Background: an optimization exercise with open tools, aiming at small area. Do not read the settings as production practice.
RTL that was checked went through simulation tests only; none was proved equivalent to the original.
Not every run is shown, and edits may drop behaviour that the tests do not exercise.
For runs 5 and 6, only the layout was checked, not whether the RTL still works.

$ cat config.mk
export PLATFORM = sky130hd
export DESIGN_NAME = riscv_top
export DESIGN_NICKNAME = riscv_top
export VERILOG_FILES = /design/flow/design.v
export SDC_FILE = /design/flow/constraint.sdc
export NUM_CORES = 4
export LEC_CHECK = 0
export CAP_MARGIN = 20
export CORE_MARGIN = 2
export CORE_UTILIZATION = 40
export SLEW_MARGIN = 20
export SYNTH_HIERARCHICAL = 1
$ cat constraint.sdc
create_clock -name core_clock -period 13.0 [get_ports {clk}]
set_input_delay 2.6000 -clock core_clock [delete_from_list [all_inputs] [get_ports {clk}]]
set_output_delay 2.6000 -clock core_clock [all_outputs]
set_load 0.01 [all_outputs]
$ cat design.v
module alu (
    input  wire [31:0] a,
    input  wire [31:0] b,
    input  wire        sub,        
    input  wire        left,       
    input  wire        ar,         
    output wire [31:0] sum,
    output wire        cout,
    output wire [31:0] p,          
    output wire [31:0] gen,        
    output wire [31:0] shr,
    output wire [31:0] shl
);
    wire [31:0] bb = b ^ {32{sub}};
    assign p   = a ^ bb;
    assign gen = a & bb;
    reg [31:0] pp, gg;
    integer i, j;
    always @* begin
        pp = p;
        gg = gen;
        gg[0] = gg[0] | (pp[0] & sub);
        for (i = 1; i <= 5; i = i + 1)
            for (j = 2**i - 1; j < 32; j = j + 2**i) begin
                gg[j] = gg[j] | (pp[j] & gg[j - 2**(i-1)]);
                pp[j] = pp[j] & pp[j - 2**(i-1)];
            end
        for (i = 5; i > 0; i = i - 1)
            for (j = 2**i + 2**(i-1) - 1; j < 32; j = j + 2**i) begin
                gg[j] = gg[j] | (pp[j] & gg[j - 2**(i-1)]);
                pp[j] = pp[j] & pp[j - 2**(i-1)];
            end
    end
    assign sum  = p ^ {gg[30:0], sub};
    assign cout = gg[31];
    wire [31:0] a_rev;
    genvar g;
    generate
        for (g = 0; g < 32; g = g + 1) begin : grev
            assign a_rev[g] = a[31-g];
            assign shl[g]   = shr[31-g];
        end
    endgenerate
    wire [31:0] shin = left ? a_rev : a;
    wire        fill = ~left & ar & a[31];
    wire [63:0] shx  = {{32{fill}}, shin} >> b[4:0];
    assign shr = shx[31:0];
endmodule
module hold #(parameter W = 32) (
    input  wire         e,
    input  wire [W-1:0] d,
    input  wire         en,
    input  wire [W-1:0] q,
    output wire [W-1:0] y
);
    assign y = ({W{e}} & d) | ({W{en}} & q);
endmodule
module hold2 #(parameter W = 32) (
    input  wire         e1,
    input  wire [W-1:0] d1,
    input  wire         e2,
    input  wire [W-1:0] d2,
    input  wire         en,
    input  wire [W-1:0] q,
    output wire [W-1:0] y
);
    assign y = ({W{e1}} & d1) | ({W{e2}} & d2) | ({W{en}} & q);
endmodule
module regfile (
    input  wire [991:0] regs,      
    input  wire [31:1]  sel,       
    output wire [31:0]  rdata
);
    genvar b, j;
    generate
        for (b = 0; b < 32; b = b + 1) begin : gb
            wire [10:0] y;
            for (j = 0; j < 10; j = j + 1) begin : gj
                aoi3 u (.s(sel[3*j+1 +: 3]),
                        .d({regs[32*(3*j+2)+b], regs[32*(3*j+1)+b], regs[32*(3*j)+b]}),
                        .y(y[j]));
            end
            assign y[10]    = ~(sel[31] & regs[32*30+b]);
            assign rdata[b] = ~&y;
        end
    endgenerate
endmodule
module aoi3 (
    input  wire [2:0] s,
    input  wire [2:0] d,
    output wire       y
);
    assign y = ~|(s & d);
endmodule
module riscv_top (
    input  wire        clk,
    input  wire        rst_n,
    input  wire        ext_irq,
    output wire [31:0] pc_out,
    input  wire [31:0] instr_in,
    output wire [31:0] data_addr,
    output wire [31:0] data_wdata,
    output wire [3:0]  data_be,
    output wire        data_re,
    input  wire [31:0] data_rdata
);
    genvar g;
    reg  [31:0]      pc;
    reg              sleeping;
    reg              mip11;
    reg  [31:0]      mstatus, mie, mtvec, mscratch, mepc, mcause, mtval, mcycle, minstret;
    reg  [32*32-1:0] rfv;                  
    wire [31:0] ins  = instr_in;
    wire [4:0]  opc  = ins[6:2];
    wire [2:0]  f3   = ins[14:12];
    wire [4:0]  rs1a = ins[19:15];
    wire [4:0]  rs2a = ins[24:20];
    wire [4:0]  rda  = ins[11:7];
    wire [11:0] f12  = ins[31:20];
    wire        ok   = ins[1] & ins[0];    
    wire is_op    = (opc == 5'b01100);
    wire is_opi   = (opc == 5'b00100);
    wire is_load  = (opc == 5'b00000);
    wire is_store = (opc == 5'b01000);
    wire is_br    = (opc == 5'b11000);
    wire is_jal   = (opc == 5'b11011);
    wire is_jalr  = (opc == 5'b11001);
    wire is_lui   = (opc == 5'b01101);
    wire is_auipc = (opc == 5'b00101);
    wire is_fence = (opc == 5'b00011);
    wire is_sys   = (opc == 5'b11100);
    wire sys0      = is_sys & (f3 == 3'b000);
    wire is_ecall  = sys0 & (f12 == 12'h000);
    wire is_ebreak = sys0 & (f12 == 12'h001);
    wire is_mret   = sys0 & (f12 == 12'h302);
    wire is_wfi    = sys0 & (f12 == 12'h105);
    wire csr_acc   = is_sys & (f3 != 3'b000);
    wire dec_ilgl = ~(is_op | is_opi | is_load | is_store | is_br | is_jal | is_jalr |
                      is_lui | is_auipc | is_fence | is_sys)
                  | (is_fence & (f3[2:1] != 2'b00))
                  | (sys0 & ~(is_ecall | is_ebreak | is_mret | is_wfi))
                  | (is_sys & (f3 == 3'b100));
    wire csr_we_dec = is_sys & (f3[1:0] != 2'b00) & (~f3[1] | (rs1a != 5'd0));
    wire reg_write = is_op | is_opi | is_load | is_jal | is_jalr | is_lui | is_auipc | csr_acc;
    wire [31:0] rs1, rs2;
    wire [31:1] sel1, sel2;
    generate
        for (g = 1; g < 32; g = g + 1) begin : gsel
            assign sel1[g] = (rs1a == g);
            assign sel2[g] = (rs2a == g);
        end
    endgenerate
    regfile rp1 (.regs(rfv[1023:32]), .sel(sel1), .rdata(rs1));
    regfile rp2 (.regs(rfv[1023:32]), .sel(sel2), .rdata(rs2));
    wire [31:0] imm_i   = {{20{ins[31]}}, ins[31:25], (is_store ? ins[11:7] : ins[24:20])};
    wire        use_imm = ~(is_op | is_br);
    wire [31:0] bop     = use_imm ? (imm_i & {32{ok}}) : rs2;
    wire alu_rr = is_op | is_opi;
    wire do_sub = is_br | (alu_rr & (f3[2:1] == 2'b01)) | (is_op & (f3 == 3'b000) & ins[30]);
    wire [31:0] sum, ap, ag, shr, shl;
    wire        cout;
    alu main_alu (.a(rs1), .b(bop), .sub(do_sub), .left(~f3[2]), .ar(ins[30]),
                  .sum(sum), .cout(cout), .p(ap), .gen(ag), .shr(shr), .shl(shl));
    wire sltu = ~cout;
    wire slt  = (rs1[31] ^ bop[31]) ? rs1[31] : sltu;
    wire lt   = f3[0] ? sltu : slt;           
    wire blt  = f3[1] ? sltu : slt;           
    wire eq   = ~|(rs1 ^ rs2);
    wire take = f3[2] ? (blt ^ f3[0]) : (~f3[1] & (eq ^ f3[0]));
    wire [31:0] imm_b = {{20{ins[31]}}, ins[7], ins[30:25], ins[11:8], 1'b0};
    wire [31:0] imm_j = {{12{ins[31]}}, ins[19:12], ins[20], ins[30:21], 1'b0};
    wire [31:0] imm_u = {ins[31:12], 12'b0} & {32{ok}};
    wire [31:0] imm_p = (~ins[2] ? imm_b : (ins[4] ? imm_u : imm_j)) & {32{ok}};
    wire [31:0] pcimm = pc + imm_p;
    wire [31:0] pc4   = {pc[31:2] + 30'd1, pc[1:0]};
    assign data_re   = is_load;
    assign data_addr = sum;
    wire [1:0] ao = sum[1:0];
    wire mis       = ((f3[1:0] == 2'b10) & (ao != 2'b00)) | ((f3[1:0] == 2'b01) & ao[0]);
    wire load_mis  = is_load & mis;
    wire store_mis = is_store & mis;
    reg [3:0] be;
    always @(*) begin
        case (f3[1:0])
            2'b00:   be = 4'b0001 << ao;
            2'b01:   be = ao[1] ? 4'b1100 : 4'b0011;
            2'b10:   be = 4'b1111;
            default: be = 4'b0000;
        endcase
        if (!is_store) be = 4'b0000;
    end
    assign data_be = be;
    assign data_wdata[7:0]   = rs2[7:0];
    assign data_wdata[15:8]  = (f3[1:0] == 2'b00) ? rs2[7:0] : rs2[15:8];
    assign data_wdata[23:16] = f3[1] ? rs2[23:16] : rs2[7:0];
    assign data_wdata[31:24] = f3[1] ? rs2[31:24] : (f3[0] ? rs2[15:8] : rs2[7:0]);
    wire        lw    = f3[1];
    wire        lhalf = ~f3[1] & f3[0];
    wire [15:0] hsel  = ao[1] ? data_rdata[31:16] : data_rdata[15:0];
    wire [7:0]  bsel  = (ao[0] & ~lhalf) ? hsel[15:8] : hsel[7:0];
    wire        sgn   = ~f3[2] & (lhalf ? hsel[15] : bsel[7]);
    wire [31:0] ld;
    assign ld[7:0]   = lw ? data_rdata[7:0] : bsel;
    assign ld[15:8]  = lw ? data_rdata[15:8] : (lhalf ? hsel[15:8] : {8{sgn}});
    assign ld[31:16] = lw ? data_rdata[31:16] : {16{sgn}};
    wire a300 = (f12 == 12'h300);
    wire a301 = (f12 == 12'h301);
    wire a304 = (f12 == 12'h304);
    wire a305 = (f12 == 12'h305);
    wire a340 = (f12 == 12'h340);
    wire a341 = (f12 == 12'h341);
    wire a342 = (f12 == 12'h342);
    wire a343 = (f12 == 12'h343);
    wire a344 = (f12 == 12'h344);
    wire aB00 = (f12 == 12'hB00);
    wire aB02 = (f12 == 12'hB02);
    wire csr_known = a300 | a301 | a304 | a305 | a340 | a341 | a342 | a343 | a344 | aB00 | aB02;
    wire [31:0] csr_rdata =
          ({32{a300}} & mstatus)
        | ({32{a301}} & 32'h40000100)
        | ({32{a304}} & mie)
        | ({32{a305}} & mtvec)
        | ({32{a340}} & mscratch)
        | ({32{a341}} & mepc)
        | ({32{a342}} & mcause)
        | ({32{a343}} & mtval)
        | ({32{a344}} & {20'b0, mip11, 11'b0})
        | ({32{aB00}} & mcycle)
        | ({32{aB02}} & minstret);
    wire csr_ilgl = (csr_acc & ~csr_known) | (csr_we_dec & (a301 | a344));
    wire illegal  = dec_ilgl | csr_ilgl;
    wire [31:0] csr_src   = f3[2] ? {27'b0, rs1a} : rs1;
    wire [31:0] csr_wdata = (f3[1:0] == 2'b01) ? csr_src :
                            (f3[1:0] == 2'b10) ? (csr_rdata | csr_src) :
                                                 (csr_rdata & ~csr_src);
    wire irq  = ext_irq & mie[11] & mip11 & mstatus[3];
    wire trap = illegal | is_ecall | is_ebreak | load_mis | store_mis | irq;
    wire tw   = trap | is_mret;        
    wire cw   = csr_we_dec & ~tw;      
    wire [3:0] cause4 = illegal   ? 4'd2 :
                        is_ebreak ? 4'd3 :
                        load_mis  ? 4'd4 :
                        store_mis ? 4'd6 : 4'd11;
    wire cause_int = ~(illegal | is_ebreak | load_mis | store_mis | is_ecall);
    wire vec = irq & (mtvec[1:0] == 2'b01);
    wire [31:0] vbase = {mtvec[31:2], 2'b00};
    wire [31:0] vtgt  = {mtvec[31:2] + 30'd11, 2'b00};
    wire act    = rst_n & ~sleeping;
    wire br_tk  = is_br & take;
    wire s_tb   = act & trap & ~vec;
    wire s_tv   = act & vec;               
    wire s_mr   = act & is_mret & ~trap;
    wire s_jr   = act & ~tw & is_jalr;
    wire s_pi   = act & ~tw & (is_jal | br_tk);
    wire s_p4   = act & ~tw & ~(is_jal | is_jalr | br_tk);
    wire s_hd   = rst_n & sleeping;
    wire [31:0] pc_d = ({32{s_tb}} & vbase)
                     | ({32{s_tv}} & vtgt)
                     | ({32{s_mr}} & mepc)
                     | ({32{s_jr}} & {sum[31:1], 1'b0})
                     | ({32{s_pi}} & pcimm)
                     | ({32{s_p4}} & pc4)
                     | ({32{s_hd}} & pc);
    wire s_add = alu_rr & (f3 == 3'b000);
    wire s_sll = alu_rr & (f3 == 3'b001);
    wire s_sr  = alu_rr & (f3 == 3'b101);
    wire s_lt  = alu_rr & (f3[2:1] == 2'b01);
    wire s_p   = alu_rr & f3[2] & ~f3[0];           
    wire s_g   = alu_rr & f3[2] & f3[1];            
    wire [31:0] wd =
          ({32{s_add}} & sum)
        | ({32{s_sll}} & shl)
        | ({32{s_sr}}  & shr)
        | ({32{s_lt}}  & {31'b0, lt})
        | ({32{s_p}}   & ap)
        | ({32{s_g}}   & ag)
        | ({32{is_load}} & ld)
        | ({32{is_jal | is_jalr}} & pc4)
        | ({32{is_lui}} & imm_u)
        | ({32{is_auipc}} & pcimm)
        | ({32{csr_acc}} & csr_rdata);
    assign pc_out = pc;
    always @(posedge clk) pc <= pc_d;
    generate
        for (g = 1; g < 32; g = g + 1) begin : grf
            wire        w = reg_write & (rda == g);
            wire [31:0] y;
            hold #(32) h (.e(rst_n & w), .d(wd), .en(rst_n & ~w), .q(rfv[32*g +: 32]), .y(y));
            always @(posedge clk) rfv[32*g +: 32] <= y;
        end
    endgenerate
    always @(posedge clk) begin
        sleeping <= rst_n & ~irq & (is_wfi | sleeping);
        mip11    <= rst_n & ext_irq;
    end
    wire        w_mie = cw & a304, w_mtvec = cw & a305, w_mscr = cw & a340;
    wire [31:0] y_mie, y_mtvec, y_mscr;
    hold #(32) h_mie   (.e(rst_n & w_mie),   .d(csr_wdata), .en(rst_n & ~w_mie),   .q(mie),      .y(y_mie));
    hold #(32) h_mtvec (.e(rst_n & w_mtvec), .d(csr_wdata), .en(rst_n & ~w_mtvec), .q(mtvec),    .y(y_mtvec));
    hold #(32) h_mscr  (.e(rst_n & w_mscr),  .d(csr_wdata), .en(rst_n & ~w_mscr),  .q(mscratch), .y(y_mscr));
    always @(posedge clk) begin
        mie      <= y_mie;
        mtvec    <= y_mtvec;
        mscratch <= y_mscr;
    end
    wire        w_mcyc = cw & aB00;
    wire        w_mins = cw & aB02;
    wire        retire = ~trap & ~sleeping;
    wire [31:0] y_mcyc, y_mins;
    hold  #(32) h_mcyc (.e(rst_n & w_mcyc), .d(csr_wdata), .en(rst_n & ~w_mcyc), .q(mcycle + 32'd1), .y(y_mcyc));
    hold2 #(32) h_mins (.e1(rst_n & w_mins), .d1(csr_wdata),
                        .e2(rst_n & ~w_mins & retire), .d2(minstret + 32'd1),
                        .en(rst_n & ~w_mins & ~retire), .q(minstret), .y(y_mins));
    always @(posedge clk) begin
        mcycle   <= y_mcyc;
        minstret <= y_mins;
    end
    wire        w_mepc = cw & a341;
    wire        w_mcau = cw & a342;
    wire        w_mtvl = cw & a343;
    wire [31:0] y_mepc, y_mcau, y_mtvl;
    hold2 #(32) h_mepc (.e1(rst_n & trap), .d1(pc), .e2(rst_n & w_mepc), .d2(csr_wdata),
                        .en(rst_n & ~trap & ~w_mepc), .q(mepc), .y(y_mepc));
    hold2 #(5)  h_mcau_t (.e1(rst_n & trap), .d1({cause_int, cause4}), .e2(rst_n & w_mcau),
                          .d2({csr_wdata[31], csr_wdata[3:0]}), .en(rst_n & ~trap & ~w_mcau),
                          .q({mcause[31], mcause[3:0]}), .y({y_mcau[31], y_mcau[3:0]}));
    hold  #(27) h_mcau_m (.e(rst_n & w_mcau), .d(csr_wdata[30:4]), .en(rst_n & ~trap & ~w_mcau),
                          .q(mcause[30:4]), .y(y_mcau[30:4]));
    wire t_ins = trap & illegal;
    wire t_adr = trap & ~illegal & (load_mis | store_mis);
    wire [31:0] tval = ({32{t_ins}} & ins) | ({32{t_adr}} & sum);
    hold2 #(32) h_mtvl (.e1(rst_n & tw), .d1(tval), .e2(rst_n & w_mtvl), .d2(csr_wdata),
                        .en(rst_n & ~tw & ~w_mtvl), .q(mtval), .y(y_mtvl));
    always @(posedge clk) begin
        mepc   <= y_mepc;
        mcause <= y_mcau;
        mtval  <= y_mtvl;
    end
    wire        w_ms = cw & a300;
    wire [31:0] y_ms;
    hold #(30) h_ms (.e(rst_n & w_ms), .d({csr_wdata[31:8], csr_wdata[6:4], csr_wdata[2:0]}),
                     .en(rst_n & ~w_ms), .q({mstatus[31:8], mstatus[6:4], mstatus[2:0]}),
                     .y({y_ms[31:8], y_ms[6:4], y_ms[2:0]}));
    assign y_ms[3] = rst_n & (w_ms ? csr_wdata[3] : tw ? (~trap & mstatus[7]) : mstatus[3]);
    assign y_ms[7] = rst_n & (w_ms ? csr_wdata[7] : tw ? (trap ? mstatus[3] : 1'b1) : mstatus[7]);
    always @(posedge clk) mstatus <= y_ms;
endmodule
$ cat run.sh
#!/bin/bash
# synth_recipe.tcl (not shown) runs the flow's synth.tcl, then flattens the netlist and writes it again
# the make line also repeats each setting of config.mk as NAME=value (left out here)
make -C /OpenROAD-flow-scripts/flow DESIGN_CONFIG=/design/flow/config.mk WORK_HOME=/design/flow/orfs CLKGATE_MAP_FILE= SYNTH_SCRIPT=/design/flow/synth_recipe.tcl finish
Figure 1. Metal 3 (run 1).
(1 px per um)
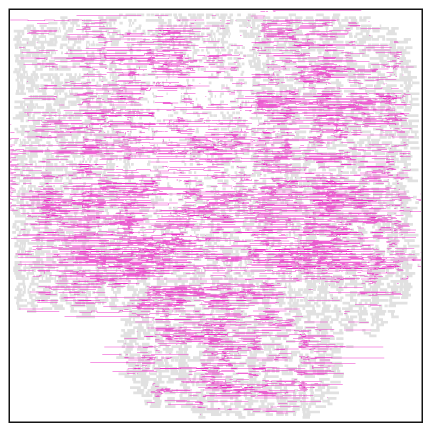
1526 nets have wire on it. The layer carries 53.4 mm of wire. The wires run mostly horizontal.
DR vias: 69.1k
drt total wl: 373 mm
grt met3 use: 15.6%

Figure 2. Metal layers overlaid (run 1).
(1 px per um)
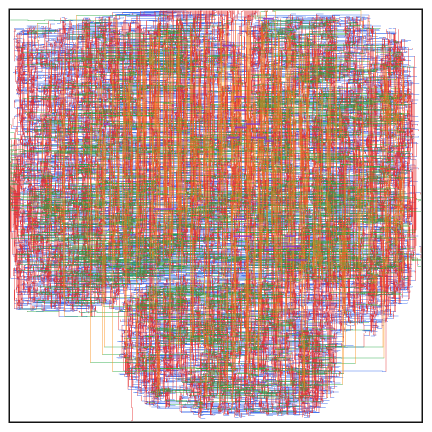
Key: orange = met4 [wire length 36.2 mm]; purple = met5 [wire length 217 um]; green = met3 [wire length 53.4 mm]; red = met2 [wire length 151 mm]; blue = met1 [wire length 132 mm]

Figure 3. Congestion heat map (run 1).
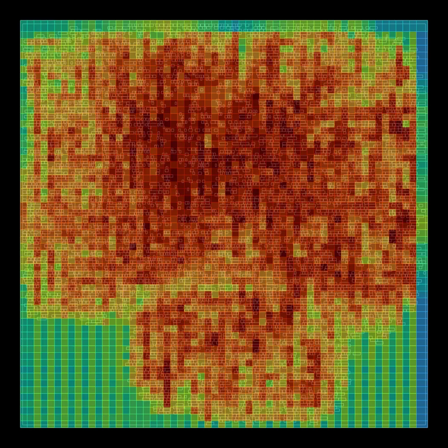
DR WL/cell: 41.7 um
final core occ: 46.2%
met2 Track Usage GR: 59.8%
GR peak layer: met2

Figure 4. Zoomed window (run 1).
Window x 186 to 226, y 186 to 226 um. Cells in grey, sequential cells in the stronger grey; small squares are vias.
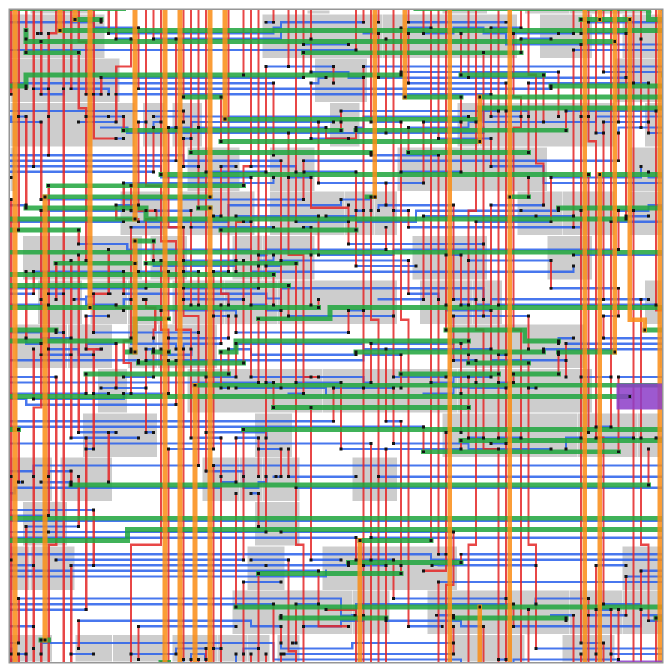
Key: blue = met1; red = met2; orange = met4; green = met3; purple = met5
Sequential cells in the window: 0. 83 logic cells have their middle in the window. Most frequent: mux4_2 (10), xor2_1 (9), buf_4 (9).

run 1: per-stage QoR:
stage          hold WS [ns]  area, um2
5_1_grt               0.482      76200
4_1_cts               0.465      75900
3_3_place_gp          0.443      71000
6_report              0.468      76200
2_1_floorplan         0.433      66400
3_5_place_dp          0.450      71100
run 1: Yosys cell counts, types with 48 or more instances:
library cell / number
nor3_1: 61
xor2_1: 91
inv_1: 169
dfxtp_1: 1314
a21oi_1: 206
nand3_1: 77
o21ai_0: 137
a22o_1: 1158
mux2i_1: 48
a22oi_1: 96
a22o_2: 77
nor2_1: 226
nand2_1: 363
a222oi_1: 756
and3_1: 52
nand2b_1: 49
xnor2_1: 140
ha_1: 66
a2111o_1: 65
a221oi_1: 90
buf_6: 238
nand4_1: 157
clkbuf_1: 152
==> impl_metrics.csv, run 1 <==
group,metric,value,unit
clocking,clock_latency,0.86,ns
timing,rsz0062_at_grt,"no",
synthesis,avgSynthCellArea,10.2,um2
final_layout,layout.nets,6781,
worst_hold_path,hp-start,"mtval[7]",
place,place_congestion,1.10,
final_layout,seq_cell_count,1314,
final_layout,multi_input_area,37200,um2
clocking,clk_pin_slew_worst_paths,0.06,ns
setup_path,startpoint_type,"input pin",
detailed_routing,drc_errors,0,
final_layout,clock_buffers,201,
clocking,h-tree-depth,4,
setup_path,crit_path_end,"data_addr[23]",
setup_path,crit_path_top_delay_cell,"clkdlybuf4s50_1",
clocking,cts_root_buf,"clkbuf_16",
setup_path,crit_arrival,10.19,ns
place,dp_hpwl,254,mm
timing,finalWorstSetupSlack,0.212,ns
final_layout,layout.cells.non_filler,8938,
clocking,cts.sinks,1314,
timing,tightestPinTransition,1.39,ns
final_layout,drive_gt1_share,14.1,%
detailed_routing,firstDrtPassIters,23,
synthesis,synth_xor_xnor_area_share,3.05,%
synthesis,synth_area,66400,um2
clocking,cts_tree,"done",
final_layout,inverters,172,
global_routing,grt_util_all_layers,42.2,%
final_layout,final-seq-area,26300,um2
place,place_ws,0.863,ns
setup_path,critical_path.max_fanout,22,
final_layout,comb.multi_input.count,4490,
synthesis,yosysWarnings,8,
outcome,status,"complete, no violations",
floorplanning,fp-row-count,149,
timing,period_needed,12.79,ns
clocking,cts-resized-gates,0,
setup_path,cp.depth,17,
place,dp.cells,8661,
setup_path,worstPathRequired,10.40,ns
detailed_routing,route.met2.wl,151,mm
synthesis,synthFlopType,"dfxtp_1",
synthesis,synth_cells,6483,
global_routing,overflow,0,
detailed_routing,drt_iter0_drc,16200,
synthesis,synth_simple_gate_area_share,8.33,%
detailed_routing,wl_met1,132,mm
timing,timing_hold_violations_final,0,
synthesis,synthTopCellsByArea,"dfxtp_1 (40%), a22o_1 (15%), a222oi_1 (11%)",
clocking,cts_buffer_depth,3,
setup_path,crit-reg2reg-launch,"rfv[39]",
synthesis,async_flop_share,0,%
setup_path,reg2reg_slack,5.36,ns
timing,slew_headroom,7.43,%
clocking,hold_buffers,0,
worst_hold_path,holdPathStages,2,
flow_run,maxCapViolCount,0,
clocking,numCtsBuffers,145,
floorplanning,die_x,412,um
## Run 2: what changed since run 1
--- a/design.v
+++ b/design.v
@@ -46,6 +46,43 @@
     wire [63:0] shx  = {{32{fill}}, shin} >> b[4:0];
     assign shr = shx[31:0];
 endmodule
+module incr #(parameter W = 32) (
+    input  wire [W-1:0] a,
+    input  wire         ci,
+    output wire [W-1:0] s
+);
+    wire [W:0] c;
+    assign c[0] = ci;
+    genvar i;
+    generate
+        for (i = 0; i < W; i = i + 1) begin : g
+            assign s[i]   = a[i] ^ c[i];
+            assign c[i+1] = a[i] & c[i];
+        end
+    endgenerate
+endmodule
+module add_cs (
+    input  wire [31:0] a,
+    input  wire [31:0] b,
+    output wire [31:0] s
+);
+    function [16:0] rip(input [15:0] x, input [15:0] y, input ci);
+        integer i;
+        reg c;
+        begin
+            c = ci;
+            for (i = 0; i < 16; i = i + 1) begin
+                rip[i] = x[i] ^ y[i] ^ c;
+                c = (x[i] & y[i]) | (x[i] & c) | (y[i] & c);
+            end
+            rip[16] = c;
+        end
+    endfunction
+    wire [16:0] lo = rip(a[15:0], b[15:0], 1'b0);
+    wire [16:0] h0 = rip(a[31:16], b[31:16], 1'b0);
+    wire [16:0] h1 = rip(a[31:16], b[31:16], 1'b1);
+    assign s = {(lo[16] ? h1[15:0] : h0[15:0]), lo[15:0]};
+endmodule
 module hold #(parameter W = 32) (
     input  wire         e,
     input  wire [W-1:0] d,
@@ -71,17 +108,32 @@
     input  wire [31:1]  sel,       
     output wire [31:0]  rdata
 );
+    ohmux #(.N(31), .W(32)) m (.s(sel), .d(regs), .y(rdata));
+endmodule
+module ohmux #(parameter N = 3, parameter W = 32) (
+    input  wire [N-1:0]   s,
+    input  wire [N*W-1:0] d,
+    output wire [W-1:0]   y
+);
+    localparam G = (N + 2) / 3;
     genvar b, j;
     generate
-        for (b = 0; b < 32; b = b + 1) begin : gb
-            wire [10:0] y;
-            for (j = 0; j < 10; j = j + 1) begin : gj
-                aoi3 u (.s(sel[3*j+1 +: 3]),
-                        .d({regs[32*(3*j+2)+b], regs[32*(3*j+1)+b], regs[32*(3*j)+b]}),
-                        .y(y[j]));
+        for (b = 0; b < W; b = b + 1) begin : gb
+            wire [G-1:0] t;
+            for (j = 0; j < G; j = j + 1) begin : gj
+                if (3 * j + 2 < N) begin : g3
+                    aoi3 u (.s(s[3*j +: 3]),
+                            .d({d[(3*j+2)*W + b], d[(3*j+1)*W + b], d[(3*j)*W + b]}),
+                            .y(t[j]));
+                end else if (3 * j + 1 < N) begin : g2
+                    aoi2 u (.s(s[3*j +: 2]),
+                            .d({d[(3*j+1)*W + b], d[(3*j)*W + b]}),
+                            .y(t[j]));
+                end else begin : g1
+                    assign t[j] = ~(s[3*j] & d[(3*j)*W + b]);
+                end
             end
-            assign y[10]    = ~(sel[31] & regs[32*30+b]);
-            assign rdata[b] = ~&y;
+            assign y[b] = ~&t;
         end
     endgenerate
 endmodule
@@ -92,6 +144,13 @@
 );
     assign y = ~|(s & d);
 endmodule
+module aoi2 (
+    input  wire [1:0] s,
+    input  wire [1:0] d,
+    output wire       y
+);
+    assign y = ~|(s & d);
+endmodule
 module riscv_top (
     input  wire        clk,
     input  wire        rst_n,
@@ -165,14 +224,16 @@
     wire slt  = (rs1[31] ^ bop[31]) ? rs1[31] : sltu;
     wire lt   = f3[0] ? sltu : slt;           
     wire blt  = f3[1] ? sltu : slt;           
-    wire eq   = ~|(rs1 ^ rs2);
+    wire eq   = &ap;                      
     wire take = f3[2] ? (blt ^ f3[0]) : (~f3[1] & (eq ^ f3[0]));
     wire [31:0] imm_b = {{20{ins[31]}}, ins[7], ins[30:25], ins[11:8], 1'b0};
     wire [31:0] imm_j = {{12{ins[31]}}, ins[19:12], ins[20], ins[30:21], 1'b0};
     wire [31:0] imm_u = {ins[31:12], 12'b0} & {32{ok}};
     wire [31:0] imm_p = (~ins[2] ? imm_b : (ins[4] ? imm_u : imm_j)) & {32{ok}};
-    wire [31:0] pcimm = pc + imm_p;
-    wire [31:0] pc4   = {pc[31:2] + 30'd1, pc[1:0]};
+    wire [31:0] pcimm, pc4;
+    add_cs      u_pcimm (.a(pc), .b(imm_p), .s(pcimm));
+    incr #(30)  u_pc4   (.a(pc[31:2]), .ci(1'b1), .s(pc4[31:2]));
+    assign pc4[1:0] = pc[1:0];
     assign data_re   = is_load;
     assign data_addr = sum;
     wire [1:0] ao = sum[1:0];
@@ -215,18 +276,12 @@
     wire aB00 = (f12 == 12'hB00);
     wire aB02 = (f12 == 12'hB02);
     wire csr_known = a300 | a301 | a304 | a305 | a340 | a341 | a342 | a343 | a344 | aB00 | aB02;
-    wire [31:0] csr_rdata =
-          ({32{a300}} & mstatus)
-        | ({32{a301}} & 32'h40000100)
-        | ({32{a304}} & mie)
-        | ({32{a305}} & mtvec)
-        | ({32{a340}} & mscratch)
-        | ({32{a341}} & mepc)
-        | ({32{a342}} & mcause)
-        | ({32{a343}} & mtval)
-        | ({32{a344}} & {20'b0, mip11, 11'b0})
-        | ({32{aB00}} & mcycle)
-        | ({32{aB02}} & minstret);
+    wire [31:0] csr_rd9;
+    ohmux #(.N(9), .W(32)) u_csr_rd (
+        .s({a300, a304, a305, a340, a341, a342, a343, aB00, aB02}),
+        .d({mstatus, mie, mtvec, mscratch, mepc, mcause, mtval, mcycle, minstret}),
+        .y(csr_rd9));
+    wire [31:0] csr_rdata = csr_rd9 | {1'b0, a301, 18'b0, a344 & mip11, 2'b0, a301, 8'b0};
     wire csr_ilgl = (csr_acc & ~csr_known) | (csr_we_dec & (a301 | a344));
     wire illegal  = dec_ilgl | csr_ilgl;
     wire [31:0] csr_src   = f3[2] ? {27'b0, rs1a} : rs1;
@@ -244,7 +299,10 @@
     wire cause_int = ~(illegal | is_ebreak | load_mis | store_mis | is_ecall);
     wire vec = irq & (mtvec[1:0] == 2'b01);
     wire [31:0] vbase = {mtvec[31:2], 2'b00};
-    wire [31:0] vtgt  = {mtvec[31:2] + 30'd11, 2'b00};
+    wire [4:0]  vlo   = {1'b0, mtvec[5:2]} + 5'd11;
+    wire [31:0] vtgt;
+    incr #(26)  u_vtgt (.a(mtvec[31:6]), .ci(vlo[4]), .s(vtgt[31:6]));
+    assign vtgt[5:0] = {vlo[3:0], 2'b00};
     wire act    = rst_n & ~sleeping;
     wire br_tk  = is_br & take;
     wire s_tb   = act & trap & ~vec;
@@ -254,31 +312,41 @@
     wire s_pi   = act & ~tw & (is_jal | br_tk);
     wire s_p4   = act & ~tw & ~(is_jal | is_jalr | br_tk);
     wire s_hd   = rst_n & sleeping;
-    wire [31:0] pc_d = ({32{s_tb}} & vbase)
-                     | ({32{s_tv}} & vtgt)
-                     | ({32{s_mr}} & mepc)
-                     | ({32{s_jr}} & {sum[31:1], 1'b0})
-                     | ({32{s_pi}} & pcimm)
-                     | ({32{s_p4}} & pc4)
-                     | ({32{s_hd}} & pc);
+    wire [31:0] pc_d;
+    ohmux #(.N(7), .W(30)) u_pcd_hi (
+        .s({s_tb, s_tv, s_mr, s_jr, s_pi, s_p4, s_hd}),
+        .d({vbase[31:2], vtgt[31:2], mepc[31:2], sum[31:2], pcimm[31:2], pc4[31:2], pc[31:2]}),
+        .y(pc_d[31:2]));
+    ohmux #(.N(5), .W(1)) u_pcd_1 (
+        .s({s_mr, s_jr, s_pi, s_p4, s_hd}),
+        .d({mepc[1], sum[1], pcimm[1], pc4[1], pc[1]}),
+        .y(pc_d[1]));
+    ohmux #(.N(4), .W(1)) u_pcd_0 (
+        .s({s_mr, s_pi, s_p4, s_hd}),
+        .d({mepc[0], pcimm[0], pc4[0], pc[0]}),
+        .y(pc_d[0]));
     wire s_add = alu_rr & (f3 == 3'b000);
     wire s_sll = alu_rr & (f3 == 3'b001);
     wire s_sr  = alu_rr & (f3 == 3'b101);
     wire s_lt  = alu_rr & (f3[2:1] == 2'b01);
     wire s_p   = alu_rr & f3[2] & ~f3[0];           
     wire s_g   = alu_rr & f3[2] & f3[1];            
-    wire [31:0] wd =
-          ({32{s_add}} & sum)
-        | ({32{s_sll}} & shl)
-        | ({32{s_sr}}  & shr)
-        | ({32{s_lt}}  & {31'b0, lt})
-        | ({32{s_p}}   & ap)
-        | ({32{s_g}}   & ag)
-        | ({32{is_load}} & ld)
-        | ({32{is_jal | is_jalr}} & pc4)
-        | ({32{is_lui}} & imm_u)
-        | ({32{is_auipc}} & pcimm)
-        | ({32{csr_acc}} & csr_rdata);
+    wire [31:0] wd;
+    wire        s_pc4 = is_jal | is_jalr;
+    ohmux #(.N(10), .W(20)) u_wd_hi (
+        .s({s_add, s_sll, s_sr, s_p, s_g, is_load, s_pc4, is_auipc, csr_acc, is_lui}),
+        .d({sum[31:12], shl[31:12], shr[31:12], ap[31:12], ag[31:12], ld[31:12], pc4[31:12],
+            pcimm[31:12], csr_rdata[31:12], imm_u[31:12]}),
+        .y(wd[31:12]));
+    ohmux #(.N(9), .W(11)) u_wd_mid (
+        .s({s_add, s_sll, s_sr, s_p, s_g, is_load, s_pc4, is_auipc, csr_acc}),
+        .d({sum[11:1], shl[11:1], shr[11:1], ap[11:1], ag[11:1], ld[11:1], pc4[11:1],
+            pcimm[11:1], csr_rdata[11:1]}),
+        .y(wd[11:1]));
+    ohmux #(.N(10), .W(1)) u_wd_0 (
+        .s({s_add, s_sll, s_sr, s_p, s_g, is_load, s_pc4, is_auipc, csr_acc, s_lt}),
+        .d({sum[0], shl[0], shr[0], ap[0], ag[0], ld[0], pc4[0], pcimm[0], csr_rdata[0], lt}),
+        .y(wd[0]));
     assign pc_out = pc;
     always @(posedge clk) pc <= pc_d;
     generate
@@ -306,10 +374,12 @@
     wire        w_mcyc = cw & aB00;
     wire        w_mins = cw & aB02;
     wire        retire = ~trap & ~sleeping;
-    wire [31:0] y_mcyc, y_mins;
-    hold  #(32) h_mcyc (.e(rst_n & w_mcyc), .d(csr_wdata), .en(rst_n & ~w_mcyc), .q(mcycle + 32'd1), .y(y_mcyc));
+    wire [31:0] y_mcyc, y_mins, mcyc_inc, mins_inc;
+    incr #(32) u_mcyc_inc (.a(mcycle),   .ci(1'b1), .s(mcyc_inc));
+    incr #(32) u_mins_inc (.a(minstret), .ci(1'b1), .s(mins_inc));
+    hold  #(32) h_mcyc (.e(rst_n & w_mcyc), .d(csr_wdata), .en(rst_n & ~w_mcyc), .q(mcyc_inc), .y(y_mcyc));
     hold2 #(32) h_mins (.e1(rst_n & w_mins), .d1(csr_wdata),
-                        .e2(rst_n & ~w_mins & retire), .d2(minstret + 32'd1),
+                        .e2(rst_n & ~w_mins & retire), .d2(mins_inc),
                         .en(rst_n & ~w_mins & ~retire), .q(minstret), .y(y_mins));
     always @(posedge clk) begin
         mcycle   <= y_mcyc;
==> flow/run.sh (new file) <==
#!/bin/bash
# Layout with the standard ORFS flow (standard.sh, which also runs the standard
# synthesis unchanged). Only two placement/CTS knobs differ from the standard flow:
#  - ports are buffered with sky130_fd_sc_hd__buf_1 (timing repair upsizes where needed);
#  - the clock tree uses clkbuf_8 with larger sink clusters and no dummy loads.
# make's full output goes to standard_flow.log; ORFS's per-step logs are under orfs/logs/.
set -euo pipefail
export BUFFER_PORTS_ARGS="-buffer_cell sky130_fd_sc_hd__buf_1"
export CTS_ARGS="-sink_clustering_enable -repair_clock_nets -buf_list sky130_fd_sc_hd__clkbuf_8 -sink_clustering_size 14 -sink_clustering_max_diameter 80 -dont_use_dummy_load"
bash standard.sh > standard_flow.log 2>&1
==> standard.sh (new file) <==
#!/bin/bash
# synth_recipe.tcl (not shown) runs the flow's synth.tcl, then flattens the netlist and writes it again
# the make line also repeats each setting of config.mk as NAME=value (left out here)
make -C /OpenROAD-flow-scripts/flow DESIGN_CONFIG=/design/flow/config.mk WORK_HOME=/design/flow/orfs CLKGATE_MAP_FILE= SYNTH_SCRIPT=/design/flow/synth_recipe.tcl "${@:-finish}"
--- a/config.mk
+++ b/config.mk
@@ -8,5 +8,6 @@
 export CAP_MARGIN = 20
 export CORE_MARGIN = 2
 export CORE_UTILIZATION = 40
+export SETUP_SLACK_MARGIN = 1.0
 export SLEW_MARGIN = 20
 export SYNTH_HIERARCHICAL = 1
removed: run.sh
==> run 2 against run 1 <==
Effect of this change:
- still clean
- area after synthesis down 3.2%
- critical path depth up 4
- critical path type unchanged
- fmax up 6.7%
- sequential share of layout area up 3.2 points
- hold slack better by 0.0047 ns
==> impl_metrics.csv, run 2 <==
group,metric,value,unit
flow_run,maxCapViolCount,0,
clocking,cts_buffer_depth,3,
timing,timing.final.crit_share,92.2,%
clocking,hold_buffers,0,
setup_path,crit_family,"compound AO/OA/AOI/OAI gates",
setup_path,critical_path.max_fanout,17,
clocking,cts_tree,"done",
floorplanning,die_x,405,um
timing,finalWorstSetupSlack,1.01,ns
detailed_routing,route.met2.wl,140,mm
outcome,status,"complete, no violations",
place,place_area,67800,um2
setup_path,startpoint_type,"input pin",
detailed_routing,wl_met1,120,mm
final_layout,multi_input_area,35100,um2
final_layout,layout.nets,6428,
final_layout,final_area,69700,um2
synthesis,netlist_top_cells_count,"dfxtp_1 (1314), a22o_1 (1130), a222oi_1 (1002), nand2_1 (285), nor2_1 (250)",
final_layout,drive_gt1_share,13.6,%
clocking,clock_latency,0.94,ns
synthesis,yosysWarnings,9,
global_routing,grt_util_met2,57.4,%
setup_path,crit_arrival,9.39,ns
timing,timing_hold_violations_final,0,
clocking,numCtsBuffers,108,
clocking,post_cts_buffers,17,
clocking,cts_root_buf,"clkbuf_8",
final_layout,top_register,"rfv",
setup_path,worstPathRequired,10.40,ns
timing,period_needed,11.99,ns
synthesis,post-synth-top-count-cell,"dfxtp_1",
synthesis,synth_cells,5928,
clocking,clk_pin_slew_worst_paths,0.05,ns
synthesis,synth-seq-cells,1314,
detailed_routing,routed_wl,340,mm
synthesis,avgSynthCellArea,10.8,um2
place,place_ws,0.818,ns
place,dp_hpwl,225,mm
global_routing,grt_util_all_layers,39.5,%
synthesis,synth_xor_xnor_area_share,1.40,%
clocking,h-tree-depth,3,
detailed_routing,drt_iter0_drc,16400,
timing,whs,0.472,ns
synthesis,async_flop_share,0,%
clocking,cts-resized-gates,4,
place,place_congestion,1.05,
timing,tightestPinTransition,1.25,ns
synthesis,synth_area,64300,um2
detailed_routing,firstDrtPassIters,14,
global_routing,overflow,0,
timing,slew_headroom,16.2,%
worst_hold_path,hold_class,"reg2reg",
synthesis,synthFlopType,"dfxtp_1",
synthesis,synthTopCellsByArea,"dfxtp_1 (41%), a222oi_1 (16%), a22o_1 (15%)",
final_layout,final-seq-area,26300,um2
timing,rsz0062_at_grt,"no",
clocking,cts.sinks,1314,
synthesis,synth_simple_gate_area_share,7.43,%
setup_path,crit_path_top_delay_cell,"a2111o_1",
global_routing,top_usage_layer,"met2",
[run 2: through the flow]
step,util (%),std cells
CTS,43.4,8228
floorplan,-,5930
global route,43.5,8254
detailed placement,42.4,8101
global placement,42.3,8095
finish,43.6,8258
[run 2: layout make-up]
type                    count  share of cell area [%]
clock buffers             108                    2.13
flip-flops and latches   1314                    37.7
multi-input cells        4039                    50.3
inverters                 161                   0.869
well taps                2086                    3.74
diodes                     10                  0.0359
repair buffers            540                    5.17
[run 2: worst paths after layout]
kind	start	end	cells after the start	slack (ns)
max reg2reg	pc[1]	rfv[222]	24	3.64
min	mie[18]	mie[18]	1	0.47
min reg2reg	mie[18]	mie[18]	1	0.47
max	instr_in[21]	data_addr[26]	21	1.01
Figure 5. Zoomed window (run 2).
Window x 182 to 222, y 182 to 222 um. Cells in grey, sequential cells in the stronger grey; small squares are vias.
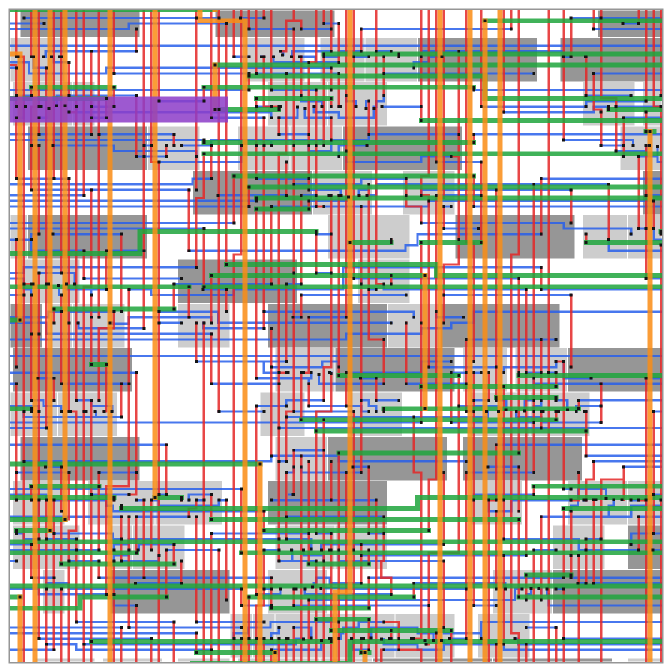
Key: blue = met1; red = met2; purple = met5; orange = met4; green = met3
78 logic cells have their middle in the window. Sequential cells in the window: 22. Most frequent: a22o_1 (22), dfxtp_1 (22), a222oi_1 (19). Netlist names of flops here include rfv (22).

Figure 6. Placement view (run 2).
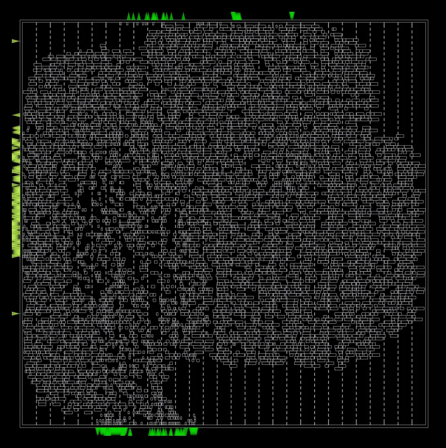
Final Non-Filler Cells: 8258
Core Rows: 147
Seq area share: 37.7%

Figure 7. Metal layers overlaid (run 2).
(1 px per um)
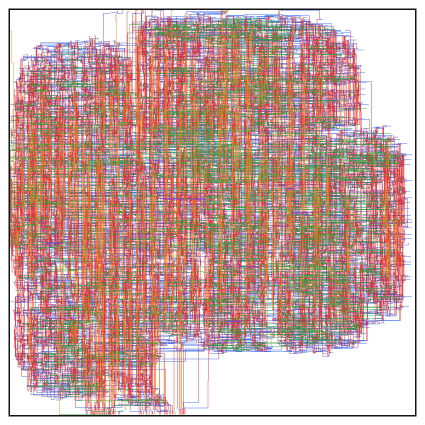
Key: orange = met4 [wire length 32.1 mm]; red = met2 [wire length 140 mm]; green = met3 [wire length 48.2 mm]; blue = met1 [wire length 120 mm]; purple = met5 [wire length 92.0 um]

Figure 8. Congestion heat map (run 2).
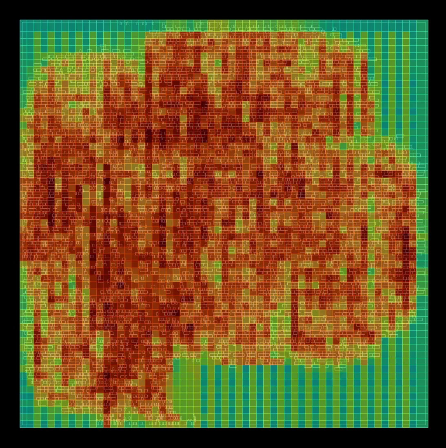
grt met3 use: 12.3%
DR WL/cell: 41.2 um

Figure 9. Metal 3 (run 2).
(1 px per um)
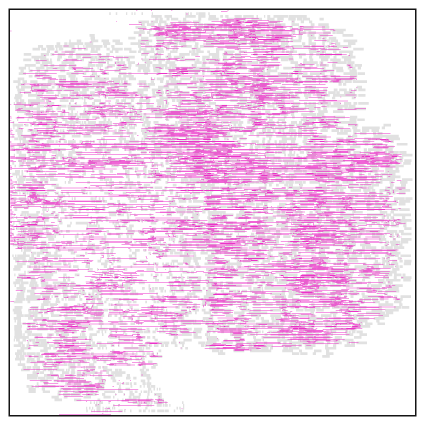

## Run 3: what changed since run 2
--- a/config.mk
+++ b/config.mk
@@ -7,7 +7,8 @@
 export LEC_CHECK = 0
 export CAP_MARGIN = 20
 export CORE_MARGIN = 2
-export CORE_UTILIZATION = 40
+export CORE_UTILIZATION = 50
+export PLACE_DENSITY = 0.65
 export SETUP_SLACK_MARGIN = 1.0
 export SLEW_MARGIN = 20
 export SYNTH_HIERARCHICAL = 1
Figure 10. Metal 3 (run 3).
(1 px per um)
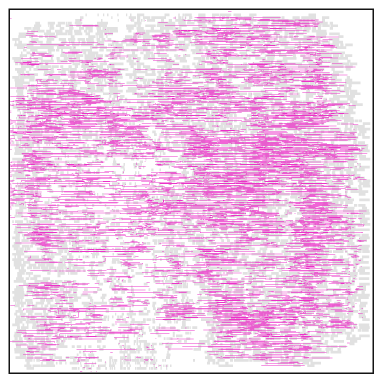
The layer carries 50.4 mm of wire. The wires run mostly horizontal. The layer holds 15% of the routed length. The longest straight run is 156 um. 1420 nets have wire on it.
drt total wl: 334 mm
grt met3 use: 17.0%

Figure 11. Metal layers overlaid (run 3).
(1 px per um)
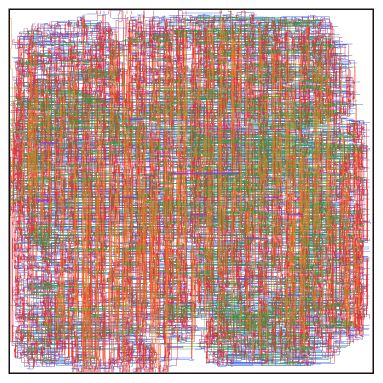
Key: red = met2 [wire length 136 mm]; blue = met1 [wire length 113 mm]; orange = met4 [wire length 34.1 mm]; purple = met5 [wire length 214 um]; green = met3 [wire length 50.4 mm]

==> run 3 against run 2 <==
Effect of this change:
- area after synthesis did not move
- sequential share of layout area rose by 0.18 points
- non-clock buffer count rose by 43
- synthesized cell count did not move
- global-route usage rose by 9.0 points
- final area fell by 0.48%
- core utilization rose by 11 points
- setup slack got worse by 0.081 ns
- wire length fell by 1.8%
- critical path type unchanged
- largest cell class unchanged
==> impl_metrics.csv, run 3 <==
group,metric,value,unit
outcome,status,"complete, no violations",
setup_path,reg2reg_depth,25,
synthesis,netlist_top_cells_count,"dfxtp_1 (1314), a22o_1 (1130), a222oi_1 (1002), nand2_1 (285), nor2_1 (250)",
clocking,clk_pin_slew_worst_paths,0.10,ns
place,dp_hpwl,224,mm
setup_path,startpoint_type,"input pin",
synthesis,synthFlopType,"dfxtp_1",
clocking,clock_latency,0.94,ns
final_layout,largest_cell_class,"multi-input combinational cells",
timing,rsz0062_at_grt,"no",
final_layout,drive_gt1_share,13.9,%
setup_path,crit_family,"compound AO/OA/AOI/OAI gates",
final_layout,inverters,161,
place,place_ws,0.744,ns
timing,tightestPinTransition,1.46,ns
final_layout,seq_cell_count,1314,
final_layout,layout.cells.non_filler,7878,
setup_path,worstPathRequired,10.40,ns
setup_path,critical_path.max_fanout,22,
clocking,cts_buffer_depth,3,
detailed_routing,drt_iter0_drc,17700,
final_layout,buffer_area_share,5.66,%
setup_path,crit_path_end,"data_addr[27]",
timing,period_needed,12.07,ns
floorplanning,die_x,363,um
synthesis,synth_xor_xnor_area_share,1.40,%
final_layout,nNonClkBuffers,583,
detailed_routing,wl_met1,113,mm
synthesis,synth_area,64300,um2
clocking,numCtsBuffers,106,
final_layout,multi_input_area,34900,um2
detailed_routing,route.met2.wl,136,mm
final_layout,clock_buffers,106,
worst_hold_path,hold_class,"reg2reg",
final_layout,comb.multi_input.count,4037,
setup_path,cp.depth,21,
synthesis,synth_cells,5928,
final_layout,layout.nets,6467,
timing,slew_headroom,2.94,%
clocking,cts.sinks,1314,
final_layout,clk_share,2.10,%
setup_path,r2r_end,"rfv[572]",
setup_path,crit-reg2reg-launch,"pc[1]",
final_layout,final_area,69400,um2
timing,whs,0.431,ns
setup_path,reg2reg_slack,3.39,ns
synthesis,avgSynthCellArea,10.8,um2
final_layout,final-seq-area,26300,um2
place,place_congestion,1.08,
setup_path,crit_path_top_delay_cell,"and3_2",
place,dp.cells,7730,
final_layout,multi_input_area_share,50.4,%
synthesis,post-synth-top-count-cell,"dfxtp_1",
synthesis,synth_simple_gate_area_share,7.43,%
detailed_routing,firstDrtPassIters,17,
detailed_routing,drc_errors,0,
timing,finalWorstSetupSlack,0.929,ns
Figure 12. Placement view (run 3).
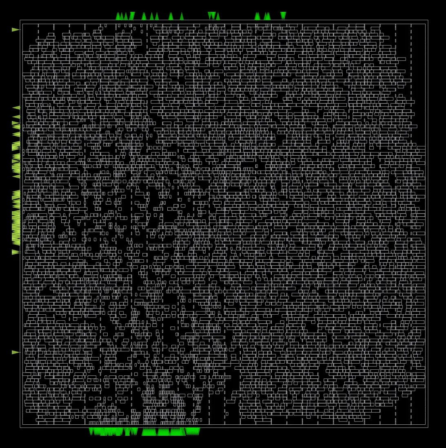
Seq area share: 37.9%
final core occ: 54.4%

Figure 13. Congestion heat map (run 3).
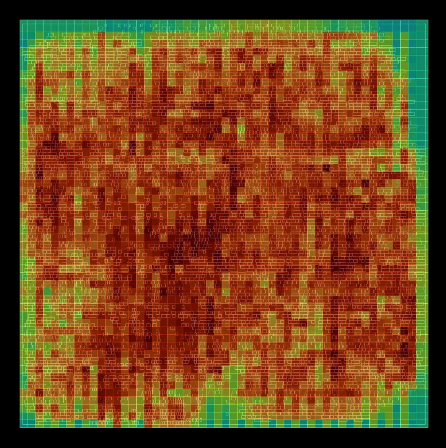
DR WL/cell: 42.4 um
met2 Track Usage GR: 69.8%
GRT Total Usage: 48.5%
met1 usage: 58.3%

-- run 3: routing by layer --
metal / global-route usage [%] / vias up
met5: 0.777 / -
met1: 58.3 / 31700
met3: 17.0 / 1633
li1: - / 26000
met4: 39.3 / 24
met2: 69.8 / 6398
-- run 3: worst min-delay path by stage --
stage,depth (start not counted),endpoint,start
final,2,pc[31],mtvec[31]
after CTS,2,pc[31],mtvec[31]
after global routing,2,pc[31],mtvec[31]
after detailed placement,1,mstatus[26],mstatus[26]
after global placement,2,mtval[21],mtval[21]
after floorplan,2,mcause[0],mcause[0]
-- run 3: Yosys stat by module, one instance, submodules excluded, a selection --
module | cell area (um2) | times used | cells inside | flops+latches
add_cs | 1150 | 1 | 122 | 0
aoi3 | 10.0 | 894 | 1 | 0
alu | 3980 | 1 | 464 | 0
aoi2 | 12.5 | 1 | 1 | 0
riscv_top | 31700 | 1 | 2285 | 1314
-- run 3: tightest hold or removal path, cell delays in order, from the launching register on --
cell     delay (ns)
dfxtp_1        0.36
nand2_1        0.08
nand3_1        0.07
-- run 3: repair_timing --
item / in CTS / in global routing
buffers inserted: 0 / 17
endpoints found under the setup margin: 0 / 10
gates resized for setup: 0 / 4
## Run 4: what changed since run 3
==> run.sh (new file) <==
#!/bin/bash
# synth_recipe.tcl (not shown) runs the flow's synth.tcl, then flattens the netlist and writes it again
# the make line also repeats each setting of config.mk as NAME=value (left out here)
make -C /OpenROAD-flow-scripts/flow DESIGN_CONFIG=/design/flow/config.mk WORK_HOME=/design/flow/orfs CLKGATE_MAP_FILE= SYNTH_SCRIPT=/design/flow/synth_recipe.tcl finish
--- a/config.mk
+++ b/config.mk
@@ -7,8 +7,10 @@
 export LEC_CHECK = 0
 export CAP_MARGIN = 20
 export CORE_MARGIN = 2
-export CORE_UTILIZATION = 50
-export PLACE_DENSITY = 0.65
+export CORE_UTILIZATION = 40
+export CTS_BUF_LIST = sky130_fd_sc_hd__clkbuf_8
+export CTS_CLUSTER_DIAMETER = 80
+export CTS_CLUSTER_SIZE = 14
 export SETUP_SLACK_MARGIN = 1.0
 export SLEW_MARGIN = 20
 export SYNTH_HIERARCHICAL = 1
removed: flow/run.sh
removed: standard.sh
Figure 14. Placement view (run 4).
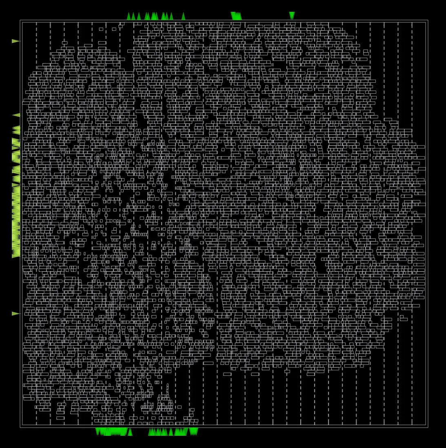
tap cells: 2086
fillcell total: 15.1k
Final Non-Filler Cells: 8345

Figure 15. Metal 3 (run 4).
(1 px per um)
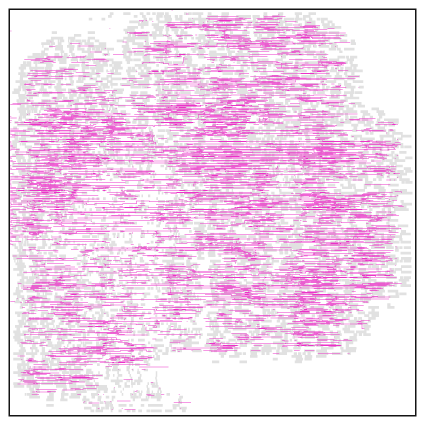
1430 nets have wire on it. The layer carries 48.9 mm of wire. The layer holds 14% of the routed length. The longest straight run is 194 um. The wires run mostly horizontal.

==> run 4 against run 3 <==
Effect of this change:
- setup slack improved by 0.051 ns
- area after synthesis did not move
- sequential cell count did not move
- non-clock buffer count rose by 24
- critical path depth fell by 1
- highest routed layer unchanged
- fmax rose by 0.42%
- first-iteration DRC count fell by 3.8%
==> impl_metrics.csv, run 4 <==
group,metric,value,unit
timing,drv_slew,0,
setup_path,max_stage_delay,0.61,ns
synthesis,avgSynthCellArea,10.8,um2
global_routing,grt_max_degree,44,
synthesis,synth_area,64300,um2
clocking,cts.sinks,1314,
final_layout,layout.nets,6496,
place,place_congestion,1.07,
place,numPortBuffers,167,
global_routing,top_usage_layer,"met2",
floorplanning,die_area,164000,um2
final_layout,drive_gt1_share,14.8,%
final_layout,seq_cell_count,1314,
worst_hold_path,hold_class,"reg2reg",
global_routing,use_met1,49.6,%
clocking,cts_buffer_depth,3,
synthesis,synthFlopType,"dfxtp_1",
flow_run,maxCapViolCount,0,
final_layout,top_register,"rfv",
setup_path,crit_arrival,9.42,ns
setup_path,path_cells,"clkdlybuf4s50_1, buf_6, nor2b_1, and3_2, a222oi_1, nand4_1, a2111o_1, a21o_1, xor2_1, ha_1, nand2_1, nor3_1, o211ai_1, and2_1, o21ai_0, buf_4, a31oi_1, fa_1, xnor2_1, clkdlybuf4s50_1",
detailed_routing,wl_met1,122,mm
clocking,cts_tree,"done",
clocking,h-tree-depth,3,
synthesis,yosysWarnings,9,
setup_path,crit_path_end_kind,"output port",
setup_path,worstPathRequired,10.40,ns
clocking,clk_pin_slew_worst_paths,0.09,ns
synthesis,synthTopCellsByArea,"dfxtp_1 (41%), a222oi_1 (16%), a22o_1 (15%)",
detailed_routing,via_per_inst,7.89,
detailed_routing,antenna_left,0,
timing,timing.final.crit_share,92.5,%
floorplanning,fp.dieH,405,um
timing,fmax,0.0832,GHz
synthesis,post-synth-top-count-cell,"dfxtp_1",
final_layout,clk_share,2.33,%
synthesis,synth_cell_types,97,
timing,slew_headroom,12.8,%
timing,whs,0.475,ns
timing,period_needed,12.02,ns
floorplanning,start_util,40.2,%
final_layout,multi_input_area_share,49.1,%
final_layout,clock_buffers,110,
final_layout,comb.multi_input.count,4042,
final_layout,seq_share,36.8,%
worst_hold_path,holdPathStages,2,
synthesis,netlist_top_cells_count,"dfxtp_1 (1314), a22o_1 (1130), a222oi_1 (1002), nand2_1 (285), nor2_1 (250)",
final_layout,inverters,161,
final_layout,multi_input_area,35100,um2
final_layout,buffer_area_share,7.23,%
global_routing,overflow,0,
setup_path,worst_path_most_repeated_cell,"clkdlybuf4s50_1",
place,place_area,69600,um2
timing,rsz0062_at_grt,"no",
detailed_routing,drt_iter0_drc,17100,
setup_path,cp.depth,20,
floorplanning,fp-row-count,147,
outcome,status,"complete, no violations",
final_layout,final_area,71500,um2
final_layout,largest_reg_flops,992,
setup_path,critical_path.max_fanout,23,
detailed_routing,route.met2.wl,143,mm
synthesis,synth-seq-cells,1314,
floorplanning,die_x,405,um
final_layout,largest_cell_class,"multi-input combinational cells",
final_layout,area_growth,11.2,%
final_layout,mostFrequentLayoutCells,"dfxtp_1 (1314), a22o_1 (1130), a222oi_1 (1002)",
final_layout,final_common_cell,"dfxtp_1",
final_layout,nNonClkBuffers,607,
setup_path,crit_path_top_delay_cell,"clkdlybuf4s50_1",
setup_path,critical_path_class,"in2out",
setup_path,startpoint_type,"input pin",
synthesis,yosysTopAreaCell,"dfxtp_1",
setup_path,crit_family,"compound AO/OA/AOI/OAI gates",
synthesis,async_flop_share,0,%
synthesis,synth_cells,5928,
timing,fin_setup_tns,0,ns
detailed_routing,drc_errors,0,
place,dp.cells,8193,
final_layout,final-seq-area,26300,um2
setup_path,reg2reg_depth,26,
timing,tightestPinTransition,1.31,ns
clocking,cts_root_buf,"clkbuf_8",
setup_path,path_buf_inv,4,
detailed_routing,firstDrtPassIters,22,
detailed_routing,wl_met3,48.9,mm
timing,timing_hold_violations_final,0,
global_routing,grt_pass1_wl,476,mm
clocking,clock_latency,0.99,ns
place,dp_hpwl,231,mm
synthesis,synth_edf_count,0,
final_layout,antenna_cells,12,
clocking,numCtsBuffers,106,
Figure 16. Metal layers overlaid (run 4).
(1 px per um)
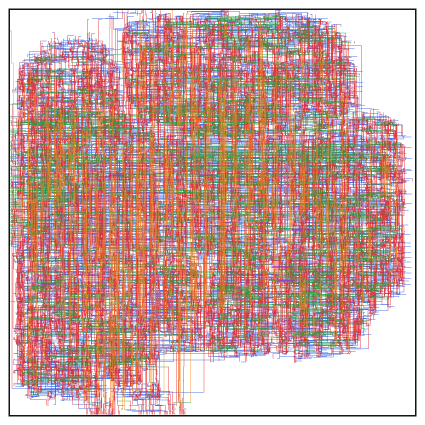
Key: blue = met1 [wire length 122 mm]; purple = met5 [wire length 94.8 um]; red = met2 [wire length 143 mm]; orange = met4 [wire length 32.7 mm]; green = met3 [wire length 48.9 mm]
GRT Total Usage: 40.1%
DR vias: 65.9k
drt total wl: 346 mm
DR WL/cell: 41.5 um

Figure 17. Congestion heat map (run 4).
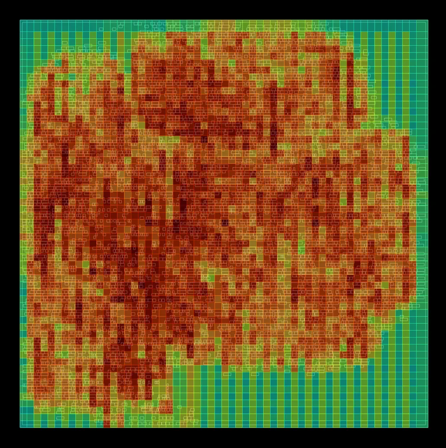
final core occ: 44.7%
grt met3 use: 11.7%
met2 Track Usage GR: 59.1%

-- run 4: cell counts after synthesis --
No cell type changed its count.
-- run 4: worst paths after layout --
| check | from | endpoint | slack (ns) |
|---|---|---|---|
| setup reg to reg | pc[1] | rfv[796] | 3.54 |
| hold reg to reg | mcause[0] | mcause[0] | 0.47 |
| hold / removal | mcause[0] | mcause[0] | 0.47 |
| setup / recovery | instr_in[23] | data_addr[27] | 0.98 |
-- run 4: cells by family after synthesis --
logic type      share of synthesized area, %
simple gates                            7.43
fa+ha+maj                               4.20
compound gates                          37.1
buf+inv                                 6.52
flops                                   40.9
other cells                           0.0117
mux                                     2.45
xor+xnor                                1.40
-- run 4: timing repair --
item / in CTS / in global routing
gates cloned: 2 / 3
hold buffers: 0 / 0
setup endpoints to repair: 11 / 43
gates resized for setup: 7 / 28
pin swaps: 2 / 12
hold endpoints to repair: 0 / 0
buffers inserted: 0 / 5
-- run 4: through the flow --
stage / worst slack [ns]
finish: 0.980
detailed placement: 0.320
global route: 1.02
floorplan: 1.25
global placement: 0.239
CTS: 1.01
## Run 5: files that changed since run 4, shown whole
==> design.v <==
module regfile (
    input  wire [991:0] regs,      
    input  wire [31:1]  sel,       
    output reg  [31:0]  rdata
);
    integer k;
    always @(*) begin
        rdata = 32'b0;
        for (k = 1; k < 32; k = k + 1)
            rdata = rdata | ({32{sel[k]}} & regs[32*(k-1) +: 32]);
    end
endmodule
module riscv_top (
    input  wire        clk,
    input  wire        rst_n,
    input  wire        ext_irq,
    output wire [31:0] pc_out,
    input  wire [31:0] instr_in,
    output wire [31:0] data_addr,
    output wire [31:0] data_wdata,
    output wire [3:0]  data_be,
    output wire        data_re,
    input  wire [31:0] data_rdata
);
    reg  [31:0] pc;
    reg         sleeping;
    reg         mip11;
    reg  [31:0] mstatus, mie, mtvec, mscratch, mepc, mcause, mtval, mcycle, minstret;
    reg  [32*32-1:0] rfv;            
    genvar g;
    wire [31:0] ins = instr_in;
    wire [4:0]  opc = ins[6:2];
    wire [2:0]  f3  = ins[14:12];
    wire [4:0]  rs1a = ins[19:15];
    wire [4:0]  rs2a = ins[24:20];
    wire [4:0]  rda  = ins[11:7];
    wire [11:0] f12  = ins[31:20];
    wire        ok   = ins[1] & ins[0];    
    wire is_op    = (opc == 5'b01100);
    wire is_opi   = (opc == 5'b00100);
    wire is_load  = (opc == 5'b00000);
    wire is_store = (opc == 5'b01000);
    wire is_br    = (opc == 5'b11000);
    wire is_jal   = (opc == 5'b11011);
    wire is_jalr  = (opc == 5'b11001);
    wire is_lui   = (opc == 5'b01101);
    wire is_auipc = (opc == 5'b00101);
    wire is_fence = (opc == 5'b00011);
    wire is_sys   = (opc == 5'b11100);
    wire sys0      = is_sys & (f3 == 3'b000);
    wire is_ecall  = sys0 & (f12 == 12'h000);
    wire is_ebreak = sys0 & (f12 == 12'h001);
    wire is_mret   = sys0 & (f12 == 12'h302);
    wire is_wfi    = sys0 & (f12 == 12'h105);
    wire csr_acc   = is_sys & (f3 != 3'b000);
    wire dec_ilgl = ~(is_op | is_opi | is_load | is_store | is_br | is_jal | is_jalr |
                      is_lui | is_auipc | is_fence | is_sys)
                  | (is_fence & f3[2:1] != 2'b00)
                  | (sys0 & ~(is_ecall | is_ebreak | is_mret | is_wfi))
                  | (is_sys & f3 == 3'b100);
    wire csr_we_dec = is_sys & (f3[1:0] != 2'b00) & (~f3[1] | (rs1a != 5'd0));
    wire reg_write = is_op | is_opi | is_load | is_jal | is_jalr | is_lui | is_auipc | csr_acc;
    wire [31:0] rs1, rs2;
    wire [31:1] sel1, sel2;
    generate
        for (g = 1; g < 32; g = g + 1) begin : gsel
            assign sel1[g] = (rs1a == g);
            assign sel2[g] = (rs2a == g);
        end
    endgenerate
    regfile rp1 (.regs(rfv[1023:32]), .sel(sel1), .rdata(rs1));
    regfile rp2 (.regs(rfv[1023:32]), .sel(sel2), .rdata(rs2));
    wire [31:0] imm_i  = {{20{ins[31]}}, ins[31:25], (is_store ? ins[11:7] : ins[24:20])};
    wire        use_imm = ~(is_op | is_br);
    wire [31:0] bop    = use_imm ? (imm_i & {32{ok}}) : rs2;
    wire alu_rr = is_op | is_opi;
    wire do_sub = is_br | (alu_rr & (f3[2:1] == 2'b01)) | (is_op & (f3 == 3'b000) & ins[30]);
    wire [32:0] sum33 = {1'b0, rs1} + {1'b0, bop ^ {32{do_sub}}} + {32'b0, do_sub};
    wire [31:0] sum   = sum33[31:0];
    wire        sltu  = ~sum33[32];
    wire        slt   = (rs1[31] ^ bop[31]) ? rs1[31] : sltu;
    wire        lt    = f3[0] ? sltu : slt;       
    wire [31:0] xr = rs1 ^ bop;
    wire        eq = (xr == 32'b0);
    wire        sh_left = ~f3[2];
    wire [31:0] a_rev;
    generate
        for (g = 0; g < 32; g = g + 1) begin : grev
            assign a_rev[g] = rs1[31-g];
        end
    endgenerate
    wire [31:0] shin  = sh_left ? a_rev : rs1;
    wire        fill  = ~sh_left & ins[30] & rs1[31];
    wire [63:0] shx   = {{32{fill}}, shin} >> bop[4:0];
    wire [31:0] shr   = shx[31:0];
    wire [31:0] shl;
    generate
        for (g = 0; g < 32; g = g + 1) begin : gshl
            assign shl[g] = shr[31-g];
        end
    endgenerate
    wire blt  = f3[1] ? sltu : slt;
    wire take = f3[2] ? (blt ^ f3[0]) : (~f3[1] & (eq ^ f3[0]));
    wire [31:0] imm_b = {{20{ins[31]}}, ins[7], ins[30:25], ins[11:8], 1'b0};
    wire [31:0] imm_j = {{12{ins[31]}}, ins[19:12], ins[20], ins[30:21], 1'b0};
    wire [31:0] imm_u = {ins[31:12], 12'b0};
    wire [31:0] imm_p = (~ins[2] ? imm_b : (ins[4] ? imm_u : imm_j)) & {32{ok}};
    wire [31:0] pcimm = pc + imm_p;
    wire [31:0] pc4   = {pc[31:2] + 30'd1, pc[1:0]};
    assign data_re   = is_load;
    assign data_addr = sum;
    wire [1:0] ao = sum[1:0];
    wire mis = (f3[1:0] == 2'b10 & ao != 2'b00) | (f3[1:0] == 2'b01 & ao[0]);
    wire load_mis  = is_load & mis;
    wire store_mis = is_store & mis;
    reg [3:0] be;
    always @(*) begin
        case (f3[1:0])
            2'b00: be = 4'b0001 << ao;
            2'b01: be = ao[1] ? 4'b1100 : 4'b0011;
            2'b10: be = 4'b1111;
            default: be = 4'b0000;
        endcase
        if (!is_store) be = 4'b0000;
    end
    assign data_be = be;
    assign data_wdata[7:0]   = rs2[7:0];
    assign data_wdata[15:8]  = (f3[1:0] == 2'b00) ? rs2[7:0] : rs2[15:8];
    assign data_wdata[23:16] = f3[1] ? rs2[23:16] : rs2[7:0];
    assign data_wdata[31:24] = f3[1] ? rs2[31:24] : (f3[0] ? rs2[15:8] : rs2[7:0]);
    wire lw    = f3[1];
    wire lhalf = ~f3[1] & f3[0];
    wire [15:0] hsel = ao[1] ? data_rdata[31:16] : data_rdata[15:0];
    wire [7:0]  bsel = (ao[0] & ~lhalf) ? hsel[15:8] : hsel[7:0];
    wire        sgn  = ~f3[2] & (lhalf ? hsel[15] : bsel[7]);
    wire [31:0] ld;
    assign ld[7:0]   = lw ? data_rdata[7:0] : bsel;    
    assign ld[15:8]  = lw ? data_rdata[15:8] : (lhalf ? hsel[15:8] : {8{sgn}});
    assign ld[31:16] = lw ? data_rdata[31:16] : {16{sgn}};
    wire a300 = (f12 == 12'h300);
    wire a301 = (f12 == 12'h301);
    wire a304 = (f12 == 12'h304);
    wire a305 = (f12 == 12'h305);
    wire a340 = (f12 == 12'h340);
    wire a341 = (f12 == 12'h341);
    wire a342 = (f12 == 12'h342);
    wire a343 = (f12 == 12'h343);
    wire a344 = (f12 == 12'h344);
    wire aB00 = (f12 == 12'hB00);
    wire aB02 = (f12 == 12'hB02);
    wire csr_known = a300 | a301 | a304 | a305 | a340 | a341 | a342 | a343 | a344 | aB00 | aB02;
    wire [31:0] csr_rdata =
          ({32{a300}} & mstatus)
        | ({32{a301}} & 32'h40000100)
        | ({32{a304}} & mie)
        | ({32{a305}} & mtvec)
        | ({32{a340}} & mscratch)
        | ({32{a341}} & mepc)
        | ({32{a342}} & mcause)
        | ({32{a343}} & mtval)
        | ({32{a344}} & {20'b0, mip11, 11'b0})
        | ({32{aB00}} & mcycle)
        | ({32{aB02}} & minstret);
    wire csr_ilgl = (csr_acc & ~csr_known) | (csr_we_dec & (a301 | a344));
    wire illegal  = dec_ilgl | csr_ilgl;
    wire [31:0] csr_src = f3[2] ? {27'b0, rs1a} : rs1;
    wire [31:0] csr_wdata = (f3[1:0] == 2'b01) ? csr_src :
                            (f3[1:0] == 2'b10) ? (csr_rdata | csr_src) :
                                                 (csr_rdata & ~csr_src);
    wire irq   = ext_irq & mie[11] & mip11 & mstatus[3];
    wire trap  = illegal | is_ecall | is_ebreak | load_mis | store_mis | irq;
    wire tw    = trap | is_mret;       
    wire cw    = csr_we_dec & ~tw;     
    wire [3:0] cause4 = illegal   ? 4'd2 :
                        is_ebreak ? 4'd3 :
                        load_mis  ? 4'd4 :
                        store_mis ? 4'd6 : 4'd11;
    wire cause_int = ~(illegal | is_ebreak | load_mis | store_mis | is_ecall);
    wire [31:0] tval = ({32{trap & illegal}} & ins)
                     | ({32{trap & ~illegal & ~is_ebreak & (load_mis | store_mis)}} & sum);
    wire [31:0] vbase  = {mtvec[31:2], 2'b00};
    wire [31:0] vtgt   = {mtvec[31:6] + {25'b0, (mtvec[5:2] > 4'd4)}, mtvec[5:2] + 4'd11, 2'b00};
    wire [31:0] ttgt   = trap ? ((irq & (mtvec[1:0] == 2'b01)) ? vtgt : vbase) : mepc;
    wire [31:0] jtgt   = is_jalr ? {sum[31:1], 1'b0} : pcimm;
    wire [31:0] pc_next = tw ? ttgt :
                          (is_jal | is_jalr) ? jtgt :
                          (is_br & take) ? pcimm : pc4;
    wire s_arith = alu_rr;
    wire [31:0] alu_out =
          ({32{f3 == 3'b000}} & sum)
        | ({32{f3 == 3'b001}} & shl)
        | ({32{f3 == 3'b101}} & shr)
        | ({32{f3[2:1] == 2'b01}} & {31'b0, lt})
        | ({32{f3 == 3'b100}} & xr)
        | ({32{f3 == 3'b110}} & (rs1 | bop))
        | ({32{f3 == 3'b111}} & (rs1 & bop));
    wire [31:0] wd =
          ({32{s_arith}} & alu_out)
        | ({32{is_load}} & ld)
        | ({32{is_jal | is_jalr}} & pc4)
        | ({32{is_lui}} & (imm_u & {32{ok}}))
        | ({32{is_auipc}} & pcimm)
        | ({32{csr_acc}} & csr_rdata);
    assign pc_out = pc;
    wire        rst   = ~rst_n;
    wire [31:0] wd_r  = wd & {32{rst_n}};
    wire [31:0] cwd_r = csr_wdata & {32{rst_n}};
    generate
        for (g = 1; g < 32; g = g + 1) begin : grf
            wire we = (reg_write & (rda == g)) | rst;
            always @(posedge clk)
                if (we) rfv[32*g +: 32] <= wd_r;
        end
    endgenerate
    wire        pc_en = ~sleeping | rst;
    wire [31:0] pc_d  = pc_next & {32{rst_n}};
    always @(posedge clk) if (pc_en) pc <= pc_d;
    always @(posedge clk) begin
        sleeping <= rst_n & ~irq & (is_wfi | sleeping);
        mip11    <= rst_n & ext_irq;
        mcycle   <= {32{rst_n}} & ((cw & aB00) ? csr_wdata : mcycle + 32'd1);
    end
    wire mi_en = (cw & aB02) | (~trap & ~sleeping) | rst;
    wire [31:0] mi_d = {32{rst_n}} & ((cw & aB02) ? csr_wdata : minstret + 32'd1);
    always @(posedge clk) if (mi_en) minstret <= mi_d;
    always @(posedge clk) if ((cw & a304) | rst) mie      <= cwd_r;
    always @(posedge clk) if ((cw & a305) | rst) mtvec    <= cwd_r;
    always @(posedge clk) if ((cw & a340) | rst) mscratch <= cwd_r;
    always @(posedge clk) if (trap | (cw & a341) | rst)
        mepc <= {32{rst_n}} & (trap ? pc : csr_wdata);
    always @(posedge clk) if (trap | (cw & a342) | rst)
        mcause <= {32{rst_n}} & (trap ? {cause_int, 27'b0, cause4} : csr_wdata);
    always @(posedge clk) if (tw | (cw & a343) | rst)
        mtval <= {32{rst_n}} & (tw ? tval : csr_wdata);
    wire ms_w = cw & a300;
    always @(posedge clk) begin
        if (ms_w | rst) begin
            mstatus[31:8] <= cwd_r[31:8];
            mstatus[6:4]  <= cwd_r[6:4];
            mstatus[2:0]  <= cwd_r[2:0];
        end
        if (ms_w | tw | rst) begin
            mstatus[3] <= rst_n & (ms_w ? csr_wdata[3] : (~trap & mstatus[7]));
            mstatus[7] <= rst_n & (ms_w ? csr_wdata[7] : (trap ? mstatus[3] : 1'b1));
        end
    end
endmodule
==> config.mk <==
export PLATFORM = sky130hd
export DESIGN_NAME = riscv_top
export DESIGN_NICKNAME = riscv_top
export VERILOG_FILES = /design/flow/design.v
export SDC_FILE = /design/flow/constraint.sdc
export NUM_CORES = 4
export LEC_CHECK = 0
export CAP_MARGIN = 20
export CORE_MARGIN = 2
export CORE_UTILIZATION = 40
export SLEW_MARGIN = 20
export SYNTH_HIERARCHICAL = 1
Figure 18. Placement view (run 5).
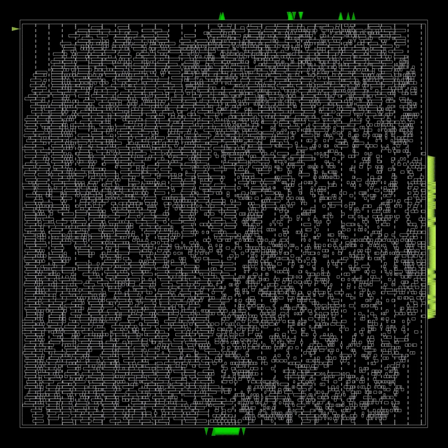
Final Non-Filler Cells: 8852
tap cells: 2325
fillcell total: 15.9k

Figure 19. Congestion heat map (run 5).
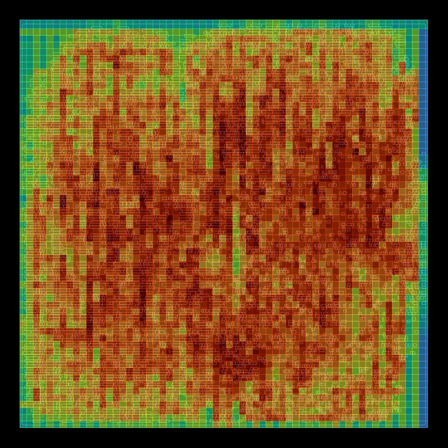
GRT Total Usage: 43.0%
DR WL/cell: 44.7 um

Figure 20. Metal layers overlaid (run 5).
(1 px per um)
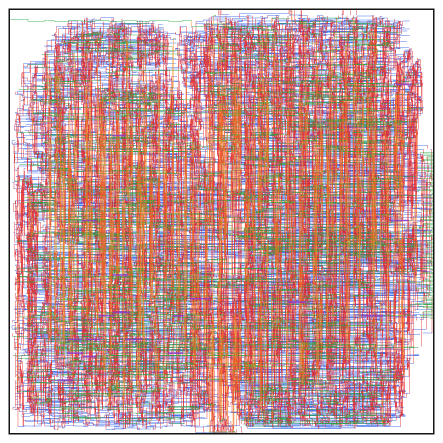
Key: green = met3 [wire length 44.0 mm]; purple = met5 [wire length 259 um]; blue = met1 [wire length 146 mm]; red = met2 [wire length 168 mm]; orange = met4 [wire length 38.0 mm]

Figure 21. Zoomed window (run 5).
Window x 192 to 232, y 192 to 232 um. Cells in grey, sequential cells in the stronger grey; small squares are vias.
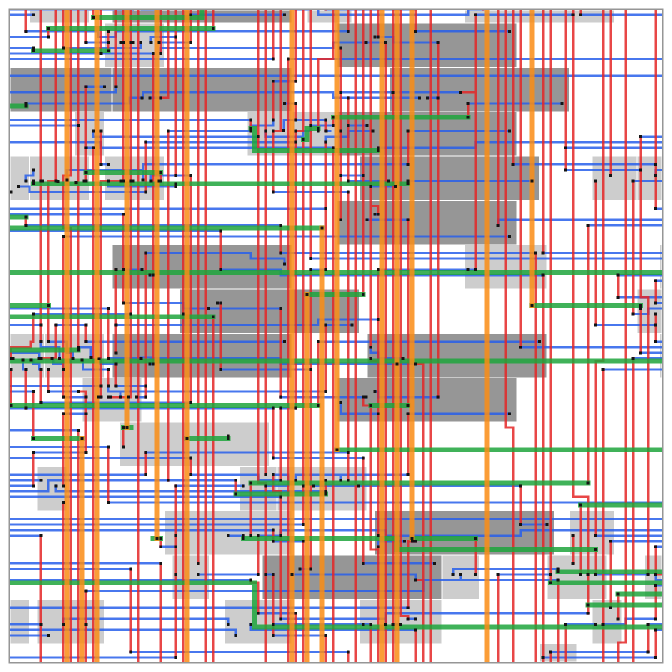
Key: red = met2; orange = met4; green = met3; blue = met1
Netlist names of flops here include rfv (14). Sequential cells in the window: 14. Most frequent: edfxtp_1 (14), a222oi_1 (6). 44 logic cells have their middle in the window.

==> run 5 against run 4 <==
Effect of this change:
- die area is 9.2% higher
- now fails the layout checks on setup timing
- wire length is 14% higher
- area after synthesis is 9.3% higher
- synthesized cell count is 3.0% higher
- global-route usage is 2.9 points higher
- count of clock-buffer cells in the layout is 68 higher
==> impl_metrics.csv, run 5 <==
group,metric,value,unit
setup_path,worst_path_most_repeated_cell,"buf_4",
synthesis,yosysWarnings,8,
synthesis,netlist_top_cells_count,"edfxtp_1 (1280), a22oi_1 (861), nor2_1 (467), clkbuf_1 (370), nand2_1 (364)",
clocking,clock_latency,0.83,ns
place,place_area,77200,um2
setup_path,crit_family,"buffers and inverters",
setup_path,worstPathRequired,10.40,ns
timing,finalWorstSetupSlack,-0.159,ns
final_layout,area_growth,16.5,%
global_routing,grt_util_met2,62.9,%
clocking,cts_tree,"done",
place,place_congestion,1.09,
final_layout,drive_gt1_share,14.1,%
synthesis,synth_edf_count,1280,
global_routing,met3_usage,10.5,%
setup_path,crit_arrival,10.56,ns
final_layout,layout.nets,6581,
timing,slew_headroom,12.5,%
detailed_routing,routed_wl,395,mm
synthesis,synthTopCellsByArea,"edfxtp_1 (55%), a22oi_1 (9.2%), nor2_1 (2.5%)",
setup_path,max_stage_delay,1.00,ns
detailed_routing,via_per_inst,7.20,
detailed_routing,dr_total_vias,63800,
clocking,numCtsBuffers,143,
timing,whs,0.549,ns
detailed_routing,wl_met1,146,mm
detailed_routing,antenna_left,0,
place,dp_hpwl,291,mm
setup_path,critical_path_class,"in2out",
synthesis,synth_area,70200,um2
timing,drv_slew,0,
floorplanning,start_util,40.3,%
timing,fin_setup_tns,-0.410,ns
timing,period_needed,13.16,ns
synthesis,synth_top_family_by_area,"compound AO/OA/AOI/OAI gates",
synthesis,synth_xor_xnor_area_share,2.53,%
synthesis,async_flop_share,0,%
detailed_routing,wl_met3,44.0,mm
final_layout,final_util,47.0,%
timing,setup_viol,4,
synthesis,yosys-mux-area-fraction,1.83,%
outcome,violatedChecks,"setup timing",
worst_hold_path,hold_class,"reg2reg",
clocking,cts_root_buf,"clkbuf_16",
timing,timing.final.crit_share,101,%
clocking,clk_pin_slew_worst_paths,0.06,ns
global_routing,grt_pass1_wl,527,mm
detailed_routing,drt_iter0_drc,11800,
synthesis,synthAdderAreaFrac,2.43,%
setup_path,reg2reg_depth,17,
floorplanning,fp-row-count,153,
place,dp.cells,8558,
clocking,post_cts_buffers,0,
final_layout,final_area,81800,um2
setup_path,critical_path.max_fanout,24,
synthesis,synth_cells,6106,
outcome,status,"finished with violations",
setup_path,path_buf_inv,6,
global_routing,grt_max_degree,56,
timing,rsz0062_at_grt,"no",
final_layout,top_register,"rfv",
clocking,cts.sinks,1314,
synthesis,synth-compound-area-share,22.9,%
detailed_routing,firstDrtPassIters,10,
flow_run,maxCapViolCount,0,
synthesis,synthFlopType,"edfxtp_1",
synthesis,synth_simple_gate_area_share,11.3,%
floorplanning,fp.dieH,423,um
floorplanning,die_area,179000,um2
setup_path,startpoint_type,"input pin",
run 5: kinds of logic after synthesis:
family / after synthesis
AO/OA/AOI/OAI: 2163
AND/OR/NAND/NOR: 1633
flip-flops: 1314
buffers and inverters: 561
XOR/XNOR: 203
adder cells (fa/ha/maj): 135
multiplexers: 97
run 5: path summary, 6_finish.rpt:
path | to | slack, ns | from
hold reg to reg | mcycle[0] | 0.55 | mcycle[0]
setup reg to reg | pc[7] | 5.64 | rfv[124]
hold / removal | mcycle[0] | 0.55 | mcycle[0]
setup / recovery | data_addr[28] | -0.16 | instr_in[21]
run 5: final cells by class:
class                           instances  area [um2]
Fill cell                           15900       92400
Sequential cell                      1314       39100
Multi-Input combinational cell       4231       29900
Timing Repair Buffer                  581        4870
Clock buffer                          178        3760
Tap cell                             2325        2910
Clock inverter                         81         807
Inverter                              108         410
Antenna cell                           34        85.1
run 5: Yosys stat by module, one instance, submodules excluded:
module     cells inside  flops+latches  cell area (um2)  times used
riscv_top          4640           1314            59500           1
regfile             733              0             5340           2
Figure 22. Metal 3 (run 5).
(1 px per um)
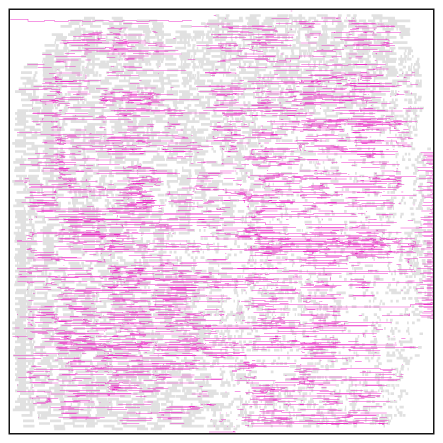

==> run 6: too many edits to list; what changed since run 5 <==
design.v: 247 -> 928 lines; modules unchanged: 0
  alu: new, 36 lines
  alu_decode: new, 62 lines
  csr_regfile: new, 128 lines
  imm_gen: new, 25 lines
  load_store_unit: new, 102 lines
  main_decode: new, 140 lines
  pc: new, 16 lines
  pc_mux: new, 44 lines
  regfile: edited, 12 -> 25 lines
  trap_ctrl: new, 89 lines
  riscv_top: edited, 235 -> 261 lines
==> module pc_mux as of run 6 <==
module pc_mux (
    input wire [31:0] pc,
    input wire [31:0] imm,
    input wire [31:0] rs1_data,      
    input wire [2:0]  funct3,        
    input wire [31:0] alu_result,    
    input wire        alu_zero,      
    input wire        trap_taken,
    input wire        mret_taken,
    input wire        branch,
    input wire        jump,
    input wire        jalr,          
    input wire [31:0] trap_target_pc,
    output reg [31:0] pc_next
);
    wire [31:0] pc_4;
    wire [31:0] branch_targ;
    wire [31:0] jump_targ;
    reg         take_branch;
    assign pc_4 = pc + 32'd4;
    assign branch_targ =  pc + imm;
    assign jump_targ = jalr ? ((rs1_data + imm) & ~32'b1) : (pc + imm);
    always @(*) begin
        case(funct3)
            3'b000:  take_branch = alu_zero;            
            3'b001:  take_branch = !alu_zero;           
            3'b100:  take_branch = alu_result[0];       
            3'b101:  take_branch = !alu_result[0];      
            3'b110:  take_branch = alu_result[0];       
            3'b111:  take_branch = !alu_result[0];      
            default: take_branch = 1'b0;
        endcase
    end
    always @(*) begin
        if (trap_taken || mret_taken)
            pc_next = trap_target_pc;
        else if (jump)
            pc_next = jump_targ;
        else if (branch && take_branch)
            pc_next = branch_targ;
        else
            pc_next = pc_4;
    end
endmodule
==> module regfile as of run 6 <==
module regfile (
    input wire         clk,          
    input wire         reset,        
    input wire         we,           
    input wire  [4:0]  rs1_addr,     
    input wire  [4:0]  rs2_addr,     
    input wire  [4:0]  rd_addr,      
    input wire  [31:0] w_data,       
    output wire [31:0] rs1_data,     
    output wire [31:0] rs2_data      
);
reg [31:0] reg_array[31:0];
integer i;
always @(posedge clk) begin
    if (!reset) begin
        for (i = 0; i < 32; i=i+1) begin
            reg_array[i] <= 0;
        end
    end else if (we && (rd_addr != 5'b00000)) begin
        reg_array[rd_addr] <= w_data;
    end
end
assign rs1_data = reg_array[rs1_addr];
assign rs2_data = reg_array[rs2_addr];
endmodule
==> module main_decode as of run 6 <==
module main_decode(
    input wire  [6:0]  opcode,
    input wire  [2:0]  funct3,
    input wire  [11:0] funct12,
    input wire  [4:0]  csr_src,
    output reg         reg_write,    
    output reg         alu_src,       
    output reg         mem_write,
    output reg         mem_read,
    output reg  [1:0]  reg_mux,    
    output reg  [2:0]  alu_op,
    output reg         branch,
    output reg         jump,
    output reg         op1_src,       
    output reg         is_ecall,
    output reg         is_ebreak,
    output reg         is_wfi,
    output reg         csr_write,
    output reg         jalr,
    output wire [2:0]  csr_op,
    output reg         csr_mret,
    output reg         decode_ilgl_instr
);
assign csr_op = funct3;
always @(*) begin
    reg_write  = 0;
    alu_src    = 0;
    mem_write  = 0;
    mem_read   = 0;
    reg_mux    = 2'b00;
    alu_op     = 3'b000;
    branch     = 0;
    jump       = 0;
    op1_src    = 0;
    is_ecall   = 0;
    is_ebreak  = 0;
    csr_write  = 0;
    jalr       = 0;
    csr_mret   = 0;
    is_wfi     = 0;
    decode_ilgl_instr = 0;
    case (opcode[6:2])
        5'b01100: begin  
            reg_write = 1;
            alu_op    = 3'b010;
        end
        5'b00100: begin  
            alu_src   = 1;
            reg_write = 1;
            alu_op    = 3'b011;
        end
        5'b00000: begin  
            alu_src    = 1;
            reg_write  = 1;
            mem_read   = 1;
            reg_mux    = 2'b01;
            alu_op     = 3'b000;
        end
        5'b01000: begin  
            alu_src   = 1;
            mem_write = 1;
            alu_op    = 3'b000;
        end
        5'b11000: begin  
            branch = 1;
            alu_src = 0;
            alu_op  = 3'b001;
        end
        5'b11011: begin  
            jump       = 1;
            reg_write  = 1;
            alu_src    = 1;
            op1_src    = 1;
            reg_mux    = 2'b10;
            alu_op     = 3'b000;
        end
        5'b11001: begin  
            jump       = 1;
            alu_src    = 1;
            reg_mux    = 2'b10;
            reg_write  = 1;
            alu_op     = 3'b000;
            jalr       = 1;
        end
        5'b01101: begin  
            alu_src   = 1;
            reg_write = 1;
            alu_op    = 3'b101;
        end
        5'b00101: begin  
            alu_src   = 1;
            reg_write = 1;
            op1_src   = 1;
            alu_op    = 3'b000;
        end
        5'b00011: begin  
            if (funct3 == 3'b000) begin
            end
            else if (funct3 == 3'b001) begin
            end
            else begin
                decode_ilgl_instr = 1;
            end
        end
        5'b11100: begin  
            if (funct3 == 3'b000) begin
                if (funct12 == 12'h000)
                    is_ecall = 1;
                else if (funct12 == 12'h001)
                    is_ebreak = 1;
                else if (funct12 == 12'h302)
                    csr_mret = 1;
                else if (funct12 == 12'h105)
                    is_wfi = 1;
                else
                    decode_ilgl_instr = 1;
            end
            else begin
                reg_mux    = 2'b11;
                reg_write  = 1;
                case (funct3)
                    3'b001:  csr_write = 1;                  
                    3'b010:  csr_write = (csr_src != 5'd0);  
                    3'b011:  csr_write = (csr_src != 5'd0);  
                    3'b101:  csr_write = 1;                  
                    3'b110:  csr_write = (csr_src != 5'd0);  
                    3'b111:  csr_write = (csr_src != 5'd0);  
                    default: begin
                        csr_write  = 0;
                        decode_ilgl_instr = 1;
                    end
                endcase
            end
        end
        default: begin
            decode_ilgl_instr = 1;
        end
    endcase
end
endmodule
==> module load_store_unit as of run 6 <==
module load_store_unit (
    input  wire        clk,
    input  wire [31:0] addr,
    input  wire [31:0] store_data,
    input  wire [2:0]  funct3,
    input  wire        mem_read,
    input  wire        mem_write,
    input  wire [31:0] mem_rdata,
    output wire [31:0] data_addr,
    output wire [31:0] data_wdata,
    output wire [3:0]  data_be,
    output reg  [31:0] load_data,
    output wire        misaligned_exc
);
    assign data_addr = addr;
    reg [3:0] be;
    always @(*) begin
        if (mem_write) begin
            case (funct3[1:0])
                2'b00: begin  
                    case (addr[1:0])
                        2'b00: be = 4'b0001;
                        2'b01: be = 4'b0010;
                        2'b10: be = 4'b0100;
                        2'b11: be = 4'b1000;
                    endcase
                end
                2'b01: begin  
                    case (addr[1])
                        1'b0: be = 4'b0011;
                        1'b1: be = 4'b1100;
                    endcase
                end
                2'b10: be = 4'b1111;  
                default: be = 4'b0000;
            endcase
        end else begin
            be = 4'b0000;
        end
    end
    assign data_be = be;
    reg [31:0] wdata;
    always @(*) begin
        case (funct3[1:0])
            2'b00: begin  
                case (addr[1:0])
                    2'b00: wdata = {24'b0, store_data[7:0]};
                    2'b01: wdata = {16'b0, store_data[7:0], 8'b0};
                    2'b10: wdata = {8'b0, store_data[7:0], 16'b0};
                    2'b11: wdata = {store_data[7:0], 24'b0};
                endcase
            end
            2'b01: begin  
                case (addr[1])
                    1'b0: wdata = {16'b0, store_data[15:0]};
                    1'b1: wdata = {store_data[15:0], 16'b0};
                endcase
            end
            2'b10: wdata = store_data;  
            default: wdata = store_data;
        endcase
    end
    assign data_wdata = wdata;
    always @(*) begin
        case (funct3)
            3'b000: begin  
                case (addr[1:0])
                    2'b00: load_data = {{24{mem_rdata[7]}},  mem_rdata[7:0]};
                    2'b01: load_data = {{24{mem_rdata[15]}}, mem_rdata[15:8]};
                    2'b10: load_data = {{24{mem_rdata[23]}}, mem_rdata[23:16]};
                    2'b11: load_data = {{24{mem_rdata[31]}}, mem_rdata[31:24]};
                endcase
            end
            3'b001: begin  
                case (addr[1])
                    1'b0: load_data = {{16{mem_rdata[15]}}, mem_rdata[15:0]};
                    1'b1: load_data = {{16{mem_rdata[31]}}, mem_rdata[31:16]};
                endcase
            end
            3'b010: load_data = mem_rdata;  
            3'b100: begin  
                case (addr[1:0])
                    2'b00: load_data = {24'b0, mem_rdata[7:0]};
                    2'b01: load_data = {24'b0, mem_rdata[15:8]};
                    2'b10: load_data = {24'b0, mem_rdata[23:16]};
                    2'b11: load_data = {24'b0, mem_rdata[31:24]};
                endcase
            end
            3'b101: begin  
                case (addr[1])
                    1'b0: load_data = {16'b0, mem_rdata[15:0]};
                    1'b1: load_data = {16'b0, mem_rdata[31:16]};
                endcase
            end
            default: load_data = mem_rdata;
        endcase
    end
    assign misaligned_exc = (mem_read || mem_write) && (
        (funct3[1:0] == 2'b10 && addr[1:0] != 2'b00) ||  
        (funct3[1:0] == 2'b01 && addr[0]   != 1'b0)     
    );
endmodule
==> module pc as of run 6 <==
module pc (
    input  wire        clk,
    input  wire        rst,
    input  wire [31:0] pc_next,
    input  wire        sleeping,
    output reg  [31:0] pc
);
    always @(posedge clk or negedge rst) begin
        if (!rst)
            pc <= 32'b0;
        else if (sleeping)           
            pc <= pc;                
        else                         
            pc <= pc_next;
    end
endmodule
==> module alu as of run 6 <==
module alu (
	input wire  [31:0] a,
	input wire  [31:0] b,
	input wire  [3:0]  alu_ctrl,  
	output reg  [31:0] op,
	output wire 	   zero
);
    wire [3:0] ALU_ADD 	 = 4'b0000;
    wire [3:0] ALU_SUB 	 = 4'b0001;
    wire [3:0] ALU_SLL 	 = 4'b0010;
    wire [3:0] ALU_SLT 	 = 4'b0011;
    wire [3:0] ALU_SLTU  = 4'b0100;
    wire [3:0] ALU_XOR   = 4'b0101;
    wire [3:0] ALU_SRL   = 4'b0110;
    wire [3:0] ALU_SRA   = 4'b0111;
    wire [3:0] ALU_OR 	 = 4'b1000;
    wire [3:0] ALU_AND 	 = 4'b1001;
    wire [3:0] ALU_PASSB = 4'b1010;
	always @(*) begin
		case (alu_ctrl)
			ALU_ADD:   op = a + b;										 
			ALU_SUB:   op = a - b;										 
			ALU_SLL:   op = a << b[4:0];								 
			ALU_SLT:   op = ($signed(a) < $signed(b)) ? 32'd1 : 32'd0;	 
			ALU_SLTU:  op = (a < b) ? 32'd1 : 32'd0;					 
			ALU_XOR:   op = a ^ b;										 
			ALU_SRL:   op = a >> b[4:0];								 
			ALU_SRA:   op = $signed(a) >>> b[4:0];						 
			ALU_OR:    op = a | b;										 
			ALU_AND:   op = a & b;										 
			ALU_PASSB: op = b;                                         	 
			default:   op = 32'd0;										 
		endcase
	end
	assign zero = (op == 32'd0);
endmodule
--- a/config.mk
+++ b/config.mk
@@ -10,3 +10,2 @@
 export CORE_UTILIZATION = 40
 export SLEW_MARGIN = 20
-export SYNTH_HIERARCHICAL = 1
Figure 23. Metal 3 (run 6).
(1 px per um)
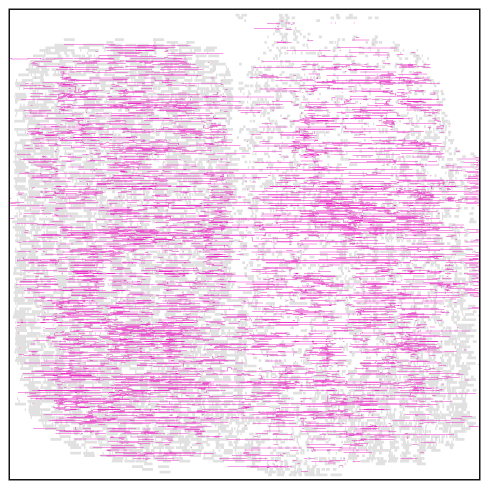
The layer carries 58.8 mm of wire. The longest straight run is 335 um. The wires run mostly horizontal. The layer holds 13% of the routed length. 1496 nets have wire on it.
DR vias: 80.0k
grt met3 use: 11.8%
drt total wl: 470 mm

Figure 24. Congestion heat map (run 6).
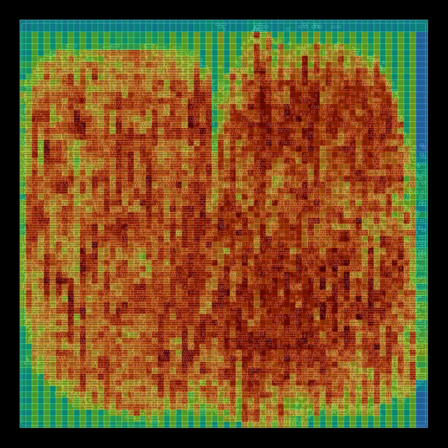
final core occ: 45.8%
met2 Track Usage GR: 62.3%
GRT Total Usage: 41.8%
met1 usage: 50.7%
DR WL/cell: 40.7 um

Figure 25. Zoomed window (run 6).
Window x 214 to 254, y 214 to 254 um. Cells in grey, sequential cells in the stronger grey; small squares are vias.
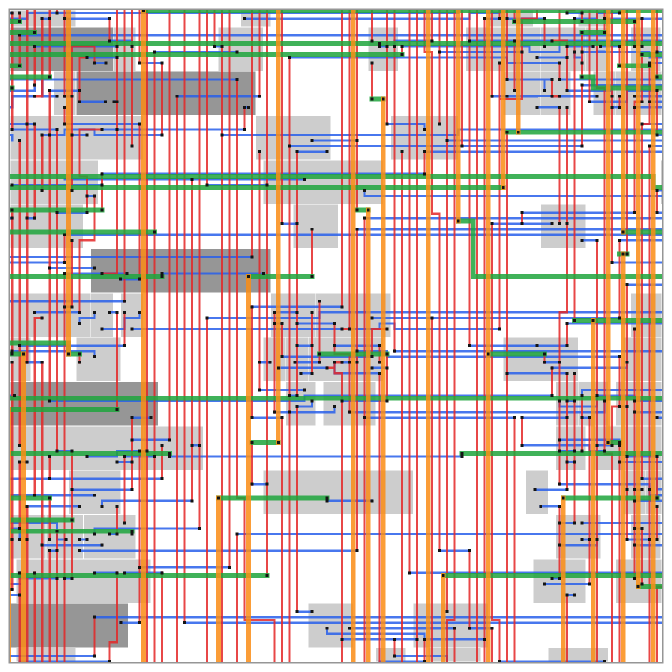
Key: orange = met4; red = met2; blue = met1; green = met3
Most frequent: nand2_1 (8), mux4_2 (6), a21oi_1 (6). Sequential cells in the window: 5. 62 logic cells have their middle in the window. Netlist names of flops here include rf.reg_array (5).

Figure 26. Placement view (run 6).
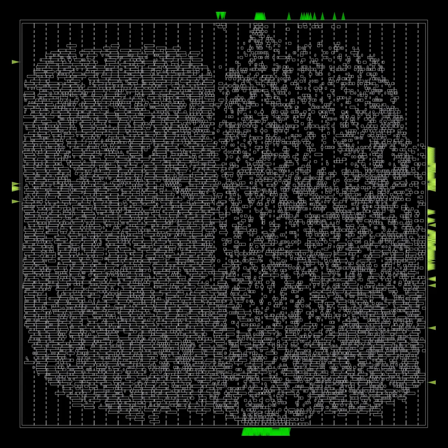
Seq area share: 39.4%
fillcell total: 20.0k
tap cells: 2838
Final Non-Filler Cells: 11.6k
Core Rows: 170

==> run 6 against run 5 <==
Effect of this change:
- the run now finishes clean
- critical path depth up 4
- hold slack worse by 0.086 ns
- core utilization down 1.1 points
- via count up 26%
- sequential share of layout area down 8.3 points
- fmax up 2.7%
- setup slack better by 0.35 ns
- global-route usage down 1.2 points
- cell count up 31%
==> impl_metrics.csv, run 6 <==
group,metric,value,unit
synthesis,synth_area,86400,um2
timing,fmax,0.0780,GHz
setup_path,cp.depth,25,
final_layout,inverters,176,
final_layout,final_common_cell,"nor2_1",
synthesis,synth_cells,8410,
setup_path,max_stage_delay,0.58,ns
final_layout,clk_share,5.00,%
final_layout,largest_reg_flops,1024,
timing,setup_viol,0,
timing,finalWorstSetupSlack,0.187,ns
setup_path,startpoint_type,"input pin",
detailed_routing,via_per_inst,6.92,
setup_path,crit-reg2reg-launch,"rf.reg_array[31][14]",
setup_path,crit_family,"buffers and inverters",
final_layout,layout.nets,8817,
worst_hold_path,hold_path_end,"csr_reg.mcause[16]",
synthesis,post-synth-top-count-cell,"nor2_1",
synthesis,netlist_top_cells_count,"nor2_1 (1464), edfxtp_1 (1024), nand2_1 (688), mux2i_1 (562), clkbuf_1 (481)",
floorplanning,core-area,215000,um2
final_layout,multi_input_area_share,44.9,%
synthesis,yosysWarnings,11,
clocking,cts_buffer_depth,3,
synthesis,yosysTopAreaCell,"edfxtp_1",
detailed_routing,drt_iter0_drc,13000,
synthesis,synth_top_area_share,35.6,%
global_routing,top_usage_layer,"met2",
synthesis,synth_cell_types,124,
timing,slew_headroom,16.2,%
floorplanning,start_util,40.3,%
timing,timing_hold_violations_final,0,
synthesis,synthFlopType,"edfxtp_1",
detailed_routing,drc_errors,0,
timing,tightestPinTransition,1.25,ns
synthesis,async_flop_share,23.9,%
place,place_congestion,1.06,
clocking,clock_latency,0.84,ns
clocking,cts_root_buf,"clkbuf_16",
final_layout,antenna_cells,21,
final_layout,seq_cell_count,1346,
outcome,status,"complete, no violations",
clocking,cts.sinks,1346,
worst_hold_path,hp-start,"csr_reg.mcause[16]",
setup_path,reg2reg_slack,3.78,ns
floorplanning,die_area,220000,um2
detailed_routing,firstDrtPassIters,7,
final_layout,final-seq-area,38800,um2
final_layout,comb.multi_input.count,6191,
clocking,cts-resized-gates,0,
setup_path,critical_path.max_fanout,56,
global_routing,grt_pass1_wl,635,mm
setup_path,reg2reg_depth,28,
place,numPortBuffers,167,
place,place_ws,-0.0162,ns
clocking,hold_buffers,0,
global_routing,grt_max_degree,109,
clocking,numCtsBuffers,150,
timing,fin_setup_tns,0,ns
floorplanning,die_x,469,um
clocking,cts_tree,"done",
final_layout,largest_cell_class,"multi-input combinational cells",
floorplanning,fp.dieH,469,um
final_layout,mostFrequentLayoutCells,"nor2_1 (1454), edfxtp_1 (1024), nand2_1 (619)",
setup_path,startpoint,"instr_in[21]",
final_layout,area_growth,13.8,%
synthesis,yosysSeqAreaShare,44.9,%
setup_path,worstPathRequired,10.40,ns
clocking,h-tree-depth,4,
setup_path,critical_path_class,"in2out",
detailed_routing,wl_met3,58.8,mm
timing,rsz0062_at_grt,"no",
setup_path,r2r_end,"rf.reg_array[4][9]",
global_routing,antenna_found_initial,29,
detailed_routing,wl_met1,164,mm
setup_path,path_buf_inv,6,
worst_hold_path,holdPathStages,2,
clocking,clk_pin_slew_worst_paths,0.06,ns
detailed_routing,route.met2.wl,201,mm
clocking,post_cts_buffers,4,
detailed_routing,antenna_left,0,
global_routing,overflow,0,
final_layout,multi_input_area,44100,um2
synthesis,synth-seq-cells,1346,
place,dp_hpwl,323,mm
timing,period_needed,12.81,ns
worst_hold_path,hold_class,"reg2reg",
flow_run,maxCapViolCount,0,
final_layout,buffer_area_share,6.33,%
timing,whs,0.463,ns
final_layout,drive_gt1_share,16.3,%
setup_path,crit_path_end,"data_wdata[7]",
place,dp.cells,11300,
timing,drv_slew,0,
timing,timing.final.crit_share,98.6,%
final_layout,top_register,"rf.reg_array",
final_layout,nNonClkBuffers,719,
synthesis,synthTopCellsByArea,"edfxtp_1 (36%), dfrtp_1 (9.3%), mux4_2 (9.0%)",
final_layout,clock_buffers,195,
synthesis,synth_edf_count,1024,
synthesis,avgSynthCellArea,10.3,um2
setup_path,crit_arrival,10.21,ns
setup_path,crit_path_end_kind,"output port",
setup_path,crit_path_top_delay_cell,"mux2_2",
==> run 6: cell types whose count changed in the layout (fill, tap and decap cells not counted), moves of 223 or more <==
cell | before | now
o21ai_0 | 161 | 384
dfrtp_1 | 0 | 322
edfxtp_1 | 1280 | 1024
nand2_1 | 364 | 619
mux2i_1 | 51 | 561
a22oi_1 | 861 | 286
mux4_2 | 23 | 344
nor2_1 | 402 | 1454
==> run 6: cell families (layout without fill, tap and decap cells) <==
family	after synthesis	count (layout)	synth area share [%]
and+or+nand+nor	2808	2809	14.0
AOI/OAI and AO/OA	2026	2026	15.5
DFF	1346	1346	44.9
muxes	953	953	16.1
buffers and inverters	905	1165	4.99
xor gates and xnor gates	205	205	2.08
adders and majority gates	166	166	2.44
other	1	53	0.00434
==> run 6: stage by stage <==
step / utilization (%) / area, um2
floorplan: - / 86600
global placement: 43.4 / 93200
detailed placement: 43.5 / 93300
CTS: 45.8 / 98300
global route: 45.8 / 98300
finish: 45.8 / 98400

static timing again, ports no longer ideal:
In the flow no input, the clock included, has a driving cell. The finished layouts below were timed again as built, in two steps.
Step 1: set_driving_cell puts a clkbuf_16 on clk and a buf_2 on each other input, an assumption about the parent block.
Step 2 times the ports against the registers' clock, not the clock port: input delays grow and output delays shrink by t, the midpoint of the rising clock arrivals with the driver on.
Slacks: ideal / step 1 / step 2; pairs: ideal / step 1.
| run | t, ns | slack for setup (ns) | hold WS [ns] | cell pins on the clock port's net |
|---|---|---|---|---|
| run 1 | 0.923 | 0.212 / 0.134 / 0.134 | 0.468 / 0.468 / 0.468 | 1 |
| run 2 | 0.965 | 1.010 / 0.986 / 0.537 | 0.472 / 0.472 / 0.472 | 1 |
| run 3 | 0.926 | 0.929 / 0.887 / 0.419 | 0.431 / 0.431 / 0.431 | 1 |
| run 4 | 1.030 | 0.980 / 0.955 / 0.285 | 0.475 / 0.475 / 0.475 | 1 |
| run 5 | 0.895 | -0.159 / -0.191 / -0.191 | 0.549 / 0.549 / 0.549 | 1 |
| run 6 | 0.905 | 0.187 / 0.137 / 0.137 | 0.463 / 0.463 / 0.463 | 1 |
The setup slack of run 4, which loses most, moves by -0.025 ns with the drivers and by -0.695 ns with both steps.
